What follows belongs to an exercise in optimizing a design on an open flow for small area and a short achievable clock period; a production flow would make more cautious choices. RTL that was checked went through simulation tests only; none was proved equivalent to the original. Some runs may be left out. An edit can pass the tests and still lose a function that they never use. Function not checked in run 3: the RTL went through the layout flow alone.

**design/flow/run.sh**
```bash
#!/bin/bash
# synth_recipe.tcl (not shown) runs the flow's synth.tcl, then flattens the netlist and writes it again
# the make line also repeats each setting of config.mk as NAME=value (left out here)
make -C /OpenROAD-flow-scripts/flow DESIGN_CONFIG=/design/flow/config.mk WORK_HOME=/design/flow/orfs CLKGATE_MAP_FILE= SYNTH_SCRIPT=/design/flow/synth_recipe.tcl finish
```
**design/flow/config.mk**
```make
export PLATFORM = sky130hd
export DESIGN_NAME = photon_tile
export DESIGN_NICKNAME = photon_tile
export VERILOG_FILES = /design/flow/design.v
export SDC_FILE = /design/flow/constraint.sdc
export NUM_CORES = 4
export LEC_CHECK = 0
export CAP_MARGIN = 20
export CORE_MARGIN = 2
export CORE_UTILIZATION = 40
export SLEW_MARGIN = 20
```
**design/flow/constraint.sdc**
```tcl
create_clock -name core_clock -period 10.0 [get_ports {clk}]
set_input_delay 2.0000 -clock core_clock [delete_from_list [all_inputs] [get_ports {clk}]]
set_output_delay 2.0000 -clock core_clock [all_outputs]
set_load 0.01 [all_outputs]
```
**design/flow/design.v**
```verilog
module photon_tile #(
    parameter TILE_ID = 0,
    parameter OPTICAL_LATENCY = 10
)(
    input  wire                clk,
    input  wire                rst_n,
    input  wire [31:0]         q_amplitude,
    input  wire [31:0]         k_phase,
    input  wire                fire_pulse,
    output reg  [31:0]         digital_score,
    output reg                 score_valid
);
  reg [9:0] vld;
  always @(posedge clk or negedge rst_n) begin
    if (!rst_n) begin
      vld <= 10'd0;
      score_valid <= 1'b0;
      digital_score <= 32'd0;
    end else begin
      vld <= {vld[8:0], fire_pulse};
      score_valid <= vld[9];
      digital_score <= vld[9] ? prod9 : 32'd0;
    end
  end
  reg [31:0] a0, b0;
  always @(posedge clk) begin
    a0 <= q_amplitude;
    b0 <= k_phase;
  end
  reg [85:0] r1;
  reg [52:0] r2;
  reg [46:0] r3;
  reg [40:0] r4;
  reg [34:0] r5;
  wire pp1 = a0[0] & b0[0];
  wire pp2 = a0[1] & b0[0];
  wire pp3 = a0[2] & b0[0];
  wire pp4 = a0[3] & b0[0];
  wire pp5 = a0[4] & b0[0];
  wire pp6 = a0[5] & b0[0];
  wire pp7 = a0[6] & b0[0];
  wire pp8 = a0[7] & b0[0];
  wire pp9 = a0[8] & b0[0];
  wire pp10 = a0[9] & b0[0];
  wire pp11 = a0[10] & b0[0];
  wire pp12 = a0[11] & b0[0];
  wire pp13 = a0[12] & b0[0];
  wire pp14 = a0[13] & b0[0];
  wire pp15 = a0[14] & b0[0];
  wire pp16 = a0[15] & b0[0];
  wire pp17 = a0[16] & b0[0];
  wire pp18 = a0[17] & b0[0];
  wire pp19 = a0[18] & b0[0];
  wire pp20 = a0[19] & b0[0];
  wire pp21 = a0[20] & b0[0];
  wire pp22 = a0[21] & b0[0];
  wire pp23 = a0[22] & b0[0];
  wire pp24 = a0[23] & b0[0];
  wire pp25 = a0[24] & b0[0];
  wire pp26 = a0[25] & b0[0];
  wire pp27 = a0[26] & b0[0];
  wire pp28 = a0[27] & b0[0];
  wire pp29 = a0[28] & b0[0];
  wire pp30 = a0[29] & b0[0];
  wire pp31 = a0[30] & b0[0];
  wire pp32 = a0[31] & b0[0];
  wire pp33 = a0[0] & b0[1];
  wire pp34 = a0[1] & b0[1];
  wire pp35 = a0[2] & b0[1];
  wire pp36 = a0[3] & b0[1];
  wire pp37 = a0[4] & b0[1];
  wire pp38 = a0[5] & b0[1];
  wire pp39 = a0[6] & b0[1];
  wire pp40 = a0[7] & b0[1];
  wire pp41 = a0[8] & b0[1];
  wire pp42 = a0[9] & b0[1];
  wire pp43 = a0[10] & b0[1];
  wire pp44 = a0[11] & b0[1];
  wire pp45 = a0[12] & b0[1];
  wire pp46 = a0[13] & b0[1];
  wire pp47 = a0[14] & b0[1];
  wire pp48 = a0[15] & b0[1];
  wire pp49 = a0[16] & b0[1];
  wire pp50 = a0[17] & b0[1];
  wire pp51 = a0[18] & b0[1];
  wire pp52 = a0[19] & b0[1];
  wire pp53 = a0[20] & b0[1];
  wire pp54 = a0[21] & b0[1];
  wire pp55 = a0[22] & b0[1];
  wire pp56 = a0[23] & b0[1];
  wire pp57 = a0[24] & b0[1];
  wire pp58 = a0[25] & b0[1];
  wire pp59 = a0[26] & b0[1];
  wire pp60 = a0[27] & b0[1];
  wire pp61 = a0[28] & b0[1];
  wire pp62 = a0[29] & b0[1];
  wire pp63 = a0[30] & b0[1];
  wire pp64 = a0[0] & b0[2];
  wire pp65 = a0[1] & b0[2];
  wire pp66 = a0[2] & b0[2];
  wire pp67 = a0[3] & b0[2];
  wire pp68 = a0[4] & b0[2];
  wire pp69 = a0[5] & b0[2];
  wire pp70 = a0[6] & b0[2];
  wire pp71 = a0[7] & b0[2];
  wire pp72 = a0[8] & b0[2];
  wire pp73 = a0[9] & b0[2];
  wire pp74 = a0[10] & b0[2];
  wire pp75 = a0[11] & b0[2];
  wire pp76 = a0[12] & b0[2];
  wire pp77 = a0[13] & b0[2];
  wire pp78 = a0[14] & b0[2];
  wire pp79 = a0[15] & b0[2];
  wire pp80 = a0[16] & b0[2];
  wire pp81 = a0[17] & b0[2];
  wire pp82 = a0[18] & b0[2];
  wire pp83 = a0[19] & b0[2];
  wire pp84 = a0[20] & b0[2];
  wire pp85 = a0[21] & b0[2];
  wire pp86 = a0[22] & b0[2];
  wire pp87 = a0[23] & b0[2];
  wire pp88 = a0[24] & b0[2];
  wire pp89 = a0[25] & b0[2];
  wire pp90 = a0[26] & b0[2];
  wire pp91 = a0[27] & b0[2];
  wire pp92 = a0[28] & b0[2];
  wire pp93 = a0[29] & b0[2];
  wire pp94 = a0[0] & b0[3];
  wire pp95 = a0[1] & b0[3];
  wire pp96 = a0[2] & b0[3];
  wire pp97 = a0[3] & b0[3];
  wire pp98 = a0[4] & b0[3];
  wire pp99 = a0[5] & b0[3];
  wire pp100 = a0[6] & b0[3];
  wire pp101 = a0[7] & b0[3];
  wire pp102 = a0[8] & b0[3];
  wire pp103 = a0[9] & b0[3];
  wire pp104 = a0[10] & b0[3];
  wire pp105 = a0[11] & b0[3];
  wire pp106 = a0[12] & b0[3];
  wire pp107 = a0[13] & b0[3];
  wire pp108 = a0[14] & b0[3];
  wire pp109 = a0[15] & b0[3];
  wire pp110 = a0[16] & b0[3];
  wire pp111 = a0[17] & b0[3];
  wire pp112 = a0[18] & b0[3];
  wire pp113 = a0[19] & b0[3];
  wire pp114 = a0[20] & b0[3];
  wire pp115 = a0[21] & b0[3];
  wire pp116 = a0[22] & b0[3];
  wire pp117 = a0[23] & b0[3];
  wire pp118 = a0[24] & b0[3];
  wire pp119 = a0[25] & b0[3];
  wire pp120 = a0[26] & b0[3];
  wire pp121 = a0[27] & b0[3];
  wire pp122 = a0[28] & b0[3];
  wire pp123 = a0[0] & b0[4];
  wire pp124 = a0[1] & b0[4];
  wire pp125 = a0[2] & b0[4];
  wire pp126 = a0[3] & b0[4];
  wire pp127 = a0[4] & b0[4];
  wire pp128 = a0[5] & b0[4];
  wire pp129 = a0[6] & b0[4];
  wire pp130 = a0[7] & b0[4];
  wire pp131 = a0[8] & b0[4];
  wire pp132 = a0[9] & b0[4];
  wire pp133 = a0[10] & b0[4];
  wire pp134 = a0[11] & b0[4];
  wire pp135 = a0[12] & b0[4];
  wire pp136 = a0[13] & b0[4];
  wire pp137 = a0[14] & b0[4];
  wire pp138 = a0[15] & b0[4];
  wire pp139 = a0[16] & b0[4];
  wire pp140 = a0[17] & b0[4];
  wire pp141 = a0[18] & b0[4];
  wire pp142 = a0[19] & b0[4];
  wire pp143 = a0[20] & b0[4];
  wire pp144 = a0[21] & b0[4];
  wire pp145 = a0[22] & b0[4];
  wire pp146 = a0[23] & b0[4];
  wire pp147 = a0[24] & b0[4];
  wire pp148 = a0[25] & b0[4];
  wire pp149 = a0[26] & b0[4];
  wire pp150 = a0[27] & b0[4];
  wire pp151 = a0[0] & b0[5];
  wire pp152 = a0[1] & b0[5];
  wire pp153 = a0[2] & b0[5];
  wire pp154 = a0[3] & b0[5];
  wire pp155 = a0[4] & b0[5];
  wire pp156 = a0[5] & b0[5];
  wire pp157 = a0[6] & b0[5];
  wire pp158 = a0[7] & b0[5];
  wire pp159 = a0[8] & b0[5];
  wire pp160 = a0[9] & b0[5];
  wire pp161 = a0[10] & b0[5];
  wire pp162 = a0[11] & b0[5];
  wire pp163 = a0[12] & b0[5];
  wire pp164 = a0[13] & b0[5];
  wire pp165 = a0[14] & b0[5];
  wire pp166 = a0[15] & b0[5];
  wire pp167 = a0[16] & b0[5];
  wire pp168 = a0[17] & b0[5];
  wire pp169 = a0[18] & b0[5];
  wire pp170 = a0[19] & b0[5];
  wire pp171 = a0[20] & b0[5];
  wire pp172 = a0[21] & b0[5];
  wire pp173 = a0[22] & b0[5];
  wire pp174 = a0[23] & b0[5];
  wire pp175 = a0[24] & b0[5];
  wire pp176 = a0[25] & b0[5];
  wire pp177 = a0[26] & b0[5];
  wire pp178 = a0[0] & b0[6];
  wire pp179 = a0[1] & b0[6];
  wire pp180 = a0[2] & b0[6];
  wire pp181 = a0[3] & b0[6];
  wire pp182 = a0[4] & b0[6];
  wire pp183 = a0[5] & b0[6];
  wire pp184 = a0[6] & b0[6];
  wire pp185 = a0[7] & b0[6];
  wire pp186 = a0[8] & b0[6];
  wire pp187 = a0[9] & b0[6];
  wire pp188 = a0[10] & b0[6];
  wire pp189 = a0[11] & b0[6];
  wire pp190 = a0[12] & b0[6];
  wire pp191 = a0[13] & b0[6];
  wire pp192 = a0[14] & b0[6];
  wire pp193 = a0[15] & b0[6];
  wire pp194 = a0[16] & b0[6];
  wire pp195 = a0[17] & b0[6];
  wire pp196 = a0[18] & b0[6];
  wire pp197 = a0[19] & b0[6];
  wire pp198 = a0[20] & b0[6];
  wire pp199 = a0[21] & b0[6];
  wire pp200 = a0[22] & b0[6];
  wire pp201 = a0[23] & b0[6];
  wire pp202 = a0[24] & b0[6];
  wire pp203 = a0[25] & b0[6];
  wire pp204 = a0[0] & b0[7];
  wire pp205 = a0[1] & b0[7];
  wire pp206 = a0[2] & b0[7];
  wire pp207 = a0[3] & b0[7];
  wire pp208 = a0[4] & b0[7];
  wire pp209 = a0[5] & b0[7];
  wire pp210 = a0[6] & b0[7];
  wire pp211 = a0[7] & b0[7];
  wire pp212 = a0[8] & b0[7];
  wire pp213 = a0[9] & b0[7];
  wire pp214 = a0[10] & b0[7];
  wire pp215 = a0[11] & b0[7];
  wire pp216 = a0[12] & b0[7];
  wire pp217 = a0[13] & b0[7];
  wire pp218 = a0[14] & b0[7];
  wire pp219 = a0[15] & b0[7];
  wire pp220 = a0[16] & b0[7];
  wire pp221 = a0[17] & b0[7];
  wire pp222 = a0[18] & b0[7];
  wire pp223 = a0[19] & b0[7];
  wire pp224 = a0[20] & b0[7];
  wire pp225 = a0[21] & b0[7];
  wire pp226 = a0[22] & b0[7];
  wire pp227 = a0[23] & b0[7];
  wire pp228 = a0[24] & b0[7];
  wire pp229 = a0[0] & b0[8];
  wire pp230 = a0[1] & b0[8];
  wire pp231 = a0[2] & b0[8];
  wire pp232 = a0[3] & b0[8];
  wire pp233 = a0[4] & b0[8];
  wire pp234 = a0[5] & b0[8];
  wire pp235 = a0[6] & b0[8];
  wire pp236 = a0[7] & b0[8];
  wire pp237 = a0[8] & b0[8];
  wire pp238 = a0[9] & b0[8];
  wire pp239 = a0[10] & b0[8];
  wire pp240 = a0[11] & b0[8];
  wire pp241 = a0[12] & b0[8];
  wire pp242 = a0[13] & b0[8];
  wire pp243 = a0[14] & b0[8];
  wire pp244 = a0[15] & b0[8];
  wire pp245 = a0[16] & b0[8];
  wire pp246 = a0[17] & b0[8];
  wire pp247 = a0[18] & b0[8];
  wire pp248 = a0[19] & b0[8];
  wire pp249 = a0[20] & b0[8];
  wire pp250 = a0[21] & b0[8];
  wire pp251 = a0[22] & b0[8];
  wire pp252 = a0[23] & b0[8];
  wire pp253 = a0[0] & b0[9];
  wire pp254 = a0[1] & b0[9];
  wire pp255 = a0[2] & b0[9];
  wire pp256 = a0[3] & b0[9];
  wire pp257 = a0[4] & b0[9];
  wire pp258 = a0[5] & b0[9];
  wire pp259 = a0[6] & b0[9];
  wire pp260 = a0[7] & b0[9];
  wire pp261 = a0[8] & b0[9];
  wire pp262 = a0[9] & b0[9];
  wire pp263 = a0[10] & b0[9];
  wire pp264 = a0[11] & b0[9];
  wire pp265 = a0[12] & b0[9];
  wire pp266 = a0[13] & b0[9];
  wire pp267 = a0[14] & b0[9];
  wire pp268 = a0[15] & b0[9];
  wire pp269 = a0[16] & b0[9];
  wire pp270 = a0[17] & b0[9];
  wire pp271 = a0[18] & b0[9];
  wire pp272 = a0[19] & b0[9];
  wire pp273 = a0[20] & b0[9];
  wire pp274 = a0[21] & b0[9];
  wire pp275 = a0[22] & b0[9];
  wire pp276 = a0[0] & b0[10];
  wire pp277 = a0[1] & b0[10];
  wire pp278 = a0[2] & b0[10];
  wire pp279 = a0[3] & b0[10];
  wire pp280 = a0[4] & b0[10];
  wire pp281 = a0[5] & b0[10];
  wire pp282 = a0[6] & b0[10];
  wire pp283 = a0[7] & b0[10];
  wire pp284 = a0[8] & b0[10];
  wire pp285 = a0[9] & b0[10];
  wire pp286 = a0[10] & b0[10];
  wire pp287 = a0[11] & b0[10];
  wire pp288 = a0[12] & b0[10];
  wire pp289 = a0[13] & b0[10];
  wire pp290 = a0[14] & b0[10];
  wire pp291 = a0[15] & b0[10];
  wire pp292 = a0[16] & b0[10];
  wire pp293 = a0[17] & b0[10];
  wire pp294 = a0[18] & b0[10];
  wire pp295 = a0[19] & b0[10];
  wire pp296 = a0[20] & b0[10];
  wire pp297 = a0[21] & b0[10];
  wire pp298 = a0[0] & b0[11];
  wire pp299 = a0[1] & b0[11];
  wire pp300 = a0[2] & b0[11];
  wire pp301 = a0[3] & b0[11];
  wire pp302 = a0[4] & b0[11];
  wire pp303 = a0[5] & b0[11];
  wire pp304 = a0[6] & b0[11];
  wire pp305 = a0[7] & b0[11];
  wire pp306 = a0[8] & b0[11];
  wire pp307 = a0[9] & b0[11];
  wire pp308 = a0[10] & b0[11];
  wire pp309 = a0[11] & b0[11];
  wire pp310 = a0[12] & b0[11];
  wire pp311 = a0[13] & b0[11];
  wire pp312 = a0[14] & b0[11];
  wire pp313 = a0[15] & b0[11];
  wire pp314 = a0[16] & b0[11];
  wire pp315 = a0[17] & b0[11];
  wire pp316 = a0[18] & b0[11];
  wire pp317 = a0[19] & b0[11];
  wire pp318 = a0[20] & b0[11];
  wire pp319 = a0[0] & b0[12];
  wire pp320 = a0[1] & b0[12];
  wire pp321 = a0[2] & b0[12];
  wire pp322 = a0[3] & b0[12];
  wire pp323 = a0[4] & b0[12];
  wire pp324 = a0[5] & b0[12];
  wire pp325 = a0[6] & b0[12];
  wire pp326 = a0[7] & b0[12];
  wire pp327 = a0[8] & b0[12];
  wire pp328 = a0[9] & b0[12];
  wire pp329 = a0[10] & b0[12];
  wire pp330 = a0[11] & b0[12];
  wire pp331 = a0[12] & b0[12];
  wire pp332 = a0[13] & b0[12];
  wire pp333 = a0[14] & b0[12];
  wire pp334 = a0[15] & b0[12];
  wire pp335 = a0[16] & b0[12];
  wire pp336 = a0[17] & b0[12];
  wire pp337 = a0[18] & b0[12];
  wire pp338 = a0[19] & b0[12];
  wire pp339 = a0[0] & b0[13];
  wire pp340 = a0[1] & b0[13];
  wire pp341 = a0[2] & b0[13];
  wire pp342 = a0[3] & b0[13];
  wire pp343 = a0[4] & b0[13];
  wire pp344 = a0[5] & b0[13];
  wire pp345 = a0[6] & b0[13];
  wire pp346 = a0[7] & b0[13];
  wire pp347 = a0[8] & b0[13];
  wire pp348 = a0[9] & b0[13];
  wire pp349 = a0[10] & b0[13];
  wire pp350 = a0[11] & b0[13];
  wire pp351 = a0[12] & b0[13];
  wire pp352 = a0[13] & b0[13];
  wire pp353 = a0[14] & b0[13];
  wire pp354 = a0[15] & b0[13];
  wire pp355 = a0[16] & b0[13];
  wire pp356 = a0[17] & b0[13];
  wire pp357 = a0[18] & b0[13];
  wire pp358 = a0[0] & b0[14];
  wire pp359 = a0[1] & b0[14];
  wire pp360 = a0[2] & b0[14];
  wire pp361 = a0[3] & b0[14];
  wire pp362 = a0[4] & b0[14];
  wire pp363 = a0[5] & b0[14];
  wire pp364 = a0[6] & b0[14];
  wire pp365 = a0[7] & b0[14];
  wire pp366 = a0[8] & b0[14];
  wire pp367 = a0[9] & b0[14];
  wire pp368 = a0[10] & b0[14];
  wire pp369 = a0[11] & b0[14];
  wire pp370 = a0[12] & b0[14];
  wire pp371 = a0[13] & b0[14];
  wire pp372 = a0[14] & b0[14];
  wire pp373 = a0[15] & b0[14];
  wire pp374 = a0[16] & b0[14];
  wire pp375 = a0[17] & b0[14];
  wire pp376 = a0[0] & b0[15];
  wire pp377 = a0[1] & b0[15];
  wire pp378 = a0[2] & b0[15];
  wire pp379 = a0[3] & b0[15];
  wire pp380 = a0[4] & b0[15];
  wire pp381 = a0[5] & b0[15];
  wire pp382 = a0[6] & b0[15];
  wire pp383 = a0[7] & b0[15];
  wire pp384 = a0[8] & b0[15];
  wire pp385 = a0[9] & b0[15];
  wire pp386 = a0[10] & b0[15];
  wire pp387 = a0[11] & b0[15];
  wire pp388 = a0[12] & b0[15];
  wire pp389 = a0[13] & b0[15];
  wire pp390 = a0[14] & b0[15];
  wire pp391 = a0[15] & b0[15];
  wire pp392 = a0[16] & b0[15];
  wire pp393 = a0[0] & b0[16];
  wire pp394 = a0[1] & b0[16];
  wire pp395 = a0[2] & b0[16];
  wire pp396 = a0[3] & b0[16];
  wire pp397 = a0[4] & b0[16];
  wire pp398 = a0[5] & b0[16];
  wire pp399 = a0[6] & b0[16];
  wire pp400 = a0[7] & b0[16];
  wire pp401 = a0[8] & b0[16];
  wire pp402 = a0[9] & b0[16];
  wire pp403 = a0[10] & b0[16];
  wire pp404 = a0[11] & b0[16];
  wire pp405 = a0[12] & b0[16];
  wire pp406 = a0[13] & b0[16];
  wire pp407 = a0[14] & b0[16];
  wire pp408 = a0[15] & b0[16];
  wire pp409 = a0[0] & b0[17];
  wire pp410 = a0[1] & b0[17];
  wire pp411 = a0[2] & b0[17];
  wire pp412 = a0[3] & b0[17];
  wire pp413 = a0[4] & b0[17];
  wire pp414 = a0[5] & b0[17];
  wire pp415 = a0[6] & b0[17];
  wire pp416 = a0[7] & b0[17];
  wire pp417 = a0[8] & b0[17];
  wire pp418 = a0[9] & b0[17];
  wire pp419 = a0[10] & b0[17];
  wire pp420 = a0[11] & b0[17];
  wire pp421 = a0[12] & b0[17];
  wire pp422 = a0[13] & b0[17];
  wire pp423 = a0[14] & b0[17];
  wire pp424 = a0[0] & b0[18];
  wire pp425 = a0[1] & b0[18];
  wire pp426 = a0[2] & b0[18];
  wire pp427 = a0[3] & b0[18];
  wire pp428 = a0[4] & b0[18];
  wire pp429 = a0[5] & b0[18];
  wire pp430 = a0[6] & b0[18];
  wire pp431 = a0[7] & b0[18];
  wire pp432 = a0[8] & b0[18];
  wire pp433 = a0[9] & b0[18];
  wire pp434 = a0[10] & b0[18];
  wire pp435 = a0[11] & b0[18];
  wire pp436 = a0[12] & b0[18];
  wire pp437 = a0[13] & b0[18];
  wire pp438 = a0[0] & b0[19];
  wire pp439 = a0[1] & b0[19];
  wire pp440 = a0[2] & b0[19];
  wire pp441 = a0[3] & b0[19];
  wire pp442 = a0[4] & b0[19];
  wire pp443 = a0[5] & b0[19];
  wire pp444 = a0[6] & b0[19];
  wire pp445 = a0[7] & b0[19];
  wire pp446 = a0[8] & b0[19];
  wire pp447 = a0[9] & b0[19];
  wire pp448 = a0[10] & b0[19];
  wire pp449 = a0[11] & b0[19];
  wire pp450 = a0[12] & b0[19];
  wire pp451 = a0[0] & b0[20];
  wire pp452 = a0[1] & b0[20];
  wire pp453 = a0[2] & b0[20];
  wire pp454 = a0[3] & b0[20];
  wire pp455 = a0[4] & b0[20];
  wire pp456 = a0[5] & b0[20];
  wire pp457 = a0[6] & b0[20];
  wire pp458 = a0[7] & b0[20];
  wire pp459 = a0[8] & b0[20];
  wire pp460 = a0[9] & b0[20];
  wire pp461 = a0[10] & b0[20];
  wire pp462 = a0[11] & b0[20];
  wire pp463 = a0[0] & b0[21];
  wire pp464 = a0[1] & b0[21];
  wire pp465 = a0[2] & b0[21];
  wire pp466 = a0[3] & b0[21];
  wire pp467 = a0[4] & b0[21];
  wire pp468 = a0[5] & b0[21];
  wire pp469 = a0[6] & b0[21];
  wire pp470 = a0[7] & b0[21];
  wire pp471 = a0[8] & b0[21];
  wire pp472 = a0[9] & b0[21];
  wire pp473 = a0[10] & b0[21];
  wire pp474 = a0[0] & b0[22];
  wire pp475 = a0[1] & b0[22];
  wire pp476 = a0[2] & b0[22];
  wire pp477 = a0[3] & b0[22];
  wire pp478 = a0[4] & b0[22];
  wire pp479 = a0[5] & b0[22];
  wire pp480 = a0[6] & b0[22];
  wire pp481 = a0[7] & b0[22];
  wire pp482 = a0[8] & b0[22];
  wire pp483 = a0[9] & b0[22];
  wire pp484 = a0[0] & b0[23];
  wire pp485 = a0[1] & b0[23];
  wire pp486 = a0[2] & b0[23];
  wire pp487 = a0[3] & b0[23];
  wire pp488 = a0[4] & b0[23];
  wire pp489 = a0[5] & b0[23];
  wire pp490 = a0[6] & b0[23];
  wire pp491 = a0[7] & b0[23];
  wire pp492 = a0[8] & b0[23];
  wire pp493 = a0[0] & b0[24];
  wire pp494 = a0[1] & b0[24];
  wire pp495 = a0[2] & b0[24];
  wire pp496 = a0[3] & b0[24];
  wire pp497 = a0[4] & b0[24];
  wire pp498 = a0[5] & b0[24];
  wire pp499 = a0[6] & b0[24];
  wire pp500 = a0[7] & b0[24];
  wire pp501 = a0[0] & b0[25];
  wire pp502 = a0[1] & b0[25];
  wire pp503 = a0[2] & b0[25];
  wire pp504 = a0[3] & b0[25];
  wire pp505 = a0[4] & b0[25];
  wire pp506 = a0[5] & b0[25];
  wire pp507 = a0[6] & b0[25];
  wire pp508 = a0[0] & b0[26];
  wire pp509 = a0[1] & b0[26];
  wire pp510 = a0[2] & b0[26];
  wire pp511 = a0[3] & b0[26];
  wire pp512 = a0[4] & b0[26];
  wire pp513 = a0[5] & b0[26];
  wire pp514 = a0[0] & b0[27];
  wire pp515 = a0[1] & b0[27];
  wire pp516 = a0[2] & b0[27];
  wire pp517 = a0[3] & b0[27];
  wire pp518 = a0[4] & b0[27];
  wire pp519 = a0[0] & b0[28];
  wire pp520 = a0[1] & b0[28];
  wire pp521 = a0[2] & b0[28];
  wire pp522 = a0[3] & b0[28];
  wire pp523 = a0[0] & b0[29];
  wire pp524 = a0[1] & b0[29];
  wire pp525 = a0[2] & b0[29];
  wire pp526 = a0[0] & b0[30];
  wire pp527 = a0[1] & b0[30];
  wire pp528 = a0[0] & b0[31];
  wire c530, s529;
  assign {c530, s529} = pp3 + pp34 + pp64;
  wire c532, s531;
  assign {c532, s531} = pp35 + pp4 + pp65;
  wire c534, s533;
  assign {c534, s533} = pp94 + c530 + s531;
  wire c536, s535;
  assign {c536, s535} = pp123 + pp36 + pp5;
  wire c538, s537;
  assign {c538, s537} = pp66 + pp95 + c532;
  wire c540, s539;
  assign {c540, s539} = s535 + c534 + s537;
  wire c542, s541;
  assign {c542, s541} = pp124 + pp151 + pp37;
  wire c544, s543;
  assign {c544, s543} = pp6 + pp67 + pp96;
  wire c546, s545;
  assign {c546, s545} = c536 + s541 + s543;
  wire c548, s547;
  assign {c548, s547} = c538 + s545 + c540;
  wire c550, s549;
  assign {c550, s549} = pp125 + pp152 + pp178;
  wire c552, s551;
  assign {c552, s551} = pp38 + pp68 + pp7;
  wire c554, s553;
  assign {c554, s553} = pp97 + c542 + c544;
  wire c556, s555;
  assign {c556, s555} = s549 + s551 + c546;
  wire c558, s557;
  assign {c558, s557} = s553 + s555 + c548;
  wire c560, s559;
  assign {c560, s559} = pp126 + pp153 + pp179;
  wire c562, s561;
  assign {c562, s561} = pp204 + pp39 + pp69;
  wire c564, s563;
  assign {c564, s563} = pp8 + pp98 + c550;
  wire c566, s565;
  assign {c566, s565} = c552 + s559 + s561;
  wire c568, s567;
  assign {c568, s567} = c554 + s563 + s565;
  wire c570, s569;
  assign {c570, s569} = pp127 + pp154 + pp180;
  wire c572, s571;
  assign {c572, s571} = pp205 + pp229 + pp40;
  wire c574, s573;
  assign {c574, s573} = pp70 + pp9 + pp99;
  wire c576, s575;
  assign {c576, s575} = c560 + c562 + s569;
  wire c578, s577;
  assign {c578, s577} = s571 + s573 + c564;
  wire c580, s579;
  assign {c580, s579} = c566 + s575 + s577;
  wire c582, s581;
  assign {c582, s581} = pp10 + pp100 + pp128;
  wire c584, s583;
  assign {c584, s583} = pp155 + pp181 + pp206;
  wire c586, s585;
  assign {c586, s585} = pp230 + pp253 + pp41;
  wire c588, s587;
  assign {c588, s587} = pp71 + c570 + c572;
  wire c590, s589;
  assign {c590, s589} = c574 + s581 + s583;
  wire c592, s591;
  assign {c592, s591} = s585 + c576 + s587;
  wire c594, s593;
  assign {c594, s593} = s589 + c578 + s591;
  wire c596, s595;
  assign {c596, s595} = pp101 + pp11 + pp129;
  wire c598, s597;
  assign {c598, s597} = pp156 + pp182 + pp207;
  wire c600, s599;
  assign {c600, s599} = pp231 + pp254 + pp276;
  wire c602, s601;
  assign {c602, s601} = pp42 + pp72 + c582;
  wire c604, s603;
  assign {c604, s603} = c584 + c586 + s595;
  wire c606, s605;
  assign {c606, s605} = s597 + s599 + c588;
  wire c608, s607;
  assign {c608, s607} = c590 + s601 + s603;
  wire c610, s609;
  assign {c610, s609} = c592 + s605 + s607;
  wire c612, s611;
  assign {c612, s611} = pp102 + pp12 + pp130;
  wire c614, s613;
  assign {c614, s613} = pp157 + pp183 + pp208;
  wire c616, s615;
  assign {c616, s615} = pp232 + pp255 + pp277;
  wire c618, s617;
  assign {c618, s617} = pp298 + pp43 + pp73;
  wire c620, s619;
  assign {c620, s619} = c596 + c598 + c600;
  wire c622, s621;
  assign {c622, s621} = s611 + s613 + s615;
  wire c624, s623;
  assign {c624, s623} = s617 + c602 + c604;
  wire c626, s625;
  assign {c626, s625} = s619 + s621 + c606;
  wire c628, s627;
  assign {c628, s627} = c608 + s623 + s625;
  wire c630, s629;
  assign {c630, s629} = pp103 + pp13 + pp131;
  wire c632, s631;
  assign {c632, s631} = pp158 + pp184 + pp209;
  wire c634, s633;
  assign {c634, s633} = pp233 + pp256 + pp278;
  wire c636, s635;
  assign {c636, s635} = pp299 + pp319 + pp44;
  wire c638, s637;
  assign {c638, s637} = pp74 + c612 + c614;
  wire c640, s639;
  assign {c640, s639} = c616 + c618 + s629;
  wire c642, s641;
  assign {c642, s641} = s631 + s633 + s635;
  wire c644, s643;
  assign {c644, s643} = c620 + c622 + s637;
  wire c646, s645;
  assign {c646, s645} = s639 + s641 + c624;
  wire c648, s647;
  assign {c648, s647} = s643 + c626 + s645;
  wire c650, s649;
  assign {c650, s649} = pp104 + pp132 + pp14;
  wire c652, s651;
  assign {c652, s651} = pp159 + pp185 + pp210;
  wire c654, s653;
  assign {c654, s653} = pp234 + pp257 + pp279;
  wire c656, s655;
  assign {c656, s655} = pp300 + pp320 + pp339;
  wire c658, s657;
  assign {c658, s657} = pp45 + pp75 + c630;
  wire c660, s659;
  assign {c660, s659} = c632 + c634 + c636;
  wire c662, s661;
  assign {c662, s661} = s649 + s651 + s653;
  wire c664, s663;
  assign {c664, s663} = s655 + c638 + c640;
  wire c666, s665;
  assign {c666, s665} = c642 + s657 + s659;
  wire c668, s667;
  assign {c668, s667} = s661 + c644 + s663;
  wire c670, s669;
  assign {c670, s669} = s665 + c646 + s667;
  wire c672, s671;
  assign {c672, s671} = pp105 + pp133 + pp15;
  wire c674, s673;
  assign {c674, s673} = pp160 + pp186 + pp211;
  wire c676, s675;
  assign {c676, s675} = pp235 + pp258 + pp280;
  wire c678, s677;
  assign {c678, s677} = pp301 + pp321 + pp340;
  wire c680, s679;
  assign {c680, s679} = pp358 + pp46 + pp76;
  wire c682, s681;
  assign {c682, s681} = c650 + c652 + c654;
  wire c684, s683;
  assign {c684, s683} = c656 + s671 + s673;
  wire c686, s685;
  assign {c686, s685} = s675 + s677 + s679;
  wire c688, s687;
  assign {c688, s687} = c658 + c660 + c662;
  wire c690, s689;
  assign {c690, s689} = s681 + s683 + s685;
  wire c692, s691;
  assign {c692, s691} = c664 + c666 + s687;
  wire c694, s693;
  assign {c694, s693} = s689 + c668 + s691;
  wire c696, s695;
  assign {c696, s695} = pp106 + pp134 + pp16;
  wire c698, s697;
  assign {c698, s697} = pp161 + pp187 + pp212;
  wire c700, s699;
  assign {c700, s699} = pp236 + pp259 + pp281;
  wire c702, s701;
  assign {c702, s701} = pp302 + pp322 + pp341;
  wire c704, s703;
  assign {c704, s703} = pp359 + pp376 + pp47;
  wire c706, s705;
  assign {c706, s705} = pp77 + c672 + c674;
  wire c708, s707;
  assign {c708, s707} = c676 + c678 + c680;
  wire c710, s709;
  assign {c710, s709} = s695 + s697 + s699;
  wire c712, s711;
  assign {c712, s711} = s701 + s703 + c682;
  wire c714, s713;
  assign {c714, s713} = c684 + c686 + s705;
  wire c716, s715;
  assign {c716, s715} = s707 + s709 + c688;
  wire c718, s717;
  assign {c718, s717} = s711 + c690 + s713;
  wire c720, s719;
  assign {c720, s719} = c692 + s715 + s717;
  wire c722, s721;
  assign {c722, s721} = pp107 + pp135 + pp162;
  wire c724, s723;
  assign {c724, s723} = pp17 + pp188 + pp213;
  wire c726, s725;
  assign {c726, s725} = pp237 + pp260 + pp282;
  wire c728, s727;
  assign {c728, s727} = pp303 + pp323 + pp342;
  wire c730, s729;
  assign {c730, s729} = pp360 + pp377 + pp393;
  wire c732, s731;
  assign {c732, s731} = pp48 + pp78 + c696;
  wire c734, s733;
  assign {c734, s733} = c698 + c700 + c702;
  wire c736, s735;
  assign {c736, s735} = c704 + s721 + s723;
  wire c738, s737;
  assign {c738, s737} = s725 + s727 + s729;
  wire c740, s739;
  assign {c740, s739} = c706 + c708 + c710;
  wire c742, s741;
  assign {c742, s741} = s731 + s733 + s735;
  wire c744, s743;
  assign {c744, s743} = s737 + c712 + c714;
  wire c746, s745;
  assign {c746, s745} = s739 + s741 + c716;
  wire c748, s747;
  assign {c748, s747} = pp108 + pp136 + pp163;
  wire c750, s749;
  assign {c750, s749} = pp18 + pp189 + pp214;
  wire c752, s751;
  assign {c752, s751} = pp238 + pp261 + pp283;
  wire c754, s753;
  assign {c754, s753} = pp304 + pp324 + pp343;
  wire c756, s755;
  assign {c756, s755} = pp361 + pp378 + pp394;
  wire c758, s757;
  assign {c758, s757} = pp409 + pp49 + pp79;
  wire c760, s759;
  assign {c760, s759} = c722 + c724 + c726;
  wire c762, s761;
  assign {c762, s761} = c728 + c730 + s747;
  wire c764, s763;
  assign {c764, s763} = s749 + s751 + s753;
  wire c766, s765;
  assign {c766, s765} = s755 + s757 + c732;
  wire c768, s767;
  assign {c768, s767} = c734 + c736 + c738;
  wire c770, s769;
  assign {c770, s769} = s759 + s761 + s763;
  wire c772, s771;
  assign {c772, s771} = c740 + s765 + c742;
  wire c774, s773;
  assign {c774, s773} = s767 + s769 + c744;
  wire c776, s775;
  assign {c776, s775} = pp109 + pp137 + pp164;
  wire c778, s777;
  assign {c778, s777} = pp19 + pp190 + pp215;
  wire c780, s779;
  assign {c780, s779} = pp239 + pp262 + pp284;
  wire c782, s781;
  assign {c782, s781} = pp305 + pp325 + pp344;
  wire c784, s783;
  assign {c784, s783} = pp362 + pp379 + pp395;
  wire c786, s785;
  assign {c786, s785} = pp410 + pp424 + pp50;
  wire c788, s787;
  assign {c788, s787} = pp80 + c748 + c750;
  wire c790, s789;
  assign {c790, s789} = c752 + c754 + c756;
  wire c792, s791;
  assign {c792, s791} = c758 + s775 + s777;
  wire c794, s793;
  assign {c794, s793} = s779 + s781 + s783;
  wire c796, s795;
  assign {c796, s795} = s785 + c760 + c762;
  wire c798, s797;
  assign {c798, s797} = c764 + s787 + s789;
  wire c800, s799;
  assign {c800, s799} = s791 + s793 + c766;
  wire c802, s801;
  assign {c802, s801} = c768 + c770 + s795;
  wire c804, s803;
  assign {c804, s803} = s797 + s799 + c772;
  wire c806, s805;
  assign {c806, s805} = pp110 + pp138 + pp165;
  wire c808, s807;
  assign {c808, s807} = pp191 + pp20 + pp216;
  wire c810, s809;
  assign {c810, s809} = pp240 + pp263 + pp285;
  wire c812, s811;
  assign {c812, s811} = pp306 + pp326 + pp345;
  wire c814, s813;
  assign {c814, s813} = pp363 + pp380 + pp396;
  wire c816, s815;
  assign {c816, s815} = pp411 + pp425 + pp438;
  wire c818, s817;
  assign {c818, s817} = pp51 + pp81 + c776;
  wire c820, s819;
  assign {c820, s819} = c778 + c780 + c782;
  wire c822, s821;
  assign {c822, s821} = c784 + c786 + s805;
  wire c824, s823;
  assign {c824, s823} = s807 + s809 + s811;
  wire c826, s825;
  assign {c826, s825} = s813 + s815 + c788;
  wire c828, s827;
  assign {c828, s827} = c790 + c792 + c794;
  wire c830, s829;
  assign {c830, s829} = s817 + s819 + s821;
  wire c832, s831;
  assign {c832, s831} = s823 + c796 + c798;
  wire c834, s833;
  assign {c834, s833} = s825 + s827 + s829;
  wire c836, s835;
  assign {c836, s835} = c800 + c802 + s831;
  wire c838, s837;
  assign {c838, s837} = pp111 + pp139 + pp166;
  wire c840, s839;
  assign {c840, s839} = pp192 + pp21 + pp217;
  wire c842, s841;
  assign {c842, s841} = pp241 + pp264 + pp286;
  wire c844, s843;
  assign {c844, s843} = pp307 + pp327 + pp346;
  wire c846, s845;
  assign {c846, s845} = pp364 + pp381 + pp397;
  wire c848, s847;
  assign {c848, s847} = pp412 + pp426 + pp439;
  wire c850, s849;
  assign {c850, s849} = pp451 + pp52 + pp82;
  wire c852, s851;
  assign {c852, s851} = c806 + c808 + c810;
  wire c854, s853;
  assign {c854, s853} = c812 + c814 + c816;
  wire c856, s855;
  assign {c856, s855} = s837 + s839 + s841;
  wire c858, s857;
  assign {c858, s857} = s843 + s845 + s847;
  wire c860, s859;
  assign {c860, s859} = s849 + c818 + c820;
  wire c862, s861;
  assign {c862, s861} = c822 + c824 + s851;
  wire c864, s863;
  assign {c864, s863} = s853 + s855 + s857;
  wire c866, s865;
  assign {c866, s865} = c826 + c828 + s859;
  wire c868, s867;
  assign {c868, s867} = c830 + s861 + s863;
  wire c870, s869;
  assign {c870, s869} = c832 + s865 + c834;
  wire c872, s871;
  assign {c872, s871} = pp112 + pp140 + pp167;
  wire c874, s873;
  assign {c874, s873} = pp193 + pp218 + pp22;
  wire c876, s875;
  assign {c876, s875} = pp242 + pp265 + pp287;
  wire c878, s877;
  assign {c878, s877} = pp308 + pp328 + pp347;
  wire c880, s879;
  assign {c880, s879} = pp365 + pp382 + pp398;
  wire c882, s881;
  assign {c882, s881} = pp413 + pp427 + pp440;
  wire c884, s883;
  assign {c884, s883} = pp452 + pp463 + pp53;
  wire c886, s885;
  assign {c886, s885} = pp83 + c838 + c840;
  wire c888, s887;
  assign {c888, s887} = c842 + c844 + c846;
  wire c890, s889;
  assign {c890, s889} = c848 + c850 + s871;
  wire c892, s891;
  assign {c892, s891} = s873 + s875 + s877;
  wire c894, s893;
  assign {c894, s893} = s879 + s881 + s883;
  wire c896, s895;
  assign {c896, s895} = c852 + c854 + c856;
  wire c898, s897;
  assign {c898, s897} = c858 + s885 + s887;
  wire c900, s899;
  assign {c900, s899} = s889 + s891 + s893;
  wire c902, s901;
  assign {c902, s901} = c860 + c862 + c864;
  wire c904, s903;
  assign {c904, s903} = s895 + s897 + s899;
  wire c906, s905;
  assign {c906, s905} = c866 + c868 + s901;
  wire c908, s907;
  assign {c908, s907} = pp113 + pp141 + pp168;
  wire c910, s909;
  assign {c910, s909} = pp194 + pp219 + pp23;
  wire c912, s911;
  assign {c912, s911} = pp243 + pp266 + pp288;
  wire c914, s913;
  assign {c914, s913} = pp309 + pp329 + pp348;
  wire c916, s915;
  assign {c916, s915} = pp366 + pp383 + pp399;
  wire c918, s917;
  assign {c918, s917} = pp414 + pp428 + pp441;
  wire c920, s919;
  assign {c920, s919} = pp453 + pp464 + pp474;
  wire c922, s921;
  assign {c922, s921} = pp54 + pp84 + c872;
  wire c924, s923;
  assign {c924, s923} = c874 + c876 + c878;
  wire c926, s925;
  assign {c926, s925} = c880 + c882 + c884;
  wire c928, s927;
  assign {c928, s927} = s907 + s909 + s911;
  wire c930, s929;
  assign {c930, s929} = s913 + s915 + s917;
  wire c932, s931;
  assign {c932, s931} = s919 + c886 + c888;
  wire c934, s933;
  assign {c934, s933} = c890 + c892 + c894;
  wire c936, s935;
  assign {c936, s935} = s921 + s923 + s925;
  wire c938, s937;
  assign {c938, s937} = s927 + s929 + c896;
  wire c940, s939;
  assign {c940, s939} = c898 + s931 + c900;
  wire c942, s941;
  assign {c942, s941} = s933 + s935 + c902;
  wire c944, s943;
  assign {c944, s943} = s937 + c904 + s939;
  wire c946, s945;
  assign {c946, s945} = pp114 + pp142 + pp169;
  wire c948, s947;
  assign {c948, s947} = pp195 + pp220 + pp24;
  wire c950, s949;
  assign {c950, s949} = pp244 + pp267 + pp289;
  wire c952, s951;
  assign {c952, s951} = pp310 + pp330 + pp349;
  wire c954, s953;
  assign {c954, s953} = pp367 + pp384 + pp400;
  wire c956, s955;
  assign {c956, s955} = pp415 + pp429 + pp442;
  wire c958, s957;
  assign {c958, s957} = pp454 + pp465 + pp475;
  wire c960, s959;
  assign {c960, s959} = pp484 + pp55 + pp85;
  wire c962, s961;
  assign {c962, s961} = c908 + c910 + c912;
  wire c964, s963;
  assign {c964, s963} = c914 + c916 + c918;
  wire c966, s965;
  assign {c966, s965} = c920 + s945 + s947;
  wire c968, s967;
  assign {c968, s967} = s949 + s951 + s953;
  wire c970, s969;
  assign {c970, s969} = s955 + s957 + s959;
  wire c972, s971;
  assign {c972, s971} = c922 + c924 + c926;
  wire c974, s973;
  assign {c974, s973} = c928 + c930 + s961;
  wire c976, s975;
  assign {c976, s975} = s963 + s965 + s967;
  wire c978, s977;
  assign {c978, s977} = s969 + c932 + c934;
  wire c980, s979;
  assign {c980, s979} = c936 + s971 + s973;
  wire c982, s981;
  assign {c982, s981} = s975 + c938 + c940;
  wire c984, s983;
  assign {c984, s983} = pp115 + pp143 + pp170;
  wire c986, s985;
  assign {c986, s985} = pp196 + pp221 + pp245;
  wire c988, s987;
  assign {c988, s987} = pp25 + pp268 + pp290;
  wire c990, s989;
  assign {c990, s989} = pp311 + pp331 + pp350;
  wire c992, s991;
  assign {c992, s991} = pp368 + pp385 + pp401;
  wire c994, s993;
  assign {c994, s993} = pp416 + pp430 + pp443;
  wire c996, s995;
  assign {c996, s995} = pp455 + pp466 + pp476;
  wire c998, s997;
  assign {c998, s997} = pp485 + pp493 + pp56;
  wire c1000, s999;
  assign {c1000, s999} = pp86 + c946 + c948;
  wire c1002, s1001;
  assign {c1002, s1001} = c950 + c952 + c954;
  wire c1004, s1003;
  assign {c1004, s1003} = c956 + c958 + c960;
  wire c1006, s1005;
  assign {c1006, s1005} = s983 + s985 + s987;
  wire c1008, s1007;
  assign {c1008, s1007} = s989 + s991 + s993;
  wire c1010, s1009;
  assign {c1010, s1009} = s995 + s997 + c962;
  wire c1012, s1011;
  assign {c1012, s1011} = c964 + c966 + c968;
  wire c1014, s1013;
  assign {c1014, s1013} = c970 + s1001 + s1003;
  wire c1016, s1015;
  assign {c1016, s1015} = s999 + s1005 + s1007;
  wire c1018, s1017;
  assign {c1018, s1017} = c972 + c974 + s1009;
  wire c1020, s1019;
  assign {c1020, s1019} = c976 + s1011 + s1013;
  wire c1022, s1021;
  assign {c1022, s1021} = s1015 + c978 + c980;
  wire c1024, s1023;
  assign {c1024, s1023} = pp116 + pp144 + pp171;
  wire c1026, s1025;
  assign {c1026, s1025} = pp197 + pp222 + pp246;
  wire c1028, s1027;
  assign {c1028, s1027} = pp26 + pp269 + pp291;
  wire c1030, s1029;
  assign {c1030, s1029} = pp312 + pp332 + pp351;
  wire c1032, s1031;
  assign {c1032, s1031} = pp369 + pp386 + pp402;
  wire c1034, s1033;
  assign {c1034, s1033} = pp417 + pp431 + pp444;
  wire c1036, s1035;
  assign {c1036, s1035} = pp456 + pp467 + pp477;
  wire c1038, s1037;
  assign {c1038, s1037} = pp486 + pp494 + pp501;
  wire c1040, s1039;
  assign {c1040, s1039} = pp57 + pp87 + c984;
  wire c1042, s1041;
  assign {c1042, s1041} = c986 + c988 + c990;
  wire c1044, s1043;
  assign {c1044, s1043} = c992 + c994 + c996;
  wire c1046, s1045;
  assign {c1046, s1045} = c998 + s1023 + s1025;
  wire c1048, s1047;
  assign {c1048, s1047} = s1027 + s1029 + s1031;
  wire c1050, s1049;
  assign {c1050, s1049} = s1033 + s1035 + s1037;
  wire c1052, s1051;
  assign {c1052, s1051} = c1000 + c1002 + c1004;
  wire c1054, s1053;
  assign {c1054, s1053} = c1006 + c1008 + s1039;
  wire c1056, s1055;
  assign {c1056, s1055} = s1041 + s1043 + s1045;
  wire c1058, s1057;
  assign {c1058, s1057} = s1047 + s1049 + c1010;
  wire c1060, s1059;
  assign {c1060, s1059} = c1012 + c1014 + s1051;
  wire c1062, s1061;
  assign {c1062, s1061} = c1016 + s1053 + s1055;
  wire c1064, s1063;
  assign {c1064, s1063} = s1057 + c1018 + c1020;
  wire c1066, s1065;
  assign {c1066, s1065} = pp117 + pp145 + pp172;
  wire c1068, s1067;
  assign {c1068, s1067} = pp198 + pp223 + pp247;
  wire c1070, s1069;
  assign {c1070, s1069} = pp27 + pp270 + pp292;
  wire c1072, s1071;
  assign {c1072, s1071} = pp313 + pp333 + pp352;
  wire c1074, s1073;
  assign {c1074, s1073} = pp370 + pp387 + pp403;
  wire c1076, s1075;
  assign {c1076, s1075} = pp418 + pp432 + pp445;
  wire c1078, s1077;
  assign {c1078, s1077} = pp457 + pp468 + pp478;
  wire c1080, s1079;
  assign {c1080, s1079} = pp487 + pp495 + pp502;
  wire c1082, s1081;
  assign {c1082, s1081} = pp508 + pp58 + pp88;
  wire c1084, s1083;
  assign {c1084, s1083} = c1024 + c1026 + c1028;
  wire c1086, s1085;
  assign {c1086, s1085} = c1030 + c1032 + c1034;
  wire c1088, s1087;
  assign {c1088, s1087} = c1036 + c1038 + s1065;
  wire c1090, s1089;
  assign {c1090, s1089} = s1067 + s1069 + s1071;
  wire c1092, s1091;
  assign {c1092, s1091} = s1073 + s1075 + s1077;
  wire c1094, s1093;
  assign {c1094, s1093} = s1079 + s1081 + c1040;
  wire c1096, s1095;
  assign {c1096, s1095} = c1042 + c1044 + c1046;
  wire c1098, s1097;
  assign {c1098, s1097} = c1048 + c1050 + s1083;
  wire c1100, s1099;
  assign {c1100, s1099} = s1085 + s1087 + s1089;
  wire c1102, s1101;
  assign {c1102, s1101} = s1091 + c1052 + c1054;
  wire c1104, s1103;
  assign {c1104, s1103} = s1093 + c1056 + s1095;
  wire c1106, s1105;
  assign {c1106, s1105} = s1097 + s1099 + c1058;
  wire c1108, s1107;
  assign {c1108, s1107} = c1060 + s1101 + c1062;
  wire c1110, s1109;
  assign {c1110, s1109} = pp118 + pp146 + pp173;
  wire c1112, s1111;
  assign {c1112, s1111} = pp199 + pp224 + pp248;
  wire c1114, s1113;
  assign {c1114, s1113} = pp271 + pp28 + pp293;
  wire c1116, s1115;
  assign {c1116, s1115} = pp314 + pp334 + pp353;
  wire c1118, s1117;
  assign {c1118, s1117} = pp371 + pp388 + pp404;
  wire c1120, s1119;
  assign {c1120, s1119} = pp419 + pp433 + pp446;
  wire c1122, s1121;
  assign {c1122, s1121} = pp458 + pp469 + pp479;
  wire c1124, s1123;
  assign {c1124, s1123} = pp488 + pp496 + pp503;
  wire c1126, s1125;
  assign {c1126, s1125} = pp509 + pp514 + pp59;
  wire c1128, s1127;
  assign {c1128, s1127} = pp89 + c1066 + c1068;
  wire c1130, s1129;
  assign {c1130, s1129} = c1070 + c1072 + c1074;
  wire c1132, s1131;
  assign {c1132, s1131} = c1076 + c1078 + c1080;
  wire c1134, s1133;
  assign {c1134, s1133} = c1082 + s1109 + s1111;
  wire c1136, s1135;
  assign {c1136, s1135} = s1113 + s1115 + s1117;
  wire c1138, s1137;
  assign {c1138, s1137} = s1119 + s1121 + s1123;
  wire c1140, s1139;
  assign {c1140, s1139} = s1125 + c1084 + c1086;
  wire c1142, s1141;
  assign {c1142, s1141} = c1088 + c1090 + c1092;
  wire c1144, s1143;
  assign {c1144, s1143} = s1127 + s1129 + s1131;
  wire c1146, s1145;
  assign {c1146, s1145} = s1133 + s1135 + s1137;
  wire c1148, s1147;
  assign {c1148, s1147} = c1094 + c1096 + c1098;
  wire c1150, s1149;
  assign {c1150, s1149} = s1139 + c1100 + s1141;
  wire c1152, s1151;
  assign {c1152, s1151} = s1143 + s1145 + c1102;
  wire c1154, s1153;
  assign {c1154, s1153} = c1104 + s1147 + s1149;
  wire c1156, s1155;
  assign {c1156, s1155} = pp119 + pp147 + pp174;
  wire c1158, s1157;
  assign {c1158, s1157} = pp200 + pp225 + pp249;
  wire c1160, s1159;
  assign {c1160, s1159} = pp272 + pp29 + pp294;
  wire c1162, s1161;
  assign {c1162, s1161} = pp315 + pp335 + pp354;
  wire c1164, s1163;
  assign {c1164, s1163} = pp372 + pp389 + pp405;
  wire c1166, s1165;
  assign {c1166, s1165} = pp420 + pp434 + pp447;
  wire c1168, s1167;
  assign {c1168, s1167} = pp459 + pp470 + pp480;
  wire c1170, s1169;
  assign {c1170, s1169} = pp489 + pp497 + pp504;
  wire c1172, s1171;
  assign {c1172, s1171} = pp510 + pp515 + pp519;
  wire c1174, s1173;
  assign {c1174, s1173} = pp60 + pp90 + c1110;
  wire c1176, s1175;
  assign {c1176, s1175} = c1112 + c1114 + c1116;
  wire c1178, s1177;
  assign {c1178, s1177} = c1118 + c1120 + c1122;
  wire c1180, s1179;
  assign {c1180, s1179} = c1124 + c1126 + s1155;
  wire c1182, s1181;
  assign {c1182, s1181} = s1157 + s1159 + s1161;
  wire c1184, s1183;
  assign {c1184, s1183} = s1163 + s1165 + s1167;
  wire c1186, s1185;
  assign {c1186, s1185} = s1169 + s1171 + c1128;
  wire c1188, s1187;
  assign {c1188, s1187} = c1130 + c1132 + c1134;
  wire c1190, s1189;
  assign {c1190, s1189} = c1136 + c1138 + s1173;
  wire c1192, s1191;
  assign {c1192, s1191} = s1175 + s1177 + s1179;
  wire c1194, s1193;
  assign {c1194, s1193} = s1181 + s1183 + c1140;
  wire c1196, s1195;
  assign {c1196, s1195} = c1142 + c1144 + s1185;
  wire c1198, s1197;
  assign {c1198, s1197} = c1146 + s1187 + s1189;
  wire c1200, s1199;
  assign {c1200, s1199} = s1191 + s1193 + c1148;
  wire c1202, s1201;
  assign {c1202, s1201} = c1150 + s1195 + s1197;
  wire c1204, s1203;
  assign {c1204, s1203} = pp120 + pp148 + pp175;
  wire c1206, s1205;
  assign {c1206, s1205} = pp201 + pp226 + pp250;
  wire c1208, s1207;
  assign {c1208, s1207} = pp273 + pp295 + pp30;
  wire c1210, s1209;
  assign {c1210, s1209} = pp316 + pp336 + pp355;
  wire c1212, s1211;
  assign {c1212, s1211} = pp373 + pp390 + pp406;
  wire c1214, s1213;
  assign {c1214, s1213} = pp421 + pp435 + pp448;
  wire c1216, s1215;
  assign {c1216, s1215} = pp460 + pp471 + pp481;
  wire c1218, s1217;
  assign {c1218, s1217} = pp490 + pp498 + pp505;
  wire c1220, s1219;
  assign {c1220, s1219} = pp511 + pp516 + pp520;
  wire c1222, s1221;
  assign {c1222, s1221} = pp523 + pp61 + pp91;
  wire c1224, s1223;
  assign {c1224, s1223} = c1156 + c1158 + c1160;
  wire c1226, s1225;
  assign {c1226, s1225} = c1162 + c1164 + c1166;
  wire c1228, s1227;
  assign {c1228, s1227} = c1168 + c1170 + c1172;
  wire c1230, s1229;
  assign {c1230, s1229} = s1203 + s1205 + s1207;
  wire c1232, s1231;
  assign {c1232, s1231} = s1209 + s1211 + s1213;
  wire c1234, s1233;
  assign {c1234, s1233} = s1215 + s1217 + s1219;
  wire c1236, s1235;
  assign {c1236, s1235} = s1221 + c1174 + c1176;
  wire c1238, s1237;
  assign {c1238, s1237} = c1178 + c1180 + c1182;
  wire c1240, s1239;
  assign {c1240, s1239} = c1184 + s1223 + s1225;
  wire c1242, s1241;
  assign {c1242, s1241} = s1227 + s1229 + s1231;
  wire c1244, s1243;
  assign {c1244, s1243} = s1233 + c1186 + c1188;
  wire c1246, s1245;
  assign {c1246, s1245} = c1190 + s1235 + c1192;
  wire c1248, s1247;
  assign {c1248, s1247} = s1237 + s1239 + s1241;
  wire c1250, s1249;
  assign {c1250, s1249} = c1194 + c1196 + c1198;
  wire c1252, s1251;
  assign {c1252, s1251} = s1243 + s1245 + s1247;
  wire c1254, s1253;
  assign {c1254, s1253} = pp121 + pp149 + pp176;
  wire c1256, s1255;
  assign {c1256, s1255} = pp202 + pp227 + pp251;
  wire c1258, s1257;
  assign {c1258, s1257} = pp274 + pp296 + pp31;
  wire c1260, s1259;
  assign {c1260, s1259} = pp317 + pp337 + pp356;
  wire c1262, s1261;
  assign {c1262, s1261} = pp374 + pp391 + pp407;
  wire c1264, s1263;
  assign {c1264, s1263} = pp422 + pp436 + pp449;
  wire c1266, s1265;
  assign {c1266, s1265} = pp461 + pp472 + pp482;
  wire c1268, s1267;
  assign {c1268, s1267} = pp491 + pp499 + pp506;
  wire c1270, s1269;
  assign {c1270, s1269} = pp512 + pp517 + pp521;
  wire c1272, s1271;
  assign {c1272, s1271} = pp524 + pp526 + pp62;
  wire c1274, s1273;
  assign {c1274, s1273} = pp92 + c1204 + c1206;
  wire c1276, s1275;
  assign {c1276, s1275} = c1208 + c1210 + c1212;
  wire c1278, s1277;
  assign {c1278, s1277} = c1214 + c1216 + c1218;
  wire c1280, s1279;
  assign {c1280, s1279} = c1220 + c1222 + s1253;
  wire c1282, s1281;
  assign {c1282, s1281} = s1255 + s1257 + s1259;
  wire c1284, s1283;
  assign {c1284, s1283} = s1261 + s1263 + s1265;
  wire c1286, s1285;
  assign {c1286, s1285} = s1267 + s1269 + s1271;
  wire c1288, s1287;
  assign {c1288, s1287} = c1224 + c1226 + c1228;
  wire c1290, s1289;
  assign {c1290, s1289} = c1230 + c1232 + c1234;
  wire c1292, s1291;
  assign {c1292, s1291} = s1273 + s1275 + s1277;
  wire c1294, s1293;
  assign {c1294, s1293} = s1279 + s1281 + s1283;
  wire c1296, s1295;
  assign {c1296, s1295} = s1285 + c1236 + c1238;
  wire c1298, s1297;
  assign {c1298, s1297} = c1240 + s1287 + c1242;
  wire c1300, s1299;
  assign {c1300, s1299} = s1289 + s1291 + s1293;
  wire c1302, s1301;
  assign {c1302, s1301} = c1244 + c1246 + s1295;
  wire c1304, s1303;
  assign {c1304, s1303} = c1248 + s1297 + s1299;
  wire s1305 = pp122 ^ pp150 ^ pp177;
  wire s1306 = pp203 ^ pp228 ^ pp252;
  wire s1307 = pp275 ^ pp297 ^ pp318;
  wire s1308 = pp32 ^ pp338 ^ pp357;
  wire s1309 = pp375 ^ pp392 ^ pp408;
  wire s1310 = pp423 ^ pp437 ^ pp450;
  wire s1311 = pp462 ^ pp473 ^ pp483;
  wire s1312 = pp492 ^ pp500 ^ pp507;
  wire s1313 = pp513 ^ pp518 ^ pp522;
  wire s1314 = pp525 ^ pp527 ^ pp528;
  wire s1315 = pp63 ^ pp93 ^ c1254;
  wire s1316 = c1256 ^ c1258 ^ c1260;
  wire s1317 = c1262 ^ c1264 ^ c1266;
  wire s1318 = c1268 ^ c1270 ^ c1272;
  wire s1319 = s1305 ^ s1306 ^ s1307;
  wire s1320 = s1308 ^ s1309 ^ s1310;
  wire s1321 = s1311 ^ s1312 ^ s1313;
  wire s1322 = s1314 ^ c1274 ^ c1276;
  wire s1323 = c1278 ^ c1280 ^ c1282;
  wire s1324 = c1284 ^ c1286 ^ s1315;
  wire s1325 = s1316 ^ s1317 ^ s1318;
  wire s1326 = s1319 ^ s1320 ^ s1321;
  wire s1327 = c1288 ^ c1290 ^ c1292;
  wire s1328 = s1322 ^ c1294 ^ s1323;
  wire s1329 = s1324 ^ s1325 ^ s1326;
  wire s1330 = c1296 ^ c1298 ^ s1327;
  wire s1331 = c1300 ^ s1328 ^ s1329;
  wire s1332 = pp2 ^ pp33;
  wire c1333 = pp2 & pp33;
  wire s1334 = c1333 ^ s529;
  wire c1335 = c1333 & s529;
  wire s1336 = c1335 ^ s533;
  wire c1337 = c1335 & s533;
  wire s1338 = c1337 ^ s539;
  wire c1339 = c1337 & s539;
  wire s1340 = c1339 ^ s547;
  wire c1341 = c1339 & s547;
  wire c1343, s1342;
  assign {c1343, s1342} = r1[10] + r1[8] + r1[9];
  wire c1345, s1344;
  assign {c1345, s1344} = r1[11] + r1[12] + c1343;
  wire c1347, s1346;
  assign {c1347, s1346} = r1[13] + r1[14] + c1345;
  wire c1349, s1348;
  assign {c1349, s1348} = r1[15] + r1[16] + c1347;
  wire c1351, s1350;
  assign {c1351, s1350} = r1[17] + r1[18] + c1349;
  wire c1353, s1352;
  assign {c1353, s1352} = r1[19] + r1[20] + c1351;
  wire c1355, s1354;
  assign {c1355, s1354} = r1[27] + r1[28] + r1[29];
  wire c1357, s1356;
  assign {c1357, s1356} = r1[31] + r1[32] + r1[33];
  wire c1359, s1358;
  assign {c1359, s1358} = r1[34] + r1[35] + r1[36];
  wire c1361, s1360;
  assign {c1361, s1360} = r1[37] + r1[38] + r1[39];
  wire c1363, s1362;
  assign {c1363, s1362} = r1[40] + r1[41] + r1[42];
  wire c1365, s1364;
  assign {c1365, s1364} = r1[43] + r1[44] + r1[45];
  wire c1367, s1366;
  assign {c1367, s1366} = r1[46] + r1[47] + r1[48];
  wire c1369, s1368;
  assign {c1369, s1368} = r1[49] + r1[50] + r1[51];
  wire c1371, s1370;
  assign {c1371, s1370} = r1[52] + r1[53] + c1367;
  wire c1373, s1372;
  assign {c1373, s1372} = r1[54] + r1[55] + r1[56];
  wire c1375, s1374;
  assign {c1375, s1374} = r1[57] + c1369 + s1372;
  wire c1377, s1376;
  assign {c1377, s1376} = r1[58] + r1[59] + r1[60];
  wire c1379, s1378;
  assign {c1379, s1378} = r1[61] + c1373 + s1376;
  wire c1381, s1380;
  assign {c1381, s1380} = r1[62] + r1[63] + r1[64];
  wire c1383, s1382;
  assign {c1383, s1382} = r1[65] + c1377 + s1380;
  wire c1385, s1384;
  assign {c1385, s1384} = r1[66] + r1[67] + r1[68];
  wire c1387, s1386;
  assign {c1387, s1386} = r1[69] + c1381 + s1384;
  wire c1389, s1388;
  assign {c1389, s1388} = r1[70] + r1[71] + r1[72];
  wire c1391, s1390;
  assign {c1391, s1390} = r1[73] + c1385 + s1388;
  wire c1393, s1392;
  assign {c1393, s1392} = r1[74] + r1[75] + r1[76];
  wire c1395, s1394;
  assign {c1395, s1394} = r1[77] + c1389 + s1392;
  wire c1397, s1396;
  assign {c1397, s1396} = r1[78] + r1[79] + r1[80];
  wire c1399, s1398;
  assign {c1399, s1398} = r1[81] + c1393 + s1396;
  wire s1400 = r1[82] ^ r1[83] ^ r1[84];
  wire s1401 = r1[85] ^ c1397 ^ s1400;
  wire s1402 = r1[6] ^ r1[7];
  wire c1403 = r1[6] & r1[7];
  wire s1404 = c1403 ^ s1342;
  wire c1405 = c1403 & s1342;
  wire s1406 = c1405 ^ s1344;
  wire c1407 = c1405 & s1344;
  wire s1408 = c1407 ^ s1346;
  wire c1409 = c1407 & s1346;
  wire s1410 = c1409 ^ s1348;
  wire c1411 = c1409 & s1348;
  wire s1412 = c1411 ^ s1350;
  wire c1413 = c1411 & s1350;
  wire c1415, s1414;
  assign {c1415, s1414} = r2[14] + r2[15] + r2[16];
  wire c1417, s1416;
  assign {c1417, s1416} = r2[17] + r2[18] + c1415;
  wire c1419, s1418;
  assign {c1419, s1418} = r2[19] + r2[20] + c1417;
  wire c1421, s1420;
  assign {c1421, s1420} = r2[21] + r2[22] + c1419;
  wire c1423, s1422;
  assign {c1423, s1422} = r2[23] + r2[24] + c1421;
  wire c1425, s1424;
  assign {c1425, s1424} = r2[25] + r2[26] + c1423;
  wire s1426 = r2[12] ^ r2[13];
  wire c1427 = r2[12] & r2[13];
  wire s1428 = c1427 ^ s1414;
  wire c1429 = c1427 & s1414;
  wire s1430 = c1429 ^ s1416;
  wire c1431 = c1429 & s1416;
  wire s1432 = c1431 ^ s1418;
  wire c1433 = c1431 & s1418;
  wire s1434 = c1433 ^ s1420;
  wire c1435 = c1433 & s1420;
  wire s1436 = c1435 ^ s1422;
  wire c1437 = c1435 & s1422;
  wire c1439, s1438;
  assign {c1439, s1438} = r3[20] + r3[21] + r3[22];
  wire c1441, s1440;
  assign {c1441, s1440} = r3[23] + r3[24] + c1439;
  wire c1443, s1442;
  assign {c1443, s1442} = r3[25] + r3[26] + c1441;
  wire c1445, s1444;
  assign {c1445, s1444} = r3[27] + r3[28] + c1443;
  wire c1447, s1446;
  assign {c1447, s1446} = r3[29] + r3[30] + c1445;
  wire c1449, s1448;
  assign {c1449, s1448} = r3[31] + r3[32] + c1447;
  wire s1450 = r3[18] ^ r3[19];
  wire c1451 = r3[18] & r3[19];
  wire s1452 = c1451 ^ s1438;
  wire c1453 = c1451 & s1438;
  wire s1454 = c1453 ^ s1440;
  wire c1455 = c1453 & s1440;
  wire s1456 = c1455 ^ s1442;
  wire c1457 = c1455 & s1442;
  wire s1458 = c1457 ^ s1444;
  wire c1459 = c1457 & s1444;
  wire s1460 = c1459 ^ s1446;
  wire c1461 = c1459 & s1446;
  wire c1463, s1462;
  assign {c1463, s1462} = r4[26] + r4[27] + r4[28];
  wire c1465, s1464;
  assign {c1465, s1464} = r4[29] + r4[30] + c1463;
  wire c1467, s1466;
  assign {c1467, s1466} = r4[31] + r4[32] + c1465;
  wire c1469, s1468;
  assign {c1469, s1468} = r4[33] + r4[34] + c1467;
  wire c1471, s1470;
  assign {c1471, s1470} = r4[35] + r4[36] + c1469;
  wire c1473, s1472;
  assign {c1473, s1472} = r4[37] + r4[38] + c1471;
  wire s1474 = r4[24] ^ r4[25];
  wire c1475 = r4[24] & r4[25];
  wire s1476 = c1475 ^ s1462;
  wire c1477 = c1475 & s1462;
  wire s1478 = c1477 ^ s1464;
  wire c1479 = c1477 & s1464;
  wire s1480 = c1479 ^ s1466;
  wire c1481 = c1479 & s1466;
  wire s1482 = c1481 ^ s1468;
  wire c1483 = c1481 & s1468;
  wire s1484 = c1483 ^ s1470;
  wire c1485 = c1483 & s1470;
  wire s1486 = r5[32] ^ r5[33] ^ r5[34];
  wire s1487 = r5[30] ^ r5[31];
  wire c1488 = r5[30] & r5[31];
  wire s1489 = c1488 ^ s1486;
  always @(posedge clk) begin
    r1[0] <= pp1;
    r1[1] <= s1332;
    r1[2] <= s1334;
    r1[3] <= s1336;
    r1[4] <= s1338;
    r1[5] <= s1340;
    r1[6] <= s557;
    r1[7] <= c1341;
    r1[8] <= c556;
    r1[9] <= s567;
    r1[10] <= c558;
    r1[11] <= c568;
    r1[12] <= s579;
    r1[13] <= c580;
    r1[14] <= s593;
    r1[15] <= c594;
    r1[16] <= s609;
    r1[17] <= c610;
    r1[18] <= s627;
    r1[19] <= c628;
    r1[20] <= s647;
    r1[21] <= c648;
    r1[22] <= s669;
    r1[23] <= c670;
    r1[24] <= s693;
    r1[25] <= c694;
    r1[26] <= s719;
    r1[27] <= c718;
    r1[28] <= s743;
    r1[29] <= s745;
    r1[30] <= c720;
    r1[31] <= s771;
    r1[32] <= c746;
    r1[33] <= s773;
    r1[34] <= s801;
    r1[35] <= c774;
    r1[36] <= s803;
    r1[37] <= s833;
    r1[38] <= c804;
    r1[39] <= s835;
    r1[40] <= s867;
    r1[41] <= c836;
    r1[42] <= s869;
    r1[43] <= s903;
    r1[44] <= c870;
    r1[45] <= s905;
    r1[46] <= s941;
    r1[47] <= c906;
    r1[48] <= s943;
    r1[49] <= s977;
    r1[50] <= s979;
    r1[51] <= c942;
    r1[52] <= s981;
    r1[53] <= c944;
    r1[54] <= s1017;
    r1[55] <= s1019;
    r1[56] <= c982;
    r1[57] <= s1021;
    r1[58] <= s1059;
    r1[59] <= s1061;
    r1[60] <= c1022;
    r1[61] <= s1063;
    r1[62] <= s1103;
    r1[63] <= s1105;
    r1[64] <= c1064;
    r1[65] <= s1107;
    r1[66] <= c1106;
    r1[67] <= s1151;
    r1[68] <= c1108;
    r1[69] <= s1153;
    r1[70] <= c1152;
    r1[71] <= s1199;
    r1[72] <= c1154;
    r1[73] <= s1201;
    r1[74] <= c1200;
    r1[75] <= s1249;
    r1[76] <= c1202;
    r1[77] <= s1251;
    r1[78] <= c1250;
    r1[79] <= s1301;
    r1[80] <= c1252;
    r1[81] <= s1303;
    r1[82] <= c1302;
    r1[83] <= s1330;
    r1[84] <= c1304;
    r1[85] <= s1331;
    r2[0] <= r1[0];
    r2[1] <= r1[1];
    r2[2] <= r1[2];
    r2[3] <= r1[3];
    r2[4] <= r1[4];
    r2[5] <= r1[5];
    r2[6] <= s1402;
    r2[7] <= s1404;
    r2[8] <= s1406;
    r2[9] <= s1408;
    r2[10] <= s1410;
    r2[11] <= s1412;
    r2[12] <= s1352;
    r2[13] <= c1413;
    r2[14] <= r1[21];
    r2[15] <= r1[22];
    r2[16] <= c1353;
    r2[17] <= r1[23];
    r2[18] <= r1[24];
    r2[19] <= r1[25];
    r2[20] <= r1[26];
    r2[21] <= r1[30];
    r2[22] <= s1354;
    r2[23] <= c1355;
    r2[24] <= s1356;
    r2[25] <= c1357;
    r2[26] <= s1358;
    r2[27] <= c1359;
    r2[28] <= s1360;
    r2[29] <= c1361;
    r2[30] <= s1362;
    r2[31] <= c1363;
    r2[32] <= s1364;
    r2[33] <= c1365;
    r2[34] <= s1366;
    r2[35] <= s1368;
    r2[36] <= s1370;
    r2[37] <= c1371;
    r2[38] <= s1374;
    r2[39] <= c1375;
    r2[40] <= s1378;
    r2[41] <= c1379;
    r2[42] <= s1382;
    r2[43] <= c1383;
    r2[44] <= s1386;
    r2[45] <= c1387;
    r2[46] <= s1390;
    r2[47] <= c1391;
    r2[48] <= s1394;
    r2[49] <= c1395;
    r2[50] <= s1398;
    r2[51] <= c1399;
    r2[52] <= s1401;
    r3[0] <= r2[0];
    r3[1] <= r2[1];
    r3[2] <= r2[2];
    r3[3] <= r2[3];
    r3[4] <= r2[4];
    r3[5] <= r2[5];
    r3[6] <= r2[6];
    r3[7] <= r2[7];
    r3[8] <= r2[8];
    r3[9] <= r2[9];
    r3[10] <= r2[10];
    r3[11] <= r2[11];
    r3[12] <= s1426;
    r3[13] <= s1428;
    r3[14] <= s1430;
    r3[15] <= s1432;
    r3[16] <= s1434;
    r3[17] <= s1436;
    r3[18] <= s1424;
    r3[19] <= c1437;
    r3[20] <= r2[27];
    r3[21] <= r2[28];
    r3[22] <= c1425;
    r3[23] <= r2[29];
    r3[24] <= r2[30];
    r3[25] <= r2[31];
    r3[26] <= r2[32];
    r3[27] <= r2[33];
    r3[28] <= r2[34];
    r3[29] <= r2[35];
    r3[30] <= r2[36];
    r3[31] <= r2[37];
    r3[32] <= r2[38];
    r3[33] <= r2[39];
    r3[34] <= r2[40];
    r3[35] <= r2[41];
    r3[36] <= r2[42];
    r3[37] <= r2[43];
    r3[38] <= r2[44];
    r3[39] <= r2[45];
    r3[40] <= r2[46];
    r3[41] <= r2[47];
    r3[42] <= r2[48];
    r3[43] <= r2[49];
    r3[44] <= r2[50];
    r3[45] <= r2[51];
    r3[46] <= r2[52];
    r4[0] <= r3[0];
    r4[1] <= r3[1];
    r4[2] <= r3[2];
    r4[3] <= r3[3];
    r4[4] <= r3[4];
    r4[5] <= r3[5];
    r4[6] <= r3[6];
    r4[7] <= r3[7];
    r4[8] <= r3[8];
    r4[9] <= r3[9];
    r4[10] <= r3[10];
    r4[11] <= r3[11];
    r4[12] <= r3[12];
    r4[13] <= r3[13];
    r4[14] <= r3[14];
    r4[15] <= r3[15];
    r4[16] <= r3[16];
    r4[17] <= r3[17];
    r4[18] <= s1450;
    r4[19] <= s1452;
    r4[20] <= s1454;
    r4[21] <= s1456;
    r4[22] <= s1458;
    r4[23] <= s1460;
    r4[24] <= s1448;
    r4[25] <= c1461;
    r4[26] <= r3[33];
    r4[27] <= r3[34];
    r4[28] <= c1449;
    r4[29] <= r3[35];
    r4[30] <= r3[36];
    r4[31] <= r3[37];
    r4[32] <= r3[38];
    r4[33] <= r3[39];
    r4[34] <= r3[40];
    r4[35] <= r3[41];
    r4[36] <= r3[42];
    r4[37] <= r3[43];
    r4[38] <= r3[44];
    r4[39] <= r3[45];
    r4[40] <= r3[46];
    r5[0] <= r4[0];
    r5[1] <= r4[1];
    r5[2] <= r4[2];
    r5[3] <= r4[3];
    r5[4] <= r4[4];
    r5[5] <= r4[5];
    r5[6] <= r4[6];
    r5[7] <= r4[7];
    r5[8] <= r4[8];
    r5[9] <= r4[9];
    r5[10] <= r4[10];
    r5[11] <= r4[11];
    r5[12] <= r4[12];
    r5[13] <= r4[13];
    r5[14] <= r4[14];
    r5[15] <= r4[15];
    r5[16] <= r4[16];
    r5[17] <= r4[17];
    r5[18] <= r4[18];
    r5[19] <= r4[19];
    r5[20] <= r4[20];
    r5[21] <= r4[21];
    r5[22] <= r4[22];
    r5[23] <= r4[23];
    r5[24] <= s1474;
    r5[25] <= s1476;
    r5[26] <= s1478;
    r5[27] <= s1480;
    r5[28] <= s1482;
    r5[29] <= s1484;
    r5[30] <= s1472;
    r5[31] <= c1485;
    r5[32] <= r4[39];
    r5[33] <= r4[40];
    r5[34] <= c1473;
  end
  wire [31:0] prod_c = {s1489, s1487, r5[29], r5[28], r5[27], r5[26], r5[25], r5[24], r5[23], r5[22], r5[21], r5[20], r5[19], r5[18], r5[17], r5[16], r5[15], r5[14], r5[13], r5[12], r5[11], r5[10], r5[9], r5[8], r5[7], r5[6], r5[5], r5[4], r5[3], r5[2], r5[1], r5[0]};
  reg [31:0] prod6;
  reg [31:0] prod7;
  reg [31:0] prod8;
  reg [31:0] prod9;
  always @(posedge clk) begin
    prod6 <= prod_c;
    prod7 <= prod6;
    prod8 <= prod7;
    prod9 <= prod8;
  end
endmodule
```
==> impl_metrics.csv, run 1 <==
group,metric,value,unit
status,status,"complete, no violations",
final_layout,final_common_cell,"dfxtp_1",
logic_synthesis,synth_flop_cell,"dfxtp_1",
sta,setup_violations,0,
cts,tritoncts,"yes",
job,max_cap_viol_count,0,
logic_synthesis,synth_top_family_by_area,"adder cells",
worst_setup_path,end_kind,"register",
final_layout,nNetsFinal,2659,
logic_synthesis,synthSimpleGateAreaFrac,11.37,%
logic_synthesis,ys_warn_count,1,
floorplanning,dieArea,0.06274,sq mm
worst_setup_path,cp_common_cell,"fa_1",
worst_setup_path,critPathLaunchType,"register",
cts,clkLatencyLatePin,0.62,ns
global_routing,met2_usage,30.71,%
routing,wire_per_inst,18.13,um
cts,clockBufferDepth,3,
worst_setup_path,reg2reg_to,"r1[85]",
logic_synthesis,synth_xor_xnor_area_share,2.219,%
logic_synthesis,synth.cell_area,0.02430,sq mm
logic_synthesis,yosysSeqAreaShare,41.83,%
worst_setup_path,cpPeakStageDelay,1.03,ns
cts,htreeDepth,2,
logic_synthesis,synth_edf_count,0,
hold_path,hold-path-endpoint,"r4[29]",
logic_synthesis,ys_ff_latch,497,
logic_synthesis,ys_types,14,
place,placement.io_buffers,99,
worst_setup_path,critical_path_buf_inv_count,2,
final_layout,final_cell_mix,"dfxtp_1 (454), fa_1 (435), inv_1 (376)",
global_routing,grt_pass1_wl,86060,um
sta,fmax,0.2341,GHz
logic_synthesis,yosys.area.top_type_share,37.40,%
final_layout,regMostFlops,"r1",
routing,vias,13300,
sta,fin_tns_setup,0,ns
routing,wl,53510,um
global_routing,grt.busiest_layer,"met2",
floorplanning,start_util,40.34,%
sta,hold_viol,0,
final_layout,multiInputGateArea,0.01239,sq mm
sta,worst_pin_slew,1.123,ns
routing,wl_met2,25980,um
cts,cts_setup_buffers,0,
final_layout,stdcell_area,0.02785,sq mm
final_layout,largestRegisters,"r1 x86, r2 x53, r3 x47",
worst_setup_path,cp.required,10.50,ns
routing,highest_layer,"met4",
final_layout,regArea,0.01016,sq mm
worst_setup_path,path_class,"reg -> reg",
global_routing,grtUsageTotal,18.17,%
logic_synthesis,synthesis.nets,2577,
logic_synthesis,synth_cells,2045,
routing,viasPerCell,4.505,
routing,drtIter0Drc,706,
sta,clock_skew,0.05259,ns
cts,clkSinkCount,497,
cts,cts_made_buffers,51,
cts,clkTransAtPathRegs,0.06,ns
sta,fin_crit_sh,42.72,%
sta,maxSlewViolCount,0,
global_routing,grt_pass1_vias,15055,
logic_synthesis,synthAdderAreaFrac,37.38,%
global_routing,grt_util_met3,3.045,%
logic_synthesis,syn_avg_cell_area,11.88,sq um
routing,drtPass1Iterations,5,
hold_path,hold_start,"r3[35]",
final_layout,antennaDiodeCount,0,
hold_path,hold_class,"reg -> reg",
cts,ctsResizeCount,0,
worst_setup_path,slowest_stage,"dfxtp_1",
floorplanning,pin_count,100,
logic_synthesis,yosys.cell_count.top_type,"dfxtp_1",
hold_path,holdPathStages,0,
cts,cts_root_buf,"clkbuf_16",
place,hpwl,38880,um
worst_setup_path,cp_max_fo,28,
logic_synthesis,synth_commonest_cells,"dfxtp_1 (454), fa_1 (435), inv_1 (376)",
floorplanning,num_rows,90,
worst_setup_path,cp.arrival,4.77,ns
final_layout,fillers,5474,
routing,drc_errors,0,
sta,finalCriticalPeriod,4.272,ns
final_layout,largest_reg_flops,86,
routing,wl_met3,3332,um
global_routing,grt_use_met1,23.55,%
final_layout,drive_gt1_share,4.747,%
logic_synthesis,yosysTopAreaCell,"dfxtp_1",
[run 1: worst max-delay path by stage]
stage | to | slack [ns] | cells past startpoint
floorplan | r1[85] | 6.40 | 13
global placement | r1[85] | 5.80 | 12
detailed placement | r1[85] | 5.74 | 12
CTS | r1[85] | 5.72 | 12
global route | r1[85] | 5.53 | 12
finish | r1[85] | 5.73 | 12
[run 1: stage by stage]
step / std cells / setup WS, ns / utilization (%) / hold slack (ns)
final: 2952 / 5.728 / 46.23 / 0.3054
after global routing: 2952 / 5.526 / 46.23 / 0.3042
after CTS: 2952 / 5.717 / 46.23 / 0.2938
after detailed placement: 2856 / 5.737 / 43.25 / 0.3121
after global placement: 2856 / 5.796 / 43.25 / 0.3102
after floorplan: 2045 / 6.398 / - / 0.3096
[run 1: area by class of cell]
class | instances | share of cell area, %
tap | 782 | 3.513
clock buffer | 71 | 5.296
timing repair buffer | 116 | 4.007
sequential | 497 | 36.49
clock inverter | 25 | 1.154
multi-input combinational | 1085 | 44.47
inverter | 376 | 5.067
Fig. 1: run 1, placement density heat map
(1.5 px per um) 25 x 25 tiles, from dark blue (low) to red (high), 0 to 100% covered.
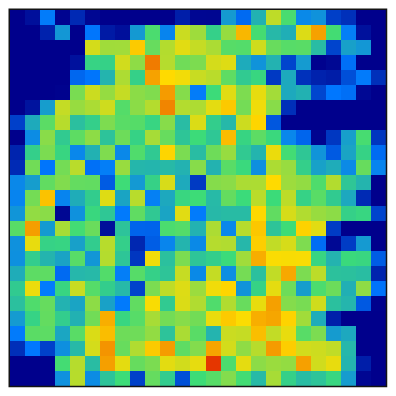
tiles over 75% full	6.2%
fullest tile	94%
nearly empty tiles	13%
mean over tiles	43%

Fig. 2: run 1, M1 wires
(3 px per um)
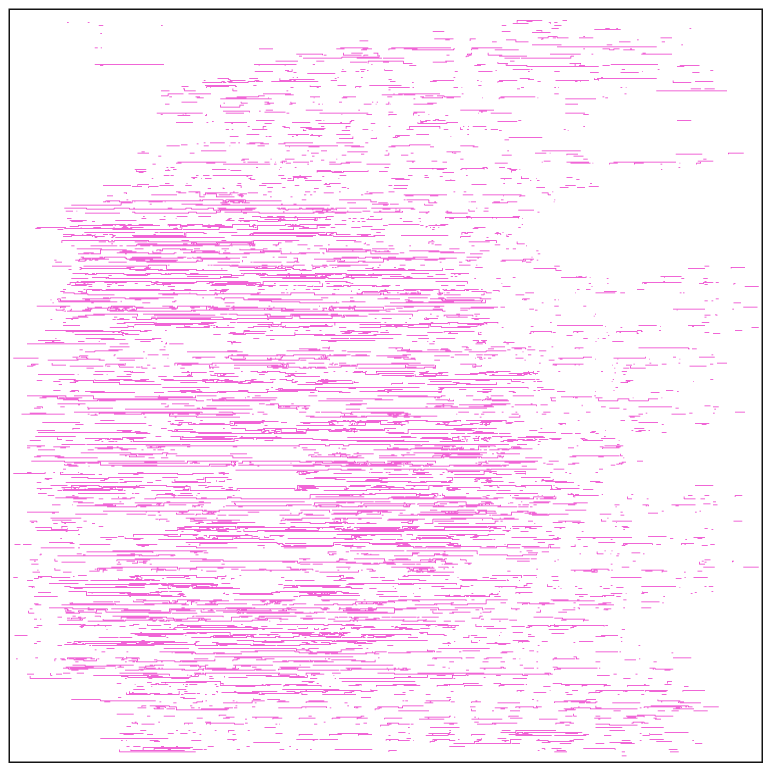
share of all routed wire	42%
wire length on this layer	22.3 mm
main direction	horizontal
longest straight run	51.1 um

Fig. 3: run 1, placed standard cells
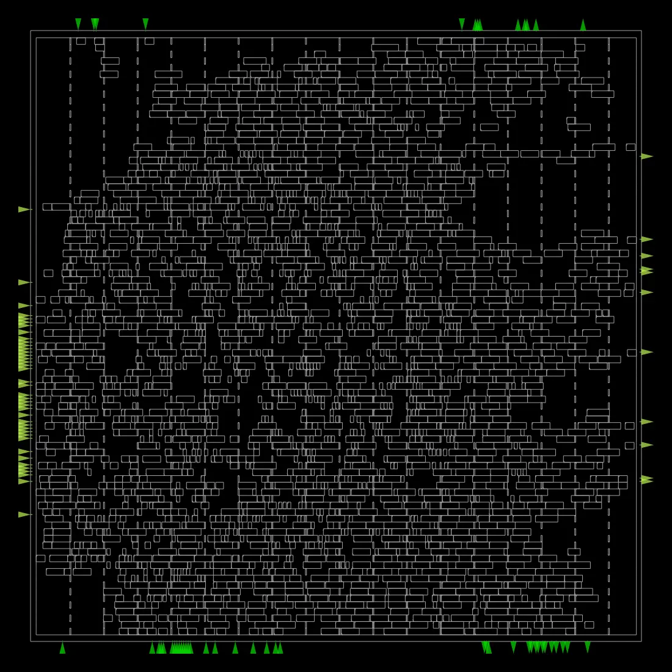
core area: 0.06025 sq mm
Final Util: 46.23%
seq_cells: 497

==> run 2: changes to the inputs <==
==> design/flow/flow/run.sh (new file) <==
#!/bin/bash
set -euo pipefail
MARGIN=$(cat flow/margin.txt)
bash standard.sh SETUP_SLACK_MARGIN=$MARGIN finish > standard_flow.log 2>&1
==> design/flow/flow/margin.txt (new file) <==
6.8
==> design/flow/standard.sh (new file) <==
#!/bin/bash
# synth_recipe.tcl (not shown) runs the flow's synth.tcl, then flattens the netlist and writes it again
# the make line also repeats each setting of config.mk as NAME=value (left out here)
make -C /OpenROAD-flow-scripts/flow DESIGN_CONFIG=/design/flow/config.mk WORK_HOME=/design/flow/orfs CLKGATE_MAP_FILE= SYNTH_SCRIPT=/design/flow/synth_recipe.tcl "${@:-finish}"
--- a/design/flow/config.mk
+++ b/design/flow/config.mk
@@ -9,3 +9,4 @@
 export CORE_MARGIN = 2
 export CORE_UTILIZATION = 40
+export CTS_BUF_LIST = sky130_fd_sc_hd__clkbuf_4 sky130_fd_sc_hd__clkbuf_8
 export SLEW_MARGIN = 20
removed: design/flow/run.sh
==> run 2 against run 1 <==
Register-to-register slack gained 0.72 ns. Critical endpoint unchanged. Sequential cell count stayed put. Still clean on timing, DRC and antenna. Critical path depth rose by 1. Clock skew down 0.0064 ns.
==> impl_metrics.csv, run 2 <==
group,metric,value,unit
sta,worst_pin_slew,0.8628,ns
sta,fin_crit_sh,35.48,%
global_routing,grt_pass1_wl,95190,um
routing,drtIter0Drc,966,
logic_synthesis,yosysSeqAreaShare,41.83,%
sta,hold_viol,0,
worst_setup_path,crit_path_cell_trace,"buf_12 -> and2_1 -> fa_1 -> inv_1 -> fa_1 -> fa_1 -> inv_2 -> fa_2 -> xor2_1 -> xnor2_1 -> xnor2_1 -> xnor2_1 -> xnor3_1",
final_layout,stdcell_area,0.03027,sq mm
global_routing,grt_util_met3,5.237,%
global_routing,grt.busiest_layer,"met2",
routing,wl,62200,um
final_layout,largestRegisters,"r1 x86, r2 x53, r3 x47",
sta,setup_violations,0,
worst_setup_path,path_class,"reg -> reg",
place,hpwl,38100,um
logic_synthesis,ys_ff_latch,497,
final_layout,drive_gt1_share,27.01,%
final_layout,nNetsFinal,2825,
worst_setup_path,end_kind,"register",
cts,htreeDepth,3,
logic_synthesis,synth_xor_xnor_area_share,2.219,%
routing,highest_layer,"met4",
cts,tritoncts,"yes",
cts,cts_root_buf,"clkbuf_8",
worst_setup_path,cp.depth,13,
global_routing,grt_max_degree,44,
logic_synthesis,synth_commonest_cells,"dfxtp_1 (454), fa_1 (435), inv_1 (376)",
routing,drtPass1Iterations,5,
routing,wire_per_inst,19.81,um
logic_synthesis,synthAdderAreaFrac,37.38,%
logic_synthesis,synthesis.nets,2577,
floorplanning,pin_count,100,
routing,wl_met3,5183,um
hold_path,hold_class,"reg -> reg",
logic_synthesis,yosys.area.top_type_share,37.40,%
logic_synthesis,yosys.cell_count.top_type,"dfxtp_1",
logic_synthesis,ys_warn_count,1,
floorplanning,core_area,0.06025,sq mm
final_layout,fillers,5245,
cts,cts_made_buffers,79,
final_layout,largest_reg_flops,86,
logic_synthesis,synth_cells,2045,
worst_setup_path,cp_max_fo,3,
routing,viasPerCell,4.636,
global_routing,grtUsageTotal,20.68,%
sta,clock_skew,0.04614,ns
routing,drc_errors,0,
sta,fmax,0.2818,GHz
cts,clockBufferDepth,3,
place,place_inst,2854,
place,placement.io_buffers,99,
logic_synthesis,syn_avg_cell_area,11.88,sq um
floorplanning,num_rows,90,
place,place_ws,5.858,ns
worst_setup_path,cpPeakStageDelay,0.52,ns
worst_setup_path,slowest_stage,"fa_1",
cts,clkSinkCount,497,
final_layout,final_common_cell,"dfxtp_1",
routing,wl_met2,28920,um
logic_synthesis,synth_edf_count,0,
floorplanning,start_util,40.34,%
worst_setup_path,critPathLaunchType,"register",
cts,clkLatencyLatePin,0.68,ns
sta,layout_setup_ws,6.452,ns
final_layout,multiInputGateArea,0.01292,sq mm
final_layout,regMostFlops,"r1",
final_layout,final_cell_mix,"dfxtp_1 (401), inv_1 (328), nand2_1 (288)",
hold_path,holdPathStages,0,
worst_setup_path,critical_path_buf_inv_count,3,
global_routing,grt_use_met1,26.00,%
cts,clkTransAtPathRegs,0.07,ns
sta,finalCriticalPeriod,3.548,ns
status,status,"complete, no violations",
hold_path,hold_start,"prod7[31]",
worst_setup_path,cp.arrival,4.10,ns
logic_synthesis,synth.cell_area,0.02430,sq mm
sta,fin_tns_setup,0,ns
logic_synthesis,synth_flop_cell,"dfxtp_1",
routing,vias,14556,
worst_setup_path,cp.required,10.56,ns
job,max_cap_viol_count,0,
global_routing,grt_pass1_vias,16231,
logic_synthesis,synth_top_family_by_area,"adder cells",
sta,maxSlewViolCount,0,
logic_synthesis,synthSimpleGateAreaFrac,11.37,%
==> run 2: cell counts after synthesis <==
No cell type changed its count.
==> run 2: per-stage QoR <==
| stage | hold WS (ns) |
|---|---|
| floorplan | 0.3096 |
| global placement | 0.3101 |
| detailed placement | 0.3121 |
| CTS | 0.2893 |
| global route | 0.3017 |
| finish | 0.2964 |
==> run 2: timing repair <==
item | 4_1_cts | 5_1_grt
pin swaps | 117 | 91
resized for setup | 474 | 90
endpoints found under the setup margin | 109 | 77
hold buffers | 0 | 0
setup buffers | 109 | 17
gates cloned | 12 | 2
==> run 2: worst max path at each step <==
stage	to	startpoint	slack, ns
final	r1[85]	b0[7]	6.45
after floorplan	r1[85]	b0[10]	6.58
after global placement	r1[85]	b0[5]	5.75
after detailed placement	r1[85]	b0[8]	5.86
after global routing	r1[85]	a0[7]	6.31
after CTS	r1[85]	a0[9]	6.43
==> run 2: final cells by class <==
cell class,count,area share [%]
Antenna cell,3,0.02480
Clock buffer,122,4.989
Clock inverter,21,1.137
Inverter,376,4.662
Multi-Input combinational cell,1085,42.68
Sequential cell,497,34.18
Tap cell,782,3.232
Timing Repair Buffer,254,9.101
Fig. 4: run 2, placed standard cells
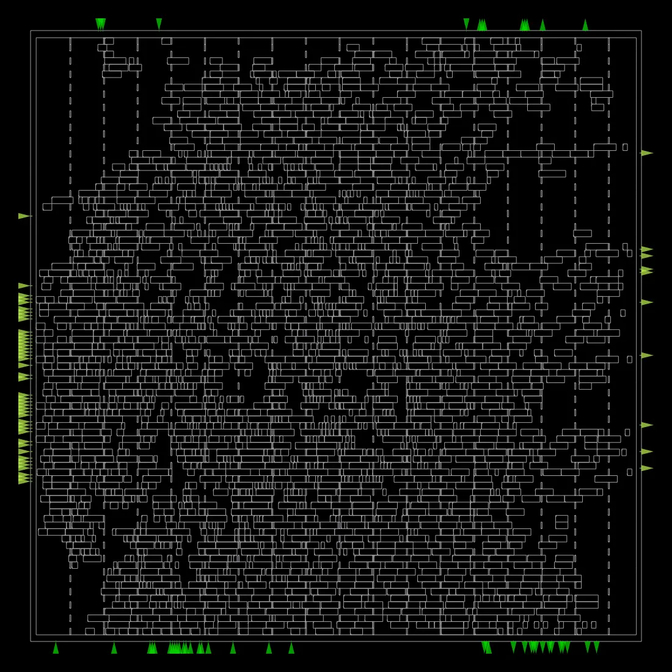
Final Util: 50.25%
TAP cells: 782
fin cells: 3140

Fig. 5: run 2, placement density heat map
(1.5 px per um) 25 x 25 tiles, from dark blue (low) to red (high), 0 to 100% covered.
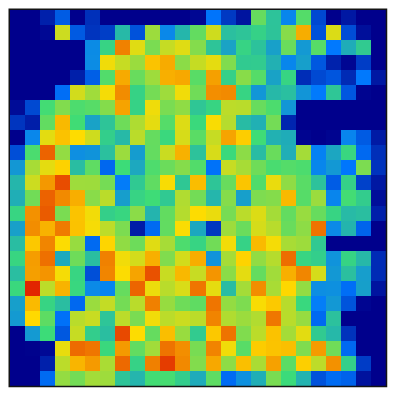
densest ninth of the die	south
mean over tiles	47%
tiles over 75% full	15%
nearly empty tiles	13%
emptiest ninth of the die	north-east
fullest tile	96%

Fig. 6: run 2, sequential cells grouped by signal name
(2 px per um)
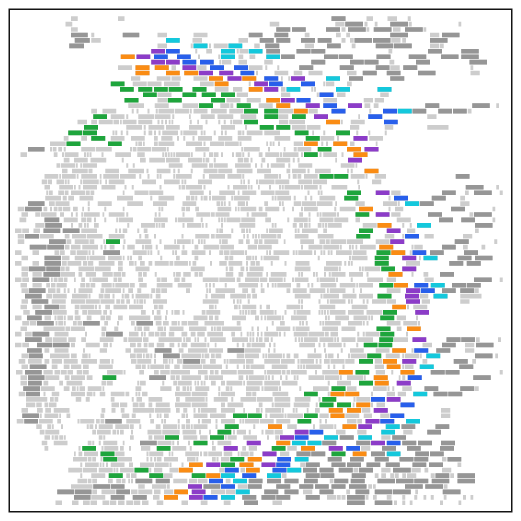
colour	netlist name	flops
blue	`r4`	41
orange	`r2`	53
cyan	`r5`	35
purple	`r3`	47
green	`r1`	86
not coloured	235

Fig. 7: run 2, I/O nets highlighted
(2 px per um)
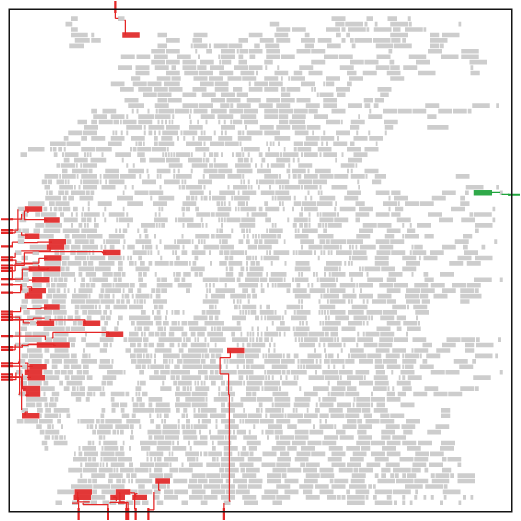
colour	port	bits	direction	edge	end cells	buffers	wire
green	`score_valid`	1	output	east	1	1	8.60 um
red	`q_amplitude`	32	input	24 west, 7 south, 1 north	32	32	697 um

--- run 3 (changed files replaced; the others as in run 2) ---
removed: design/flow/flow/run.sh
removed: design/flow/flow/margin.txt
removed: design/flow/standard.sh
==> design/flow/design.v <==
module photon_tile #(
    parameter TILE_ID = 0,
    parameter OPTICAL_LATENCY = 10  
)(
    input  wire                clk,
    input  wire                rst_n,
    input  wire [31:0]         q_amplitude,  
    input  wire [31:0]         k_phase,      
    input  wire                fire_pulse,   
    output reg  [31:0]         digital_score,
    output reg                 score_valid
);
    reg [31:0] flight_path [0:OPTICAL_LATENCY-1];
    reg        valid_path  [0:OPTICAL_LATENCY-1];
    integer i;
    wire [31:0] optical_interaction;
    assign optical_interaction = q_amplitude * k_phase;  
    always @(posedge clk or negedge rst_n) begin
        if (!rst_n) begin
            for (i=0; i<OPTICAL_LATENCY; i=i+1) begin
                flight_path[i] <= 0;
                valid_path[i]  <= 0;
            end
            digital_score <= 0;
            score_valid   <= 0;
        end else begin
            if (fire_pulse) begin
                flight_path[0] <= optical_interaction;
                valid_path[0]  <= 1;
            end else begin
                flight_path[0] <= 0;
                valid_path[0]  <= 0;
            end
            for (i=1; i<OPTICAL_LATENCY; i=i+1) begin
                flight_path[i] <= flight_path[i-1];
                valid_path[i]  <= valid_path[i-1];
            end
            digital_score <= flight_path[OPTICAL_LATENCY-1];
            score_valid   <= valid_path[OPTICAL_LATENCY-1];
        end
    end
endmodule
==> design/flow/run.sh <==
#!/bin/bash
# synth_recipe.tcl (not shown) runs the flow's synth.tcl, then flattens the netlist and writes it again
# the make line also repeats each setting of config.mk as NAME=value (left out here)
make -C /OpenROAD-flow-scripts/flow DESIGN_CONFIG=/design/flow/config.mk WORK_HOME=/design/flow/orfs CLKGATE_MAP_FILE= SYNTH_SCRIPT=/design/flow/synth_recipe.tcl finish
==> design/flow/config.mk <==
export PLATFORM = sky130hd
export DESIGN_NAME = photon_tile
export DESIGN_NICKNAME = photon_tile
export VERILOG_FILES = /design/flow/design.v
export SDC_FILE = /design/flow/constraint.sdc
export NUM_CORES = 4
export LEC_CHECK = 0
export CAP_MARGIN = 20
export CORE_MARGIN = 2
export CORE_UTILIZATION = 40
export SLEW_MARGIN = 20
==> run 3 against run 2 <==
Final cell count shrank 2.2%. Non-clock buffer count shrank 112. Synthesized cell count grew 3.9%. Final area shrank 7.4%. Still clean on timing, DRC and antenna. Largest cell class unchanged.
==> impl_metrics.csv, run 3 <==
group,metric,value,unit
status,status,"complete, no violations",
final_layout,multi_input_area_share,50.46,%
global_routing,grt_pass1_wl,86530,um
final_layout,drive_gt1_share,5.058,%
place,hpwl,40410,um
worst_setup_path,end_kind,"register",
cts,clkLatencyLatePin,0.56,ns
cts,clkTransAtPathRegs,0.07,ns
logic_synthesis,synth_commonest_cells,"fa_1 (408), inv_1 (379), dfrtp_1 (363)",
routing,wl,51300,um
hold_path,hold_class,"reg -> reg",
worst_setup_path,cp.required,10.47,ns
final_layout,final_cell_mix,"fa_1 (408), inv_1 (379), dfrtp_1 (363)",
worst_setup_path,cpPeakStageDelay,0.83,ns
logic_synthesis,synthesis.nets,2722,
final_layout,final_common_cell,"fa_1",
final_layout,fillers,5766,
final_layout,largestRegisters,"flight_path x320, digital_score x32, valid_path x10",
logic_synthesis,synth.cell_area,0.02500,sq mm
place,place_ws,0.6104,ns
cts,ctsResizeCount,0,
logic_synthesis,syn_avg_cell_area,11.77,sq um
worst_setup_path,cp.arrival,9.38,ns
sta,setup_violations,0,
routing,wl_met2,25100,um
job,max_cap_viol_count,0,
logic_synthesis,yosys.cell_count.top_type,"fa_1",
final_layout,buffer_area_share,4.787,%
global_routing,antenna_found_initial,1,
global_routing,grtUsageTotal,17.10,%
routing,vias,14408,
sta,worst_pin_slew,1.163,ns
hold_path,holdPathStages,0,
logic_synthesis,yosysTopAreaCell,"dfrtp_1",
routing,drtPass1Iterations,5,
worst_setup_path,r2r_slack,9.51,ns
final_layout,antennaDiodeCount,0,
cts,cts_root_buf,"clkbuf_16",
final_layout,largest_class,"multi-input gates",
sta,fmax,0.1123,GHz
cts,postCtsHoldBufs,0,
final_layout,multiInputGateArea,0.01415,sq mm
worst_setup_path,crit_path_cell_trace,"clkdlybuf4s50_1 -> buf_4 -> and2_1 -> fa_1 -> inv_1 -> fa_1 -> fa_1 -> inv_1 -> fa_1 -> fa_1 -> fa_1 -> fa_1 -> fa_1 -> ha_1 -> and3_1 -> nand2_1 -> nor3b_1 -> o21ai_0 -> a21oi_4 -> o211ai_1 -> a211o_1 -> a21oi_2",
sta,fin_crit_sh,89.06,%
routing,drtIter0Drc,703,
final_layout,nNonClkInverters,380,
place,place_inst,3015,
sta,fin_tns_setup,0,ns
cts,clkSinkCount,363,
sta,finalCriticalPeriod,8.906,ns
final_layout,clock_buffers,42,
floorplanning,pin_count,100,
sta,clock_skew,0.02071,ns
sta,hold_viol,0,
cts,cts_setup_buffers,0,
cts,tritoncts,"yes",
place,placement.io_buffers,99,
final_layout,design.seq.count,363,
global_routing,grt_use_met1,23.22,%
final_layout,multi_input_cells,1293,
worst_setup_path,path_class,"in -> reg",
global_routing,grt_pass1_vias,16190,
final_layout,regMostFlops,"flight_path",
routing,highest_layer,"met4",
sta,layout_setup_ws,1.094,ns
worst_setup_path,slowest_stage,"clkdlybuf4s50_1",
global_routing,grt_util_met3,1.844,%
global_routing,grt.busiest_layer,"met2",
logic_synthesis,synth_edf_count,0,
final_layout,largest_reg_flops,320,
sta,holdWs,0.3252,ns
cts,htreeDepth,1,
final_layout,stdcell_area,0.02804,sq mm
final_layout,nNetsFinal,2808,
logic_synthesis,ys_warn_count,3,
routing,wl_met3,2351,um
routing,viasPerCell,4.692,
routing,wire_per_inst,16.70,um
final_layout,stdcell_count,3071,
final_layout,n_all_buffers,142,
logic_synthesis,ys_ff_latch,363,
global_routing,grt_max_degree,192,
routing,drc_errors,0,
logic_synthesis,yosysSeqAreaShare,36.33,%
worst_setup_path,cp_max_fo,13,
final_layout,clk_share,3.543,%
cts,cts_made_buffers,30,
logic_synthesis,synth_flop_cell,"dfrtp_1",
cts,clockBufferDepth,3,
worst_setup_path,critPathLaunchType,"input pin",
run 3: cell types whose count changed after synthesis, moves of 9 or more:
cell     change
ha_1        +93
o21ai_0      +9
nor2_1      +26
xor2_1      +10
nand2_1     -69
a21oi_1     +18
dfxtp_1    -454
a21o_1       +9
dfrtp_1    +320
fa_1        -27
and2_1      +51
run 3: worst paths after layout:
kind | start | end
min in group asynchronous | rst_n | digital_score[6]
max in group asynchronous | rst_n | flight_path[9][30]
worst max register to register | flight_path[7][0] | flight_path[8][0]
worst min-delay path | flight_path[1][20] | flight_path[2][20]
worst max-delay path | q_amplitude[10] | flight_path[0][31]
worst min register to register | flight_path[1][20] | flight_path[2][20]
run 3: logic make-up after synthesis:
logic type / count (synthesis) / share of synthesized area [%]
and+or+nand+nor: 620 / 13.05
buffers and inverters: 468 / 7.071
DFF: 363 / 36.33
muxes: 2 / 0.08008
xor gates and xnor gates: 78 / 2.763
adders and majority gates: 531 / 38.82
AOI/OAI and AO/OA: 62 / 1.882
run 3: worst max-delay path: cells and delay by family:
kind	cells	cell delay (ns)
buffers and inverters	4	1.32
adder cells (fa/ha/maj)	9	4.28
AND/OR/NAND/NOR	4	0.75
AO/OA/AOI/OAI	5	1.01
Fig. 8: run 3, placed standard cells
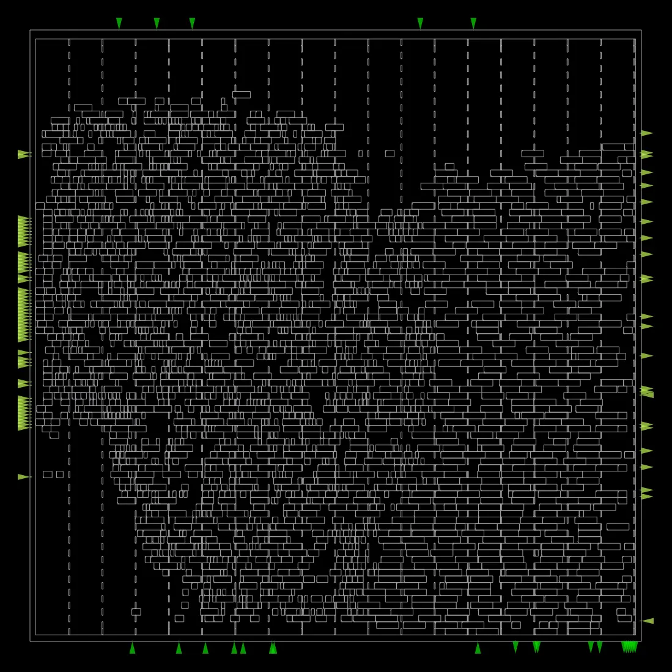
Final Util: 45.44%
TAP cells: 837
num rows: 91

Fig. 9: run 3, sequential cells grouped by signal name
(2 px per um)
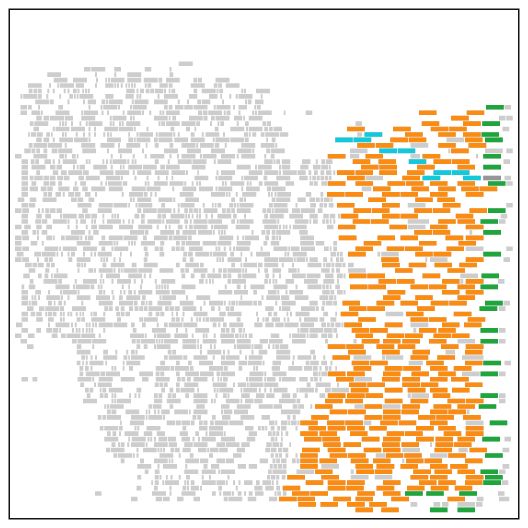
Seq area share: 32.39%
register area: 0.009084 sq mm

Fig. 10: run 3, placement density heat map
(1.5 px per um) 25 x 25 tiles, from dark blue (low) to red (high), 0 to 100% covered.
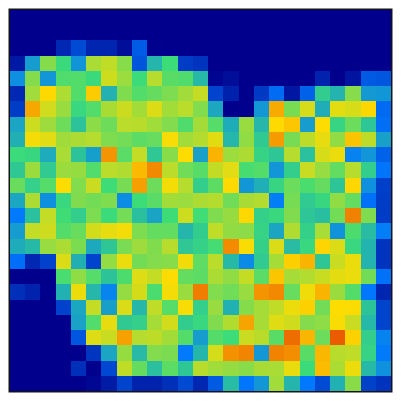
Initial Utilization: 40.51%
core area: 0.06171 sq mm

Fig. 11: run 3, M1 wires
(3 px per um)
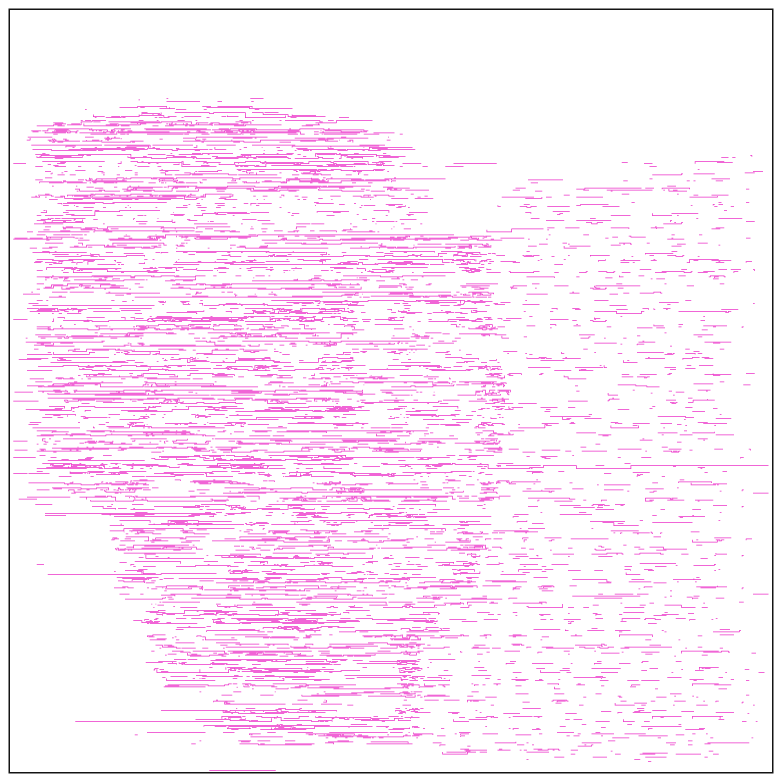
wire length on this layer	22.4 mm
longest straight run	65.3 um
nets with wire on the layer	2490
share of all routed wire	44%
main direction	horizontal


## Gallery

Track usage over the die.
image #1
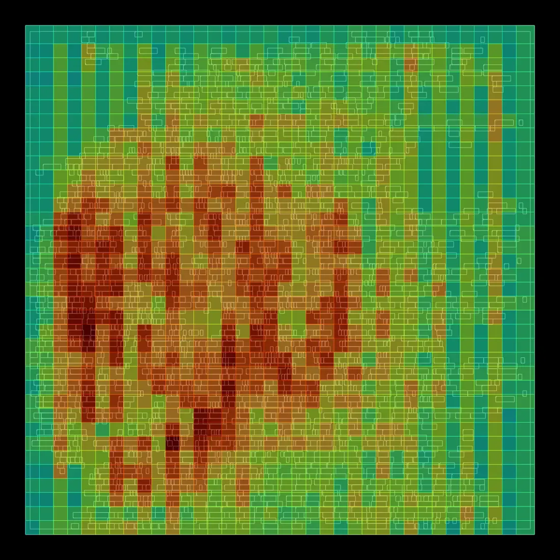
image #2
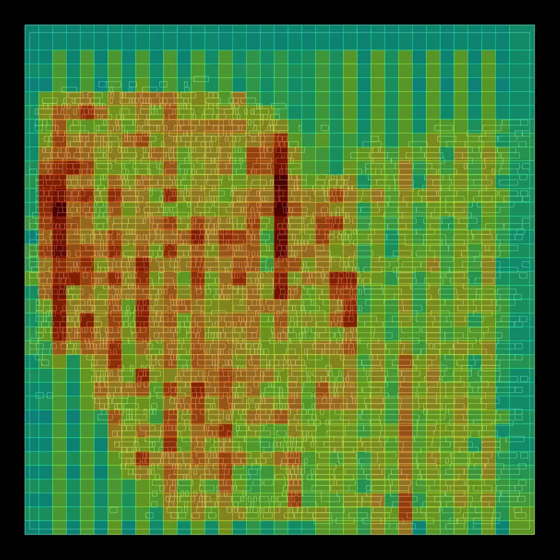
Of these, highest track usage: image #1
Of these, most wire per cell: image #1
- run 2 = image #1
- run 3 = image #2

## re-timing with driven ports
No port has a modelled driver above. Below, the same layouts with a new extraction and two added sets of constraints.
Step 1: set_driving_cell puts a clkbuf_16 on clk and a buf_2 on each other input, an assumption about the parent block.
Step 2 times the ports against the registers' clock, not the clock port: input delays grow and output delays shrink by t, the midpoint of the rising clock arrivals with the driver on.
Three values: ideal, step 1, step 2; two values: the first two.
| run | shift t [ns] | slack for setup (ns) | hold WS [ns] | worst slew at a driven data input, ns | cell pins on the clock port's net |
|---|---|---|---|---|---|
| run 1 | 0.651 | 5.728 / 5.728 / 5.728 | 0.305 / 0.305 / 0.305 | 0.05 | 1 |
| run 2 | 0.710 | 6.452 / 6.452 / 6.452 | 0.296 / 0.296 / 0.296 | 0.05 | 1 |
| run 3 | 0.583 | 1.094 / 1.031 / 0.448 | 0.325 / 0.325 / 0.325 | 0.12 | 1 |
After both steps every run listed still meets setup and hold. For run 3, which loses most, drivers alone change the setup slack by -0.063 ns; drivers and shift together by -0.646 ns.
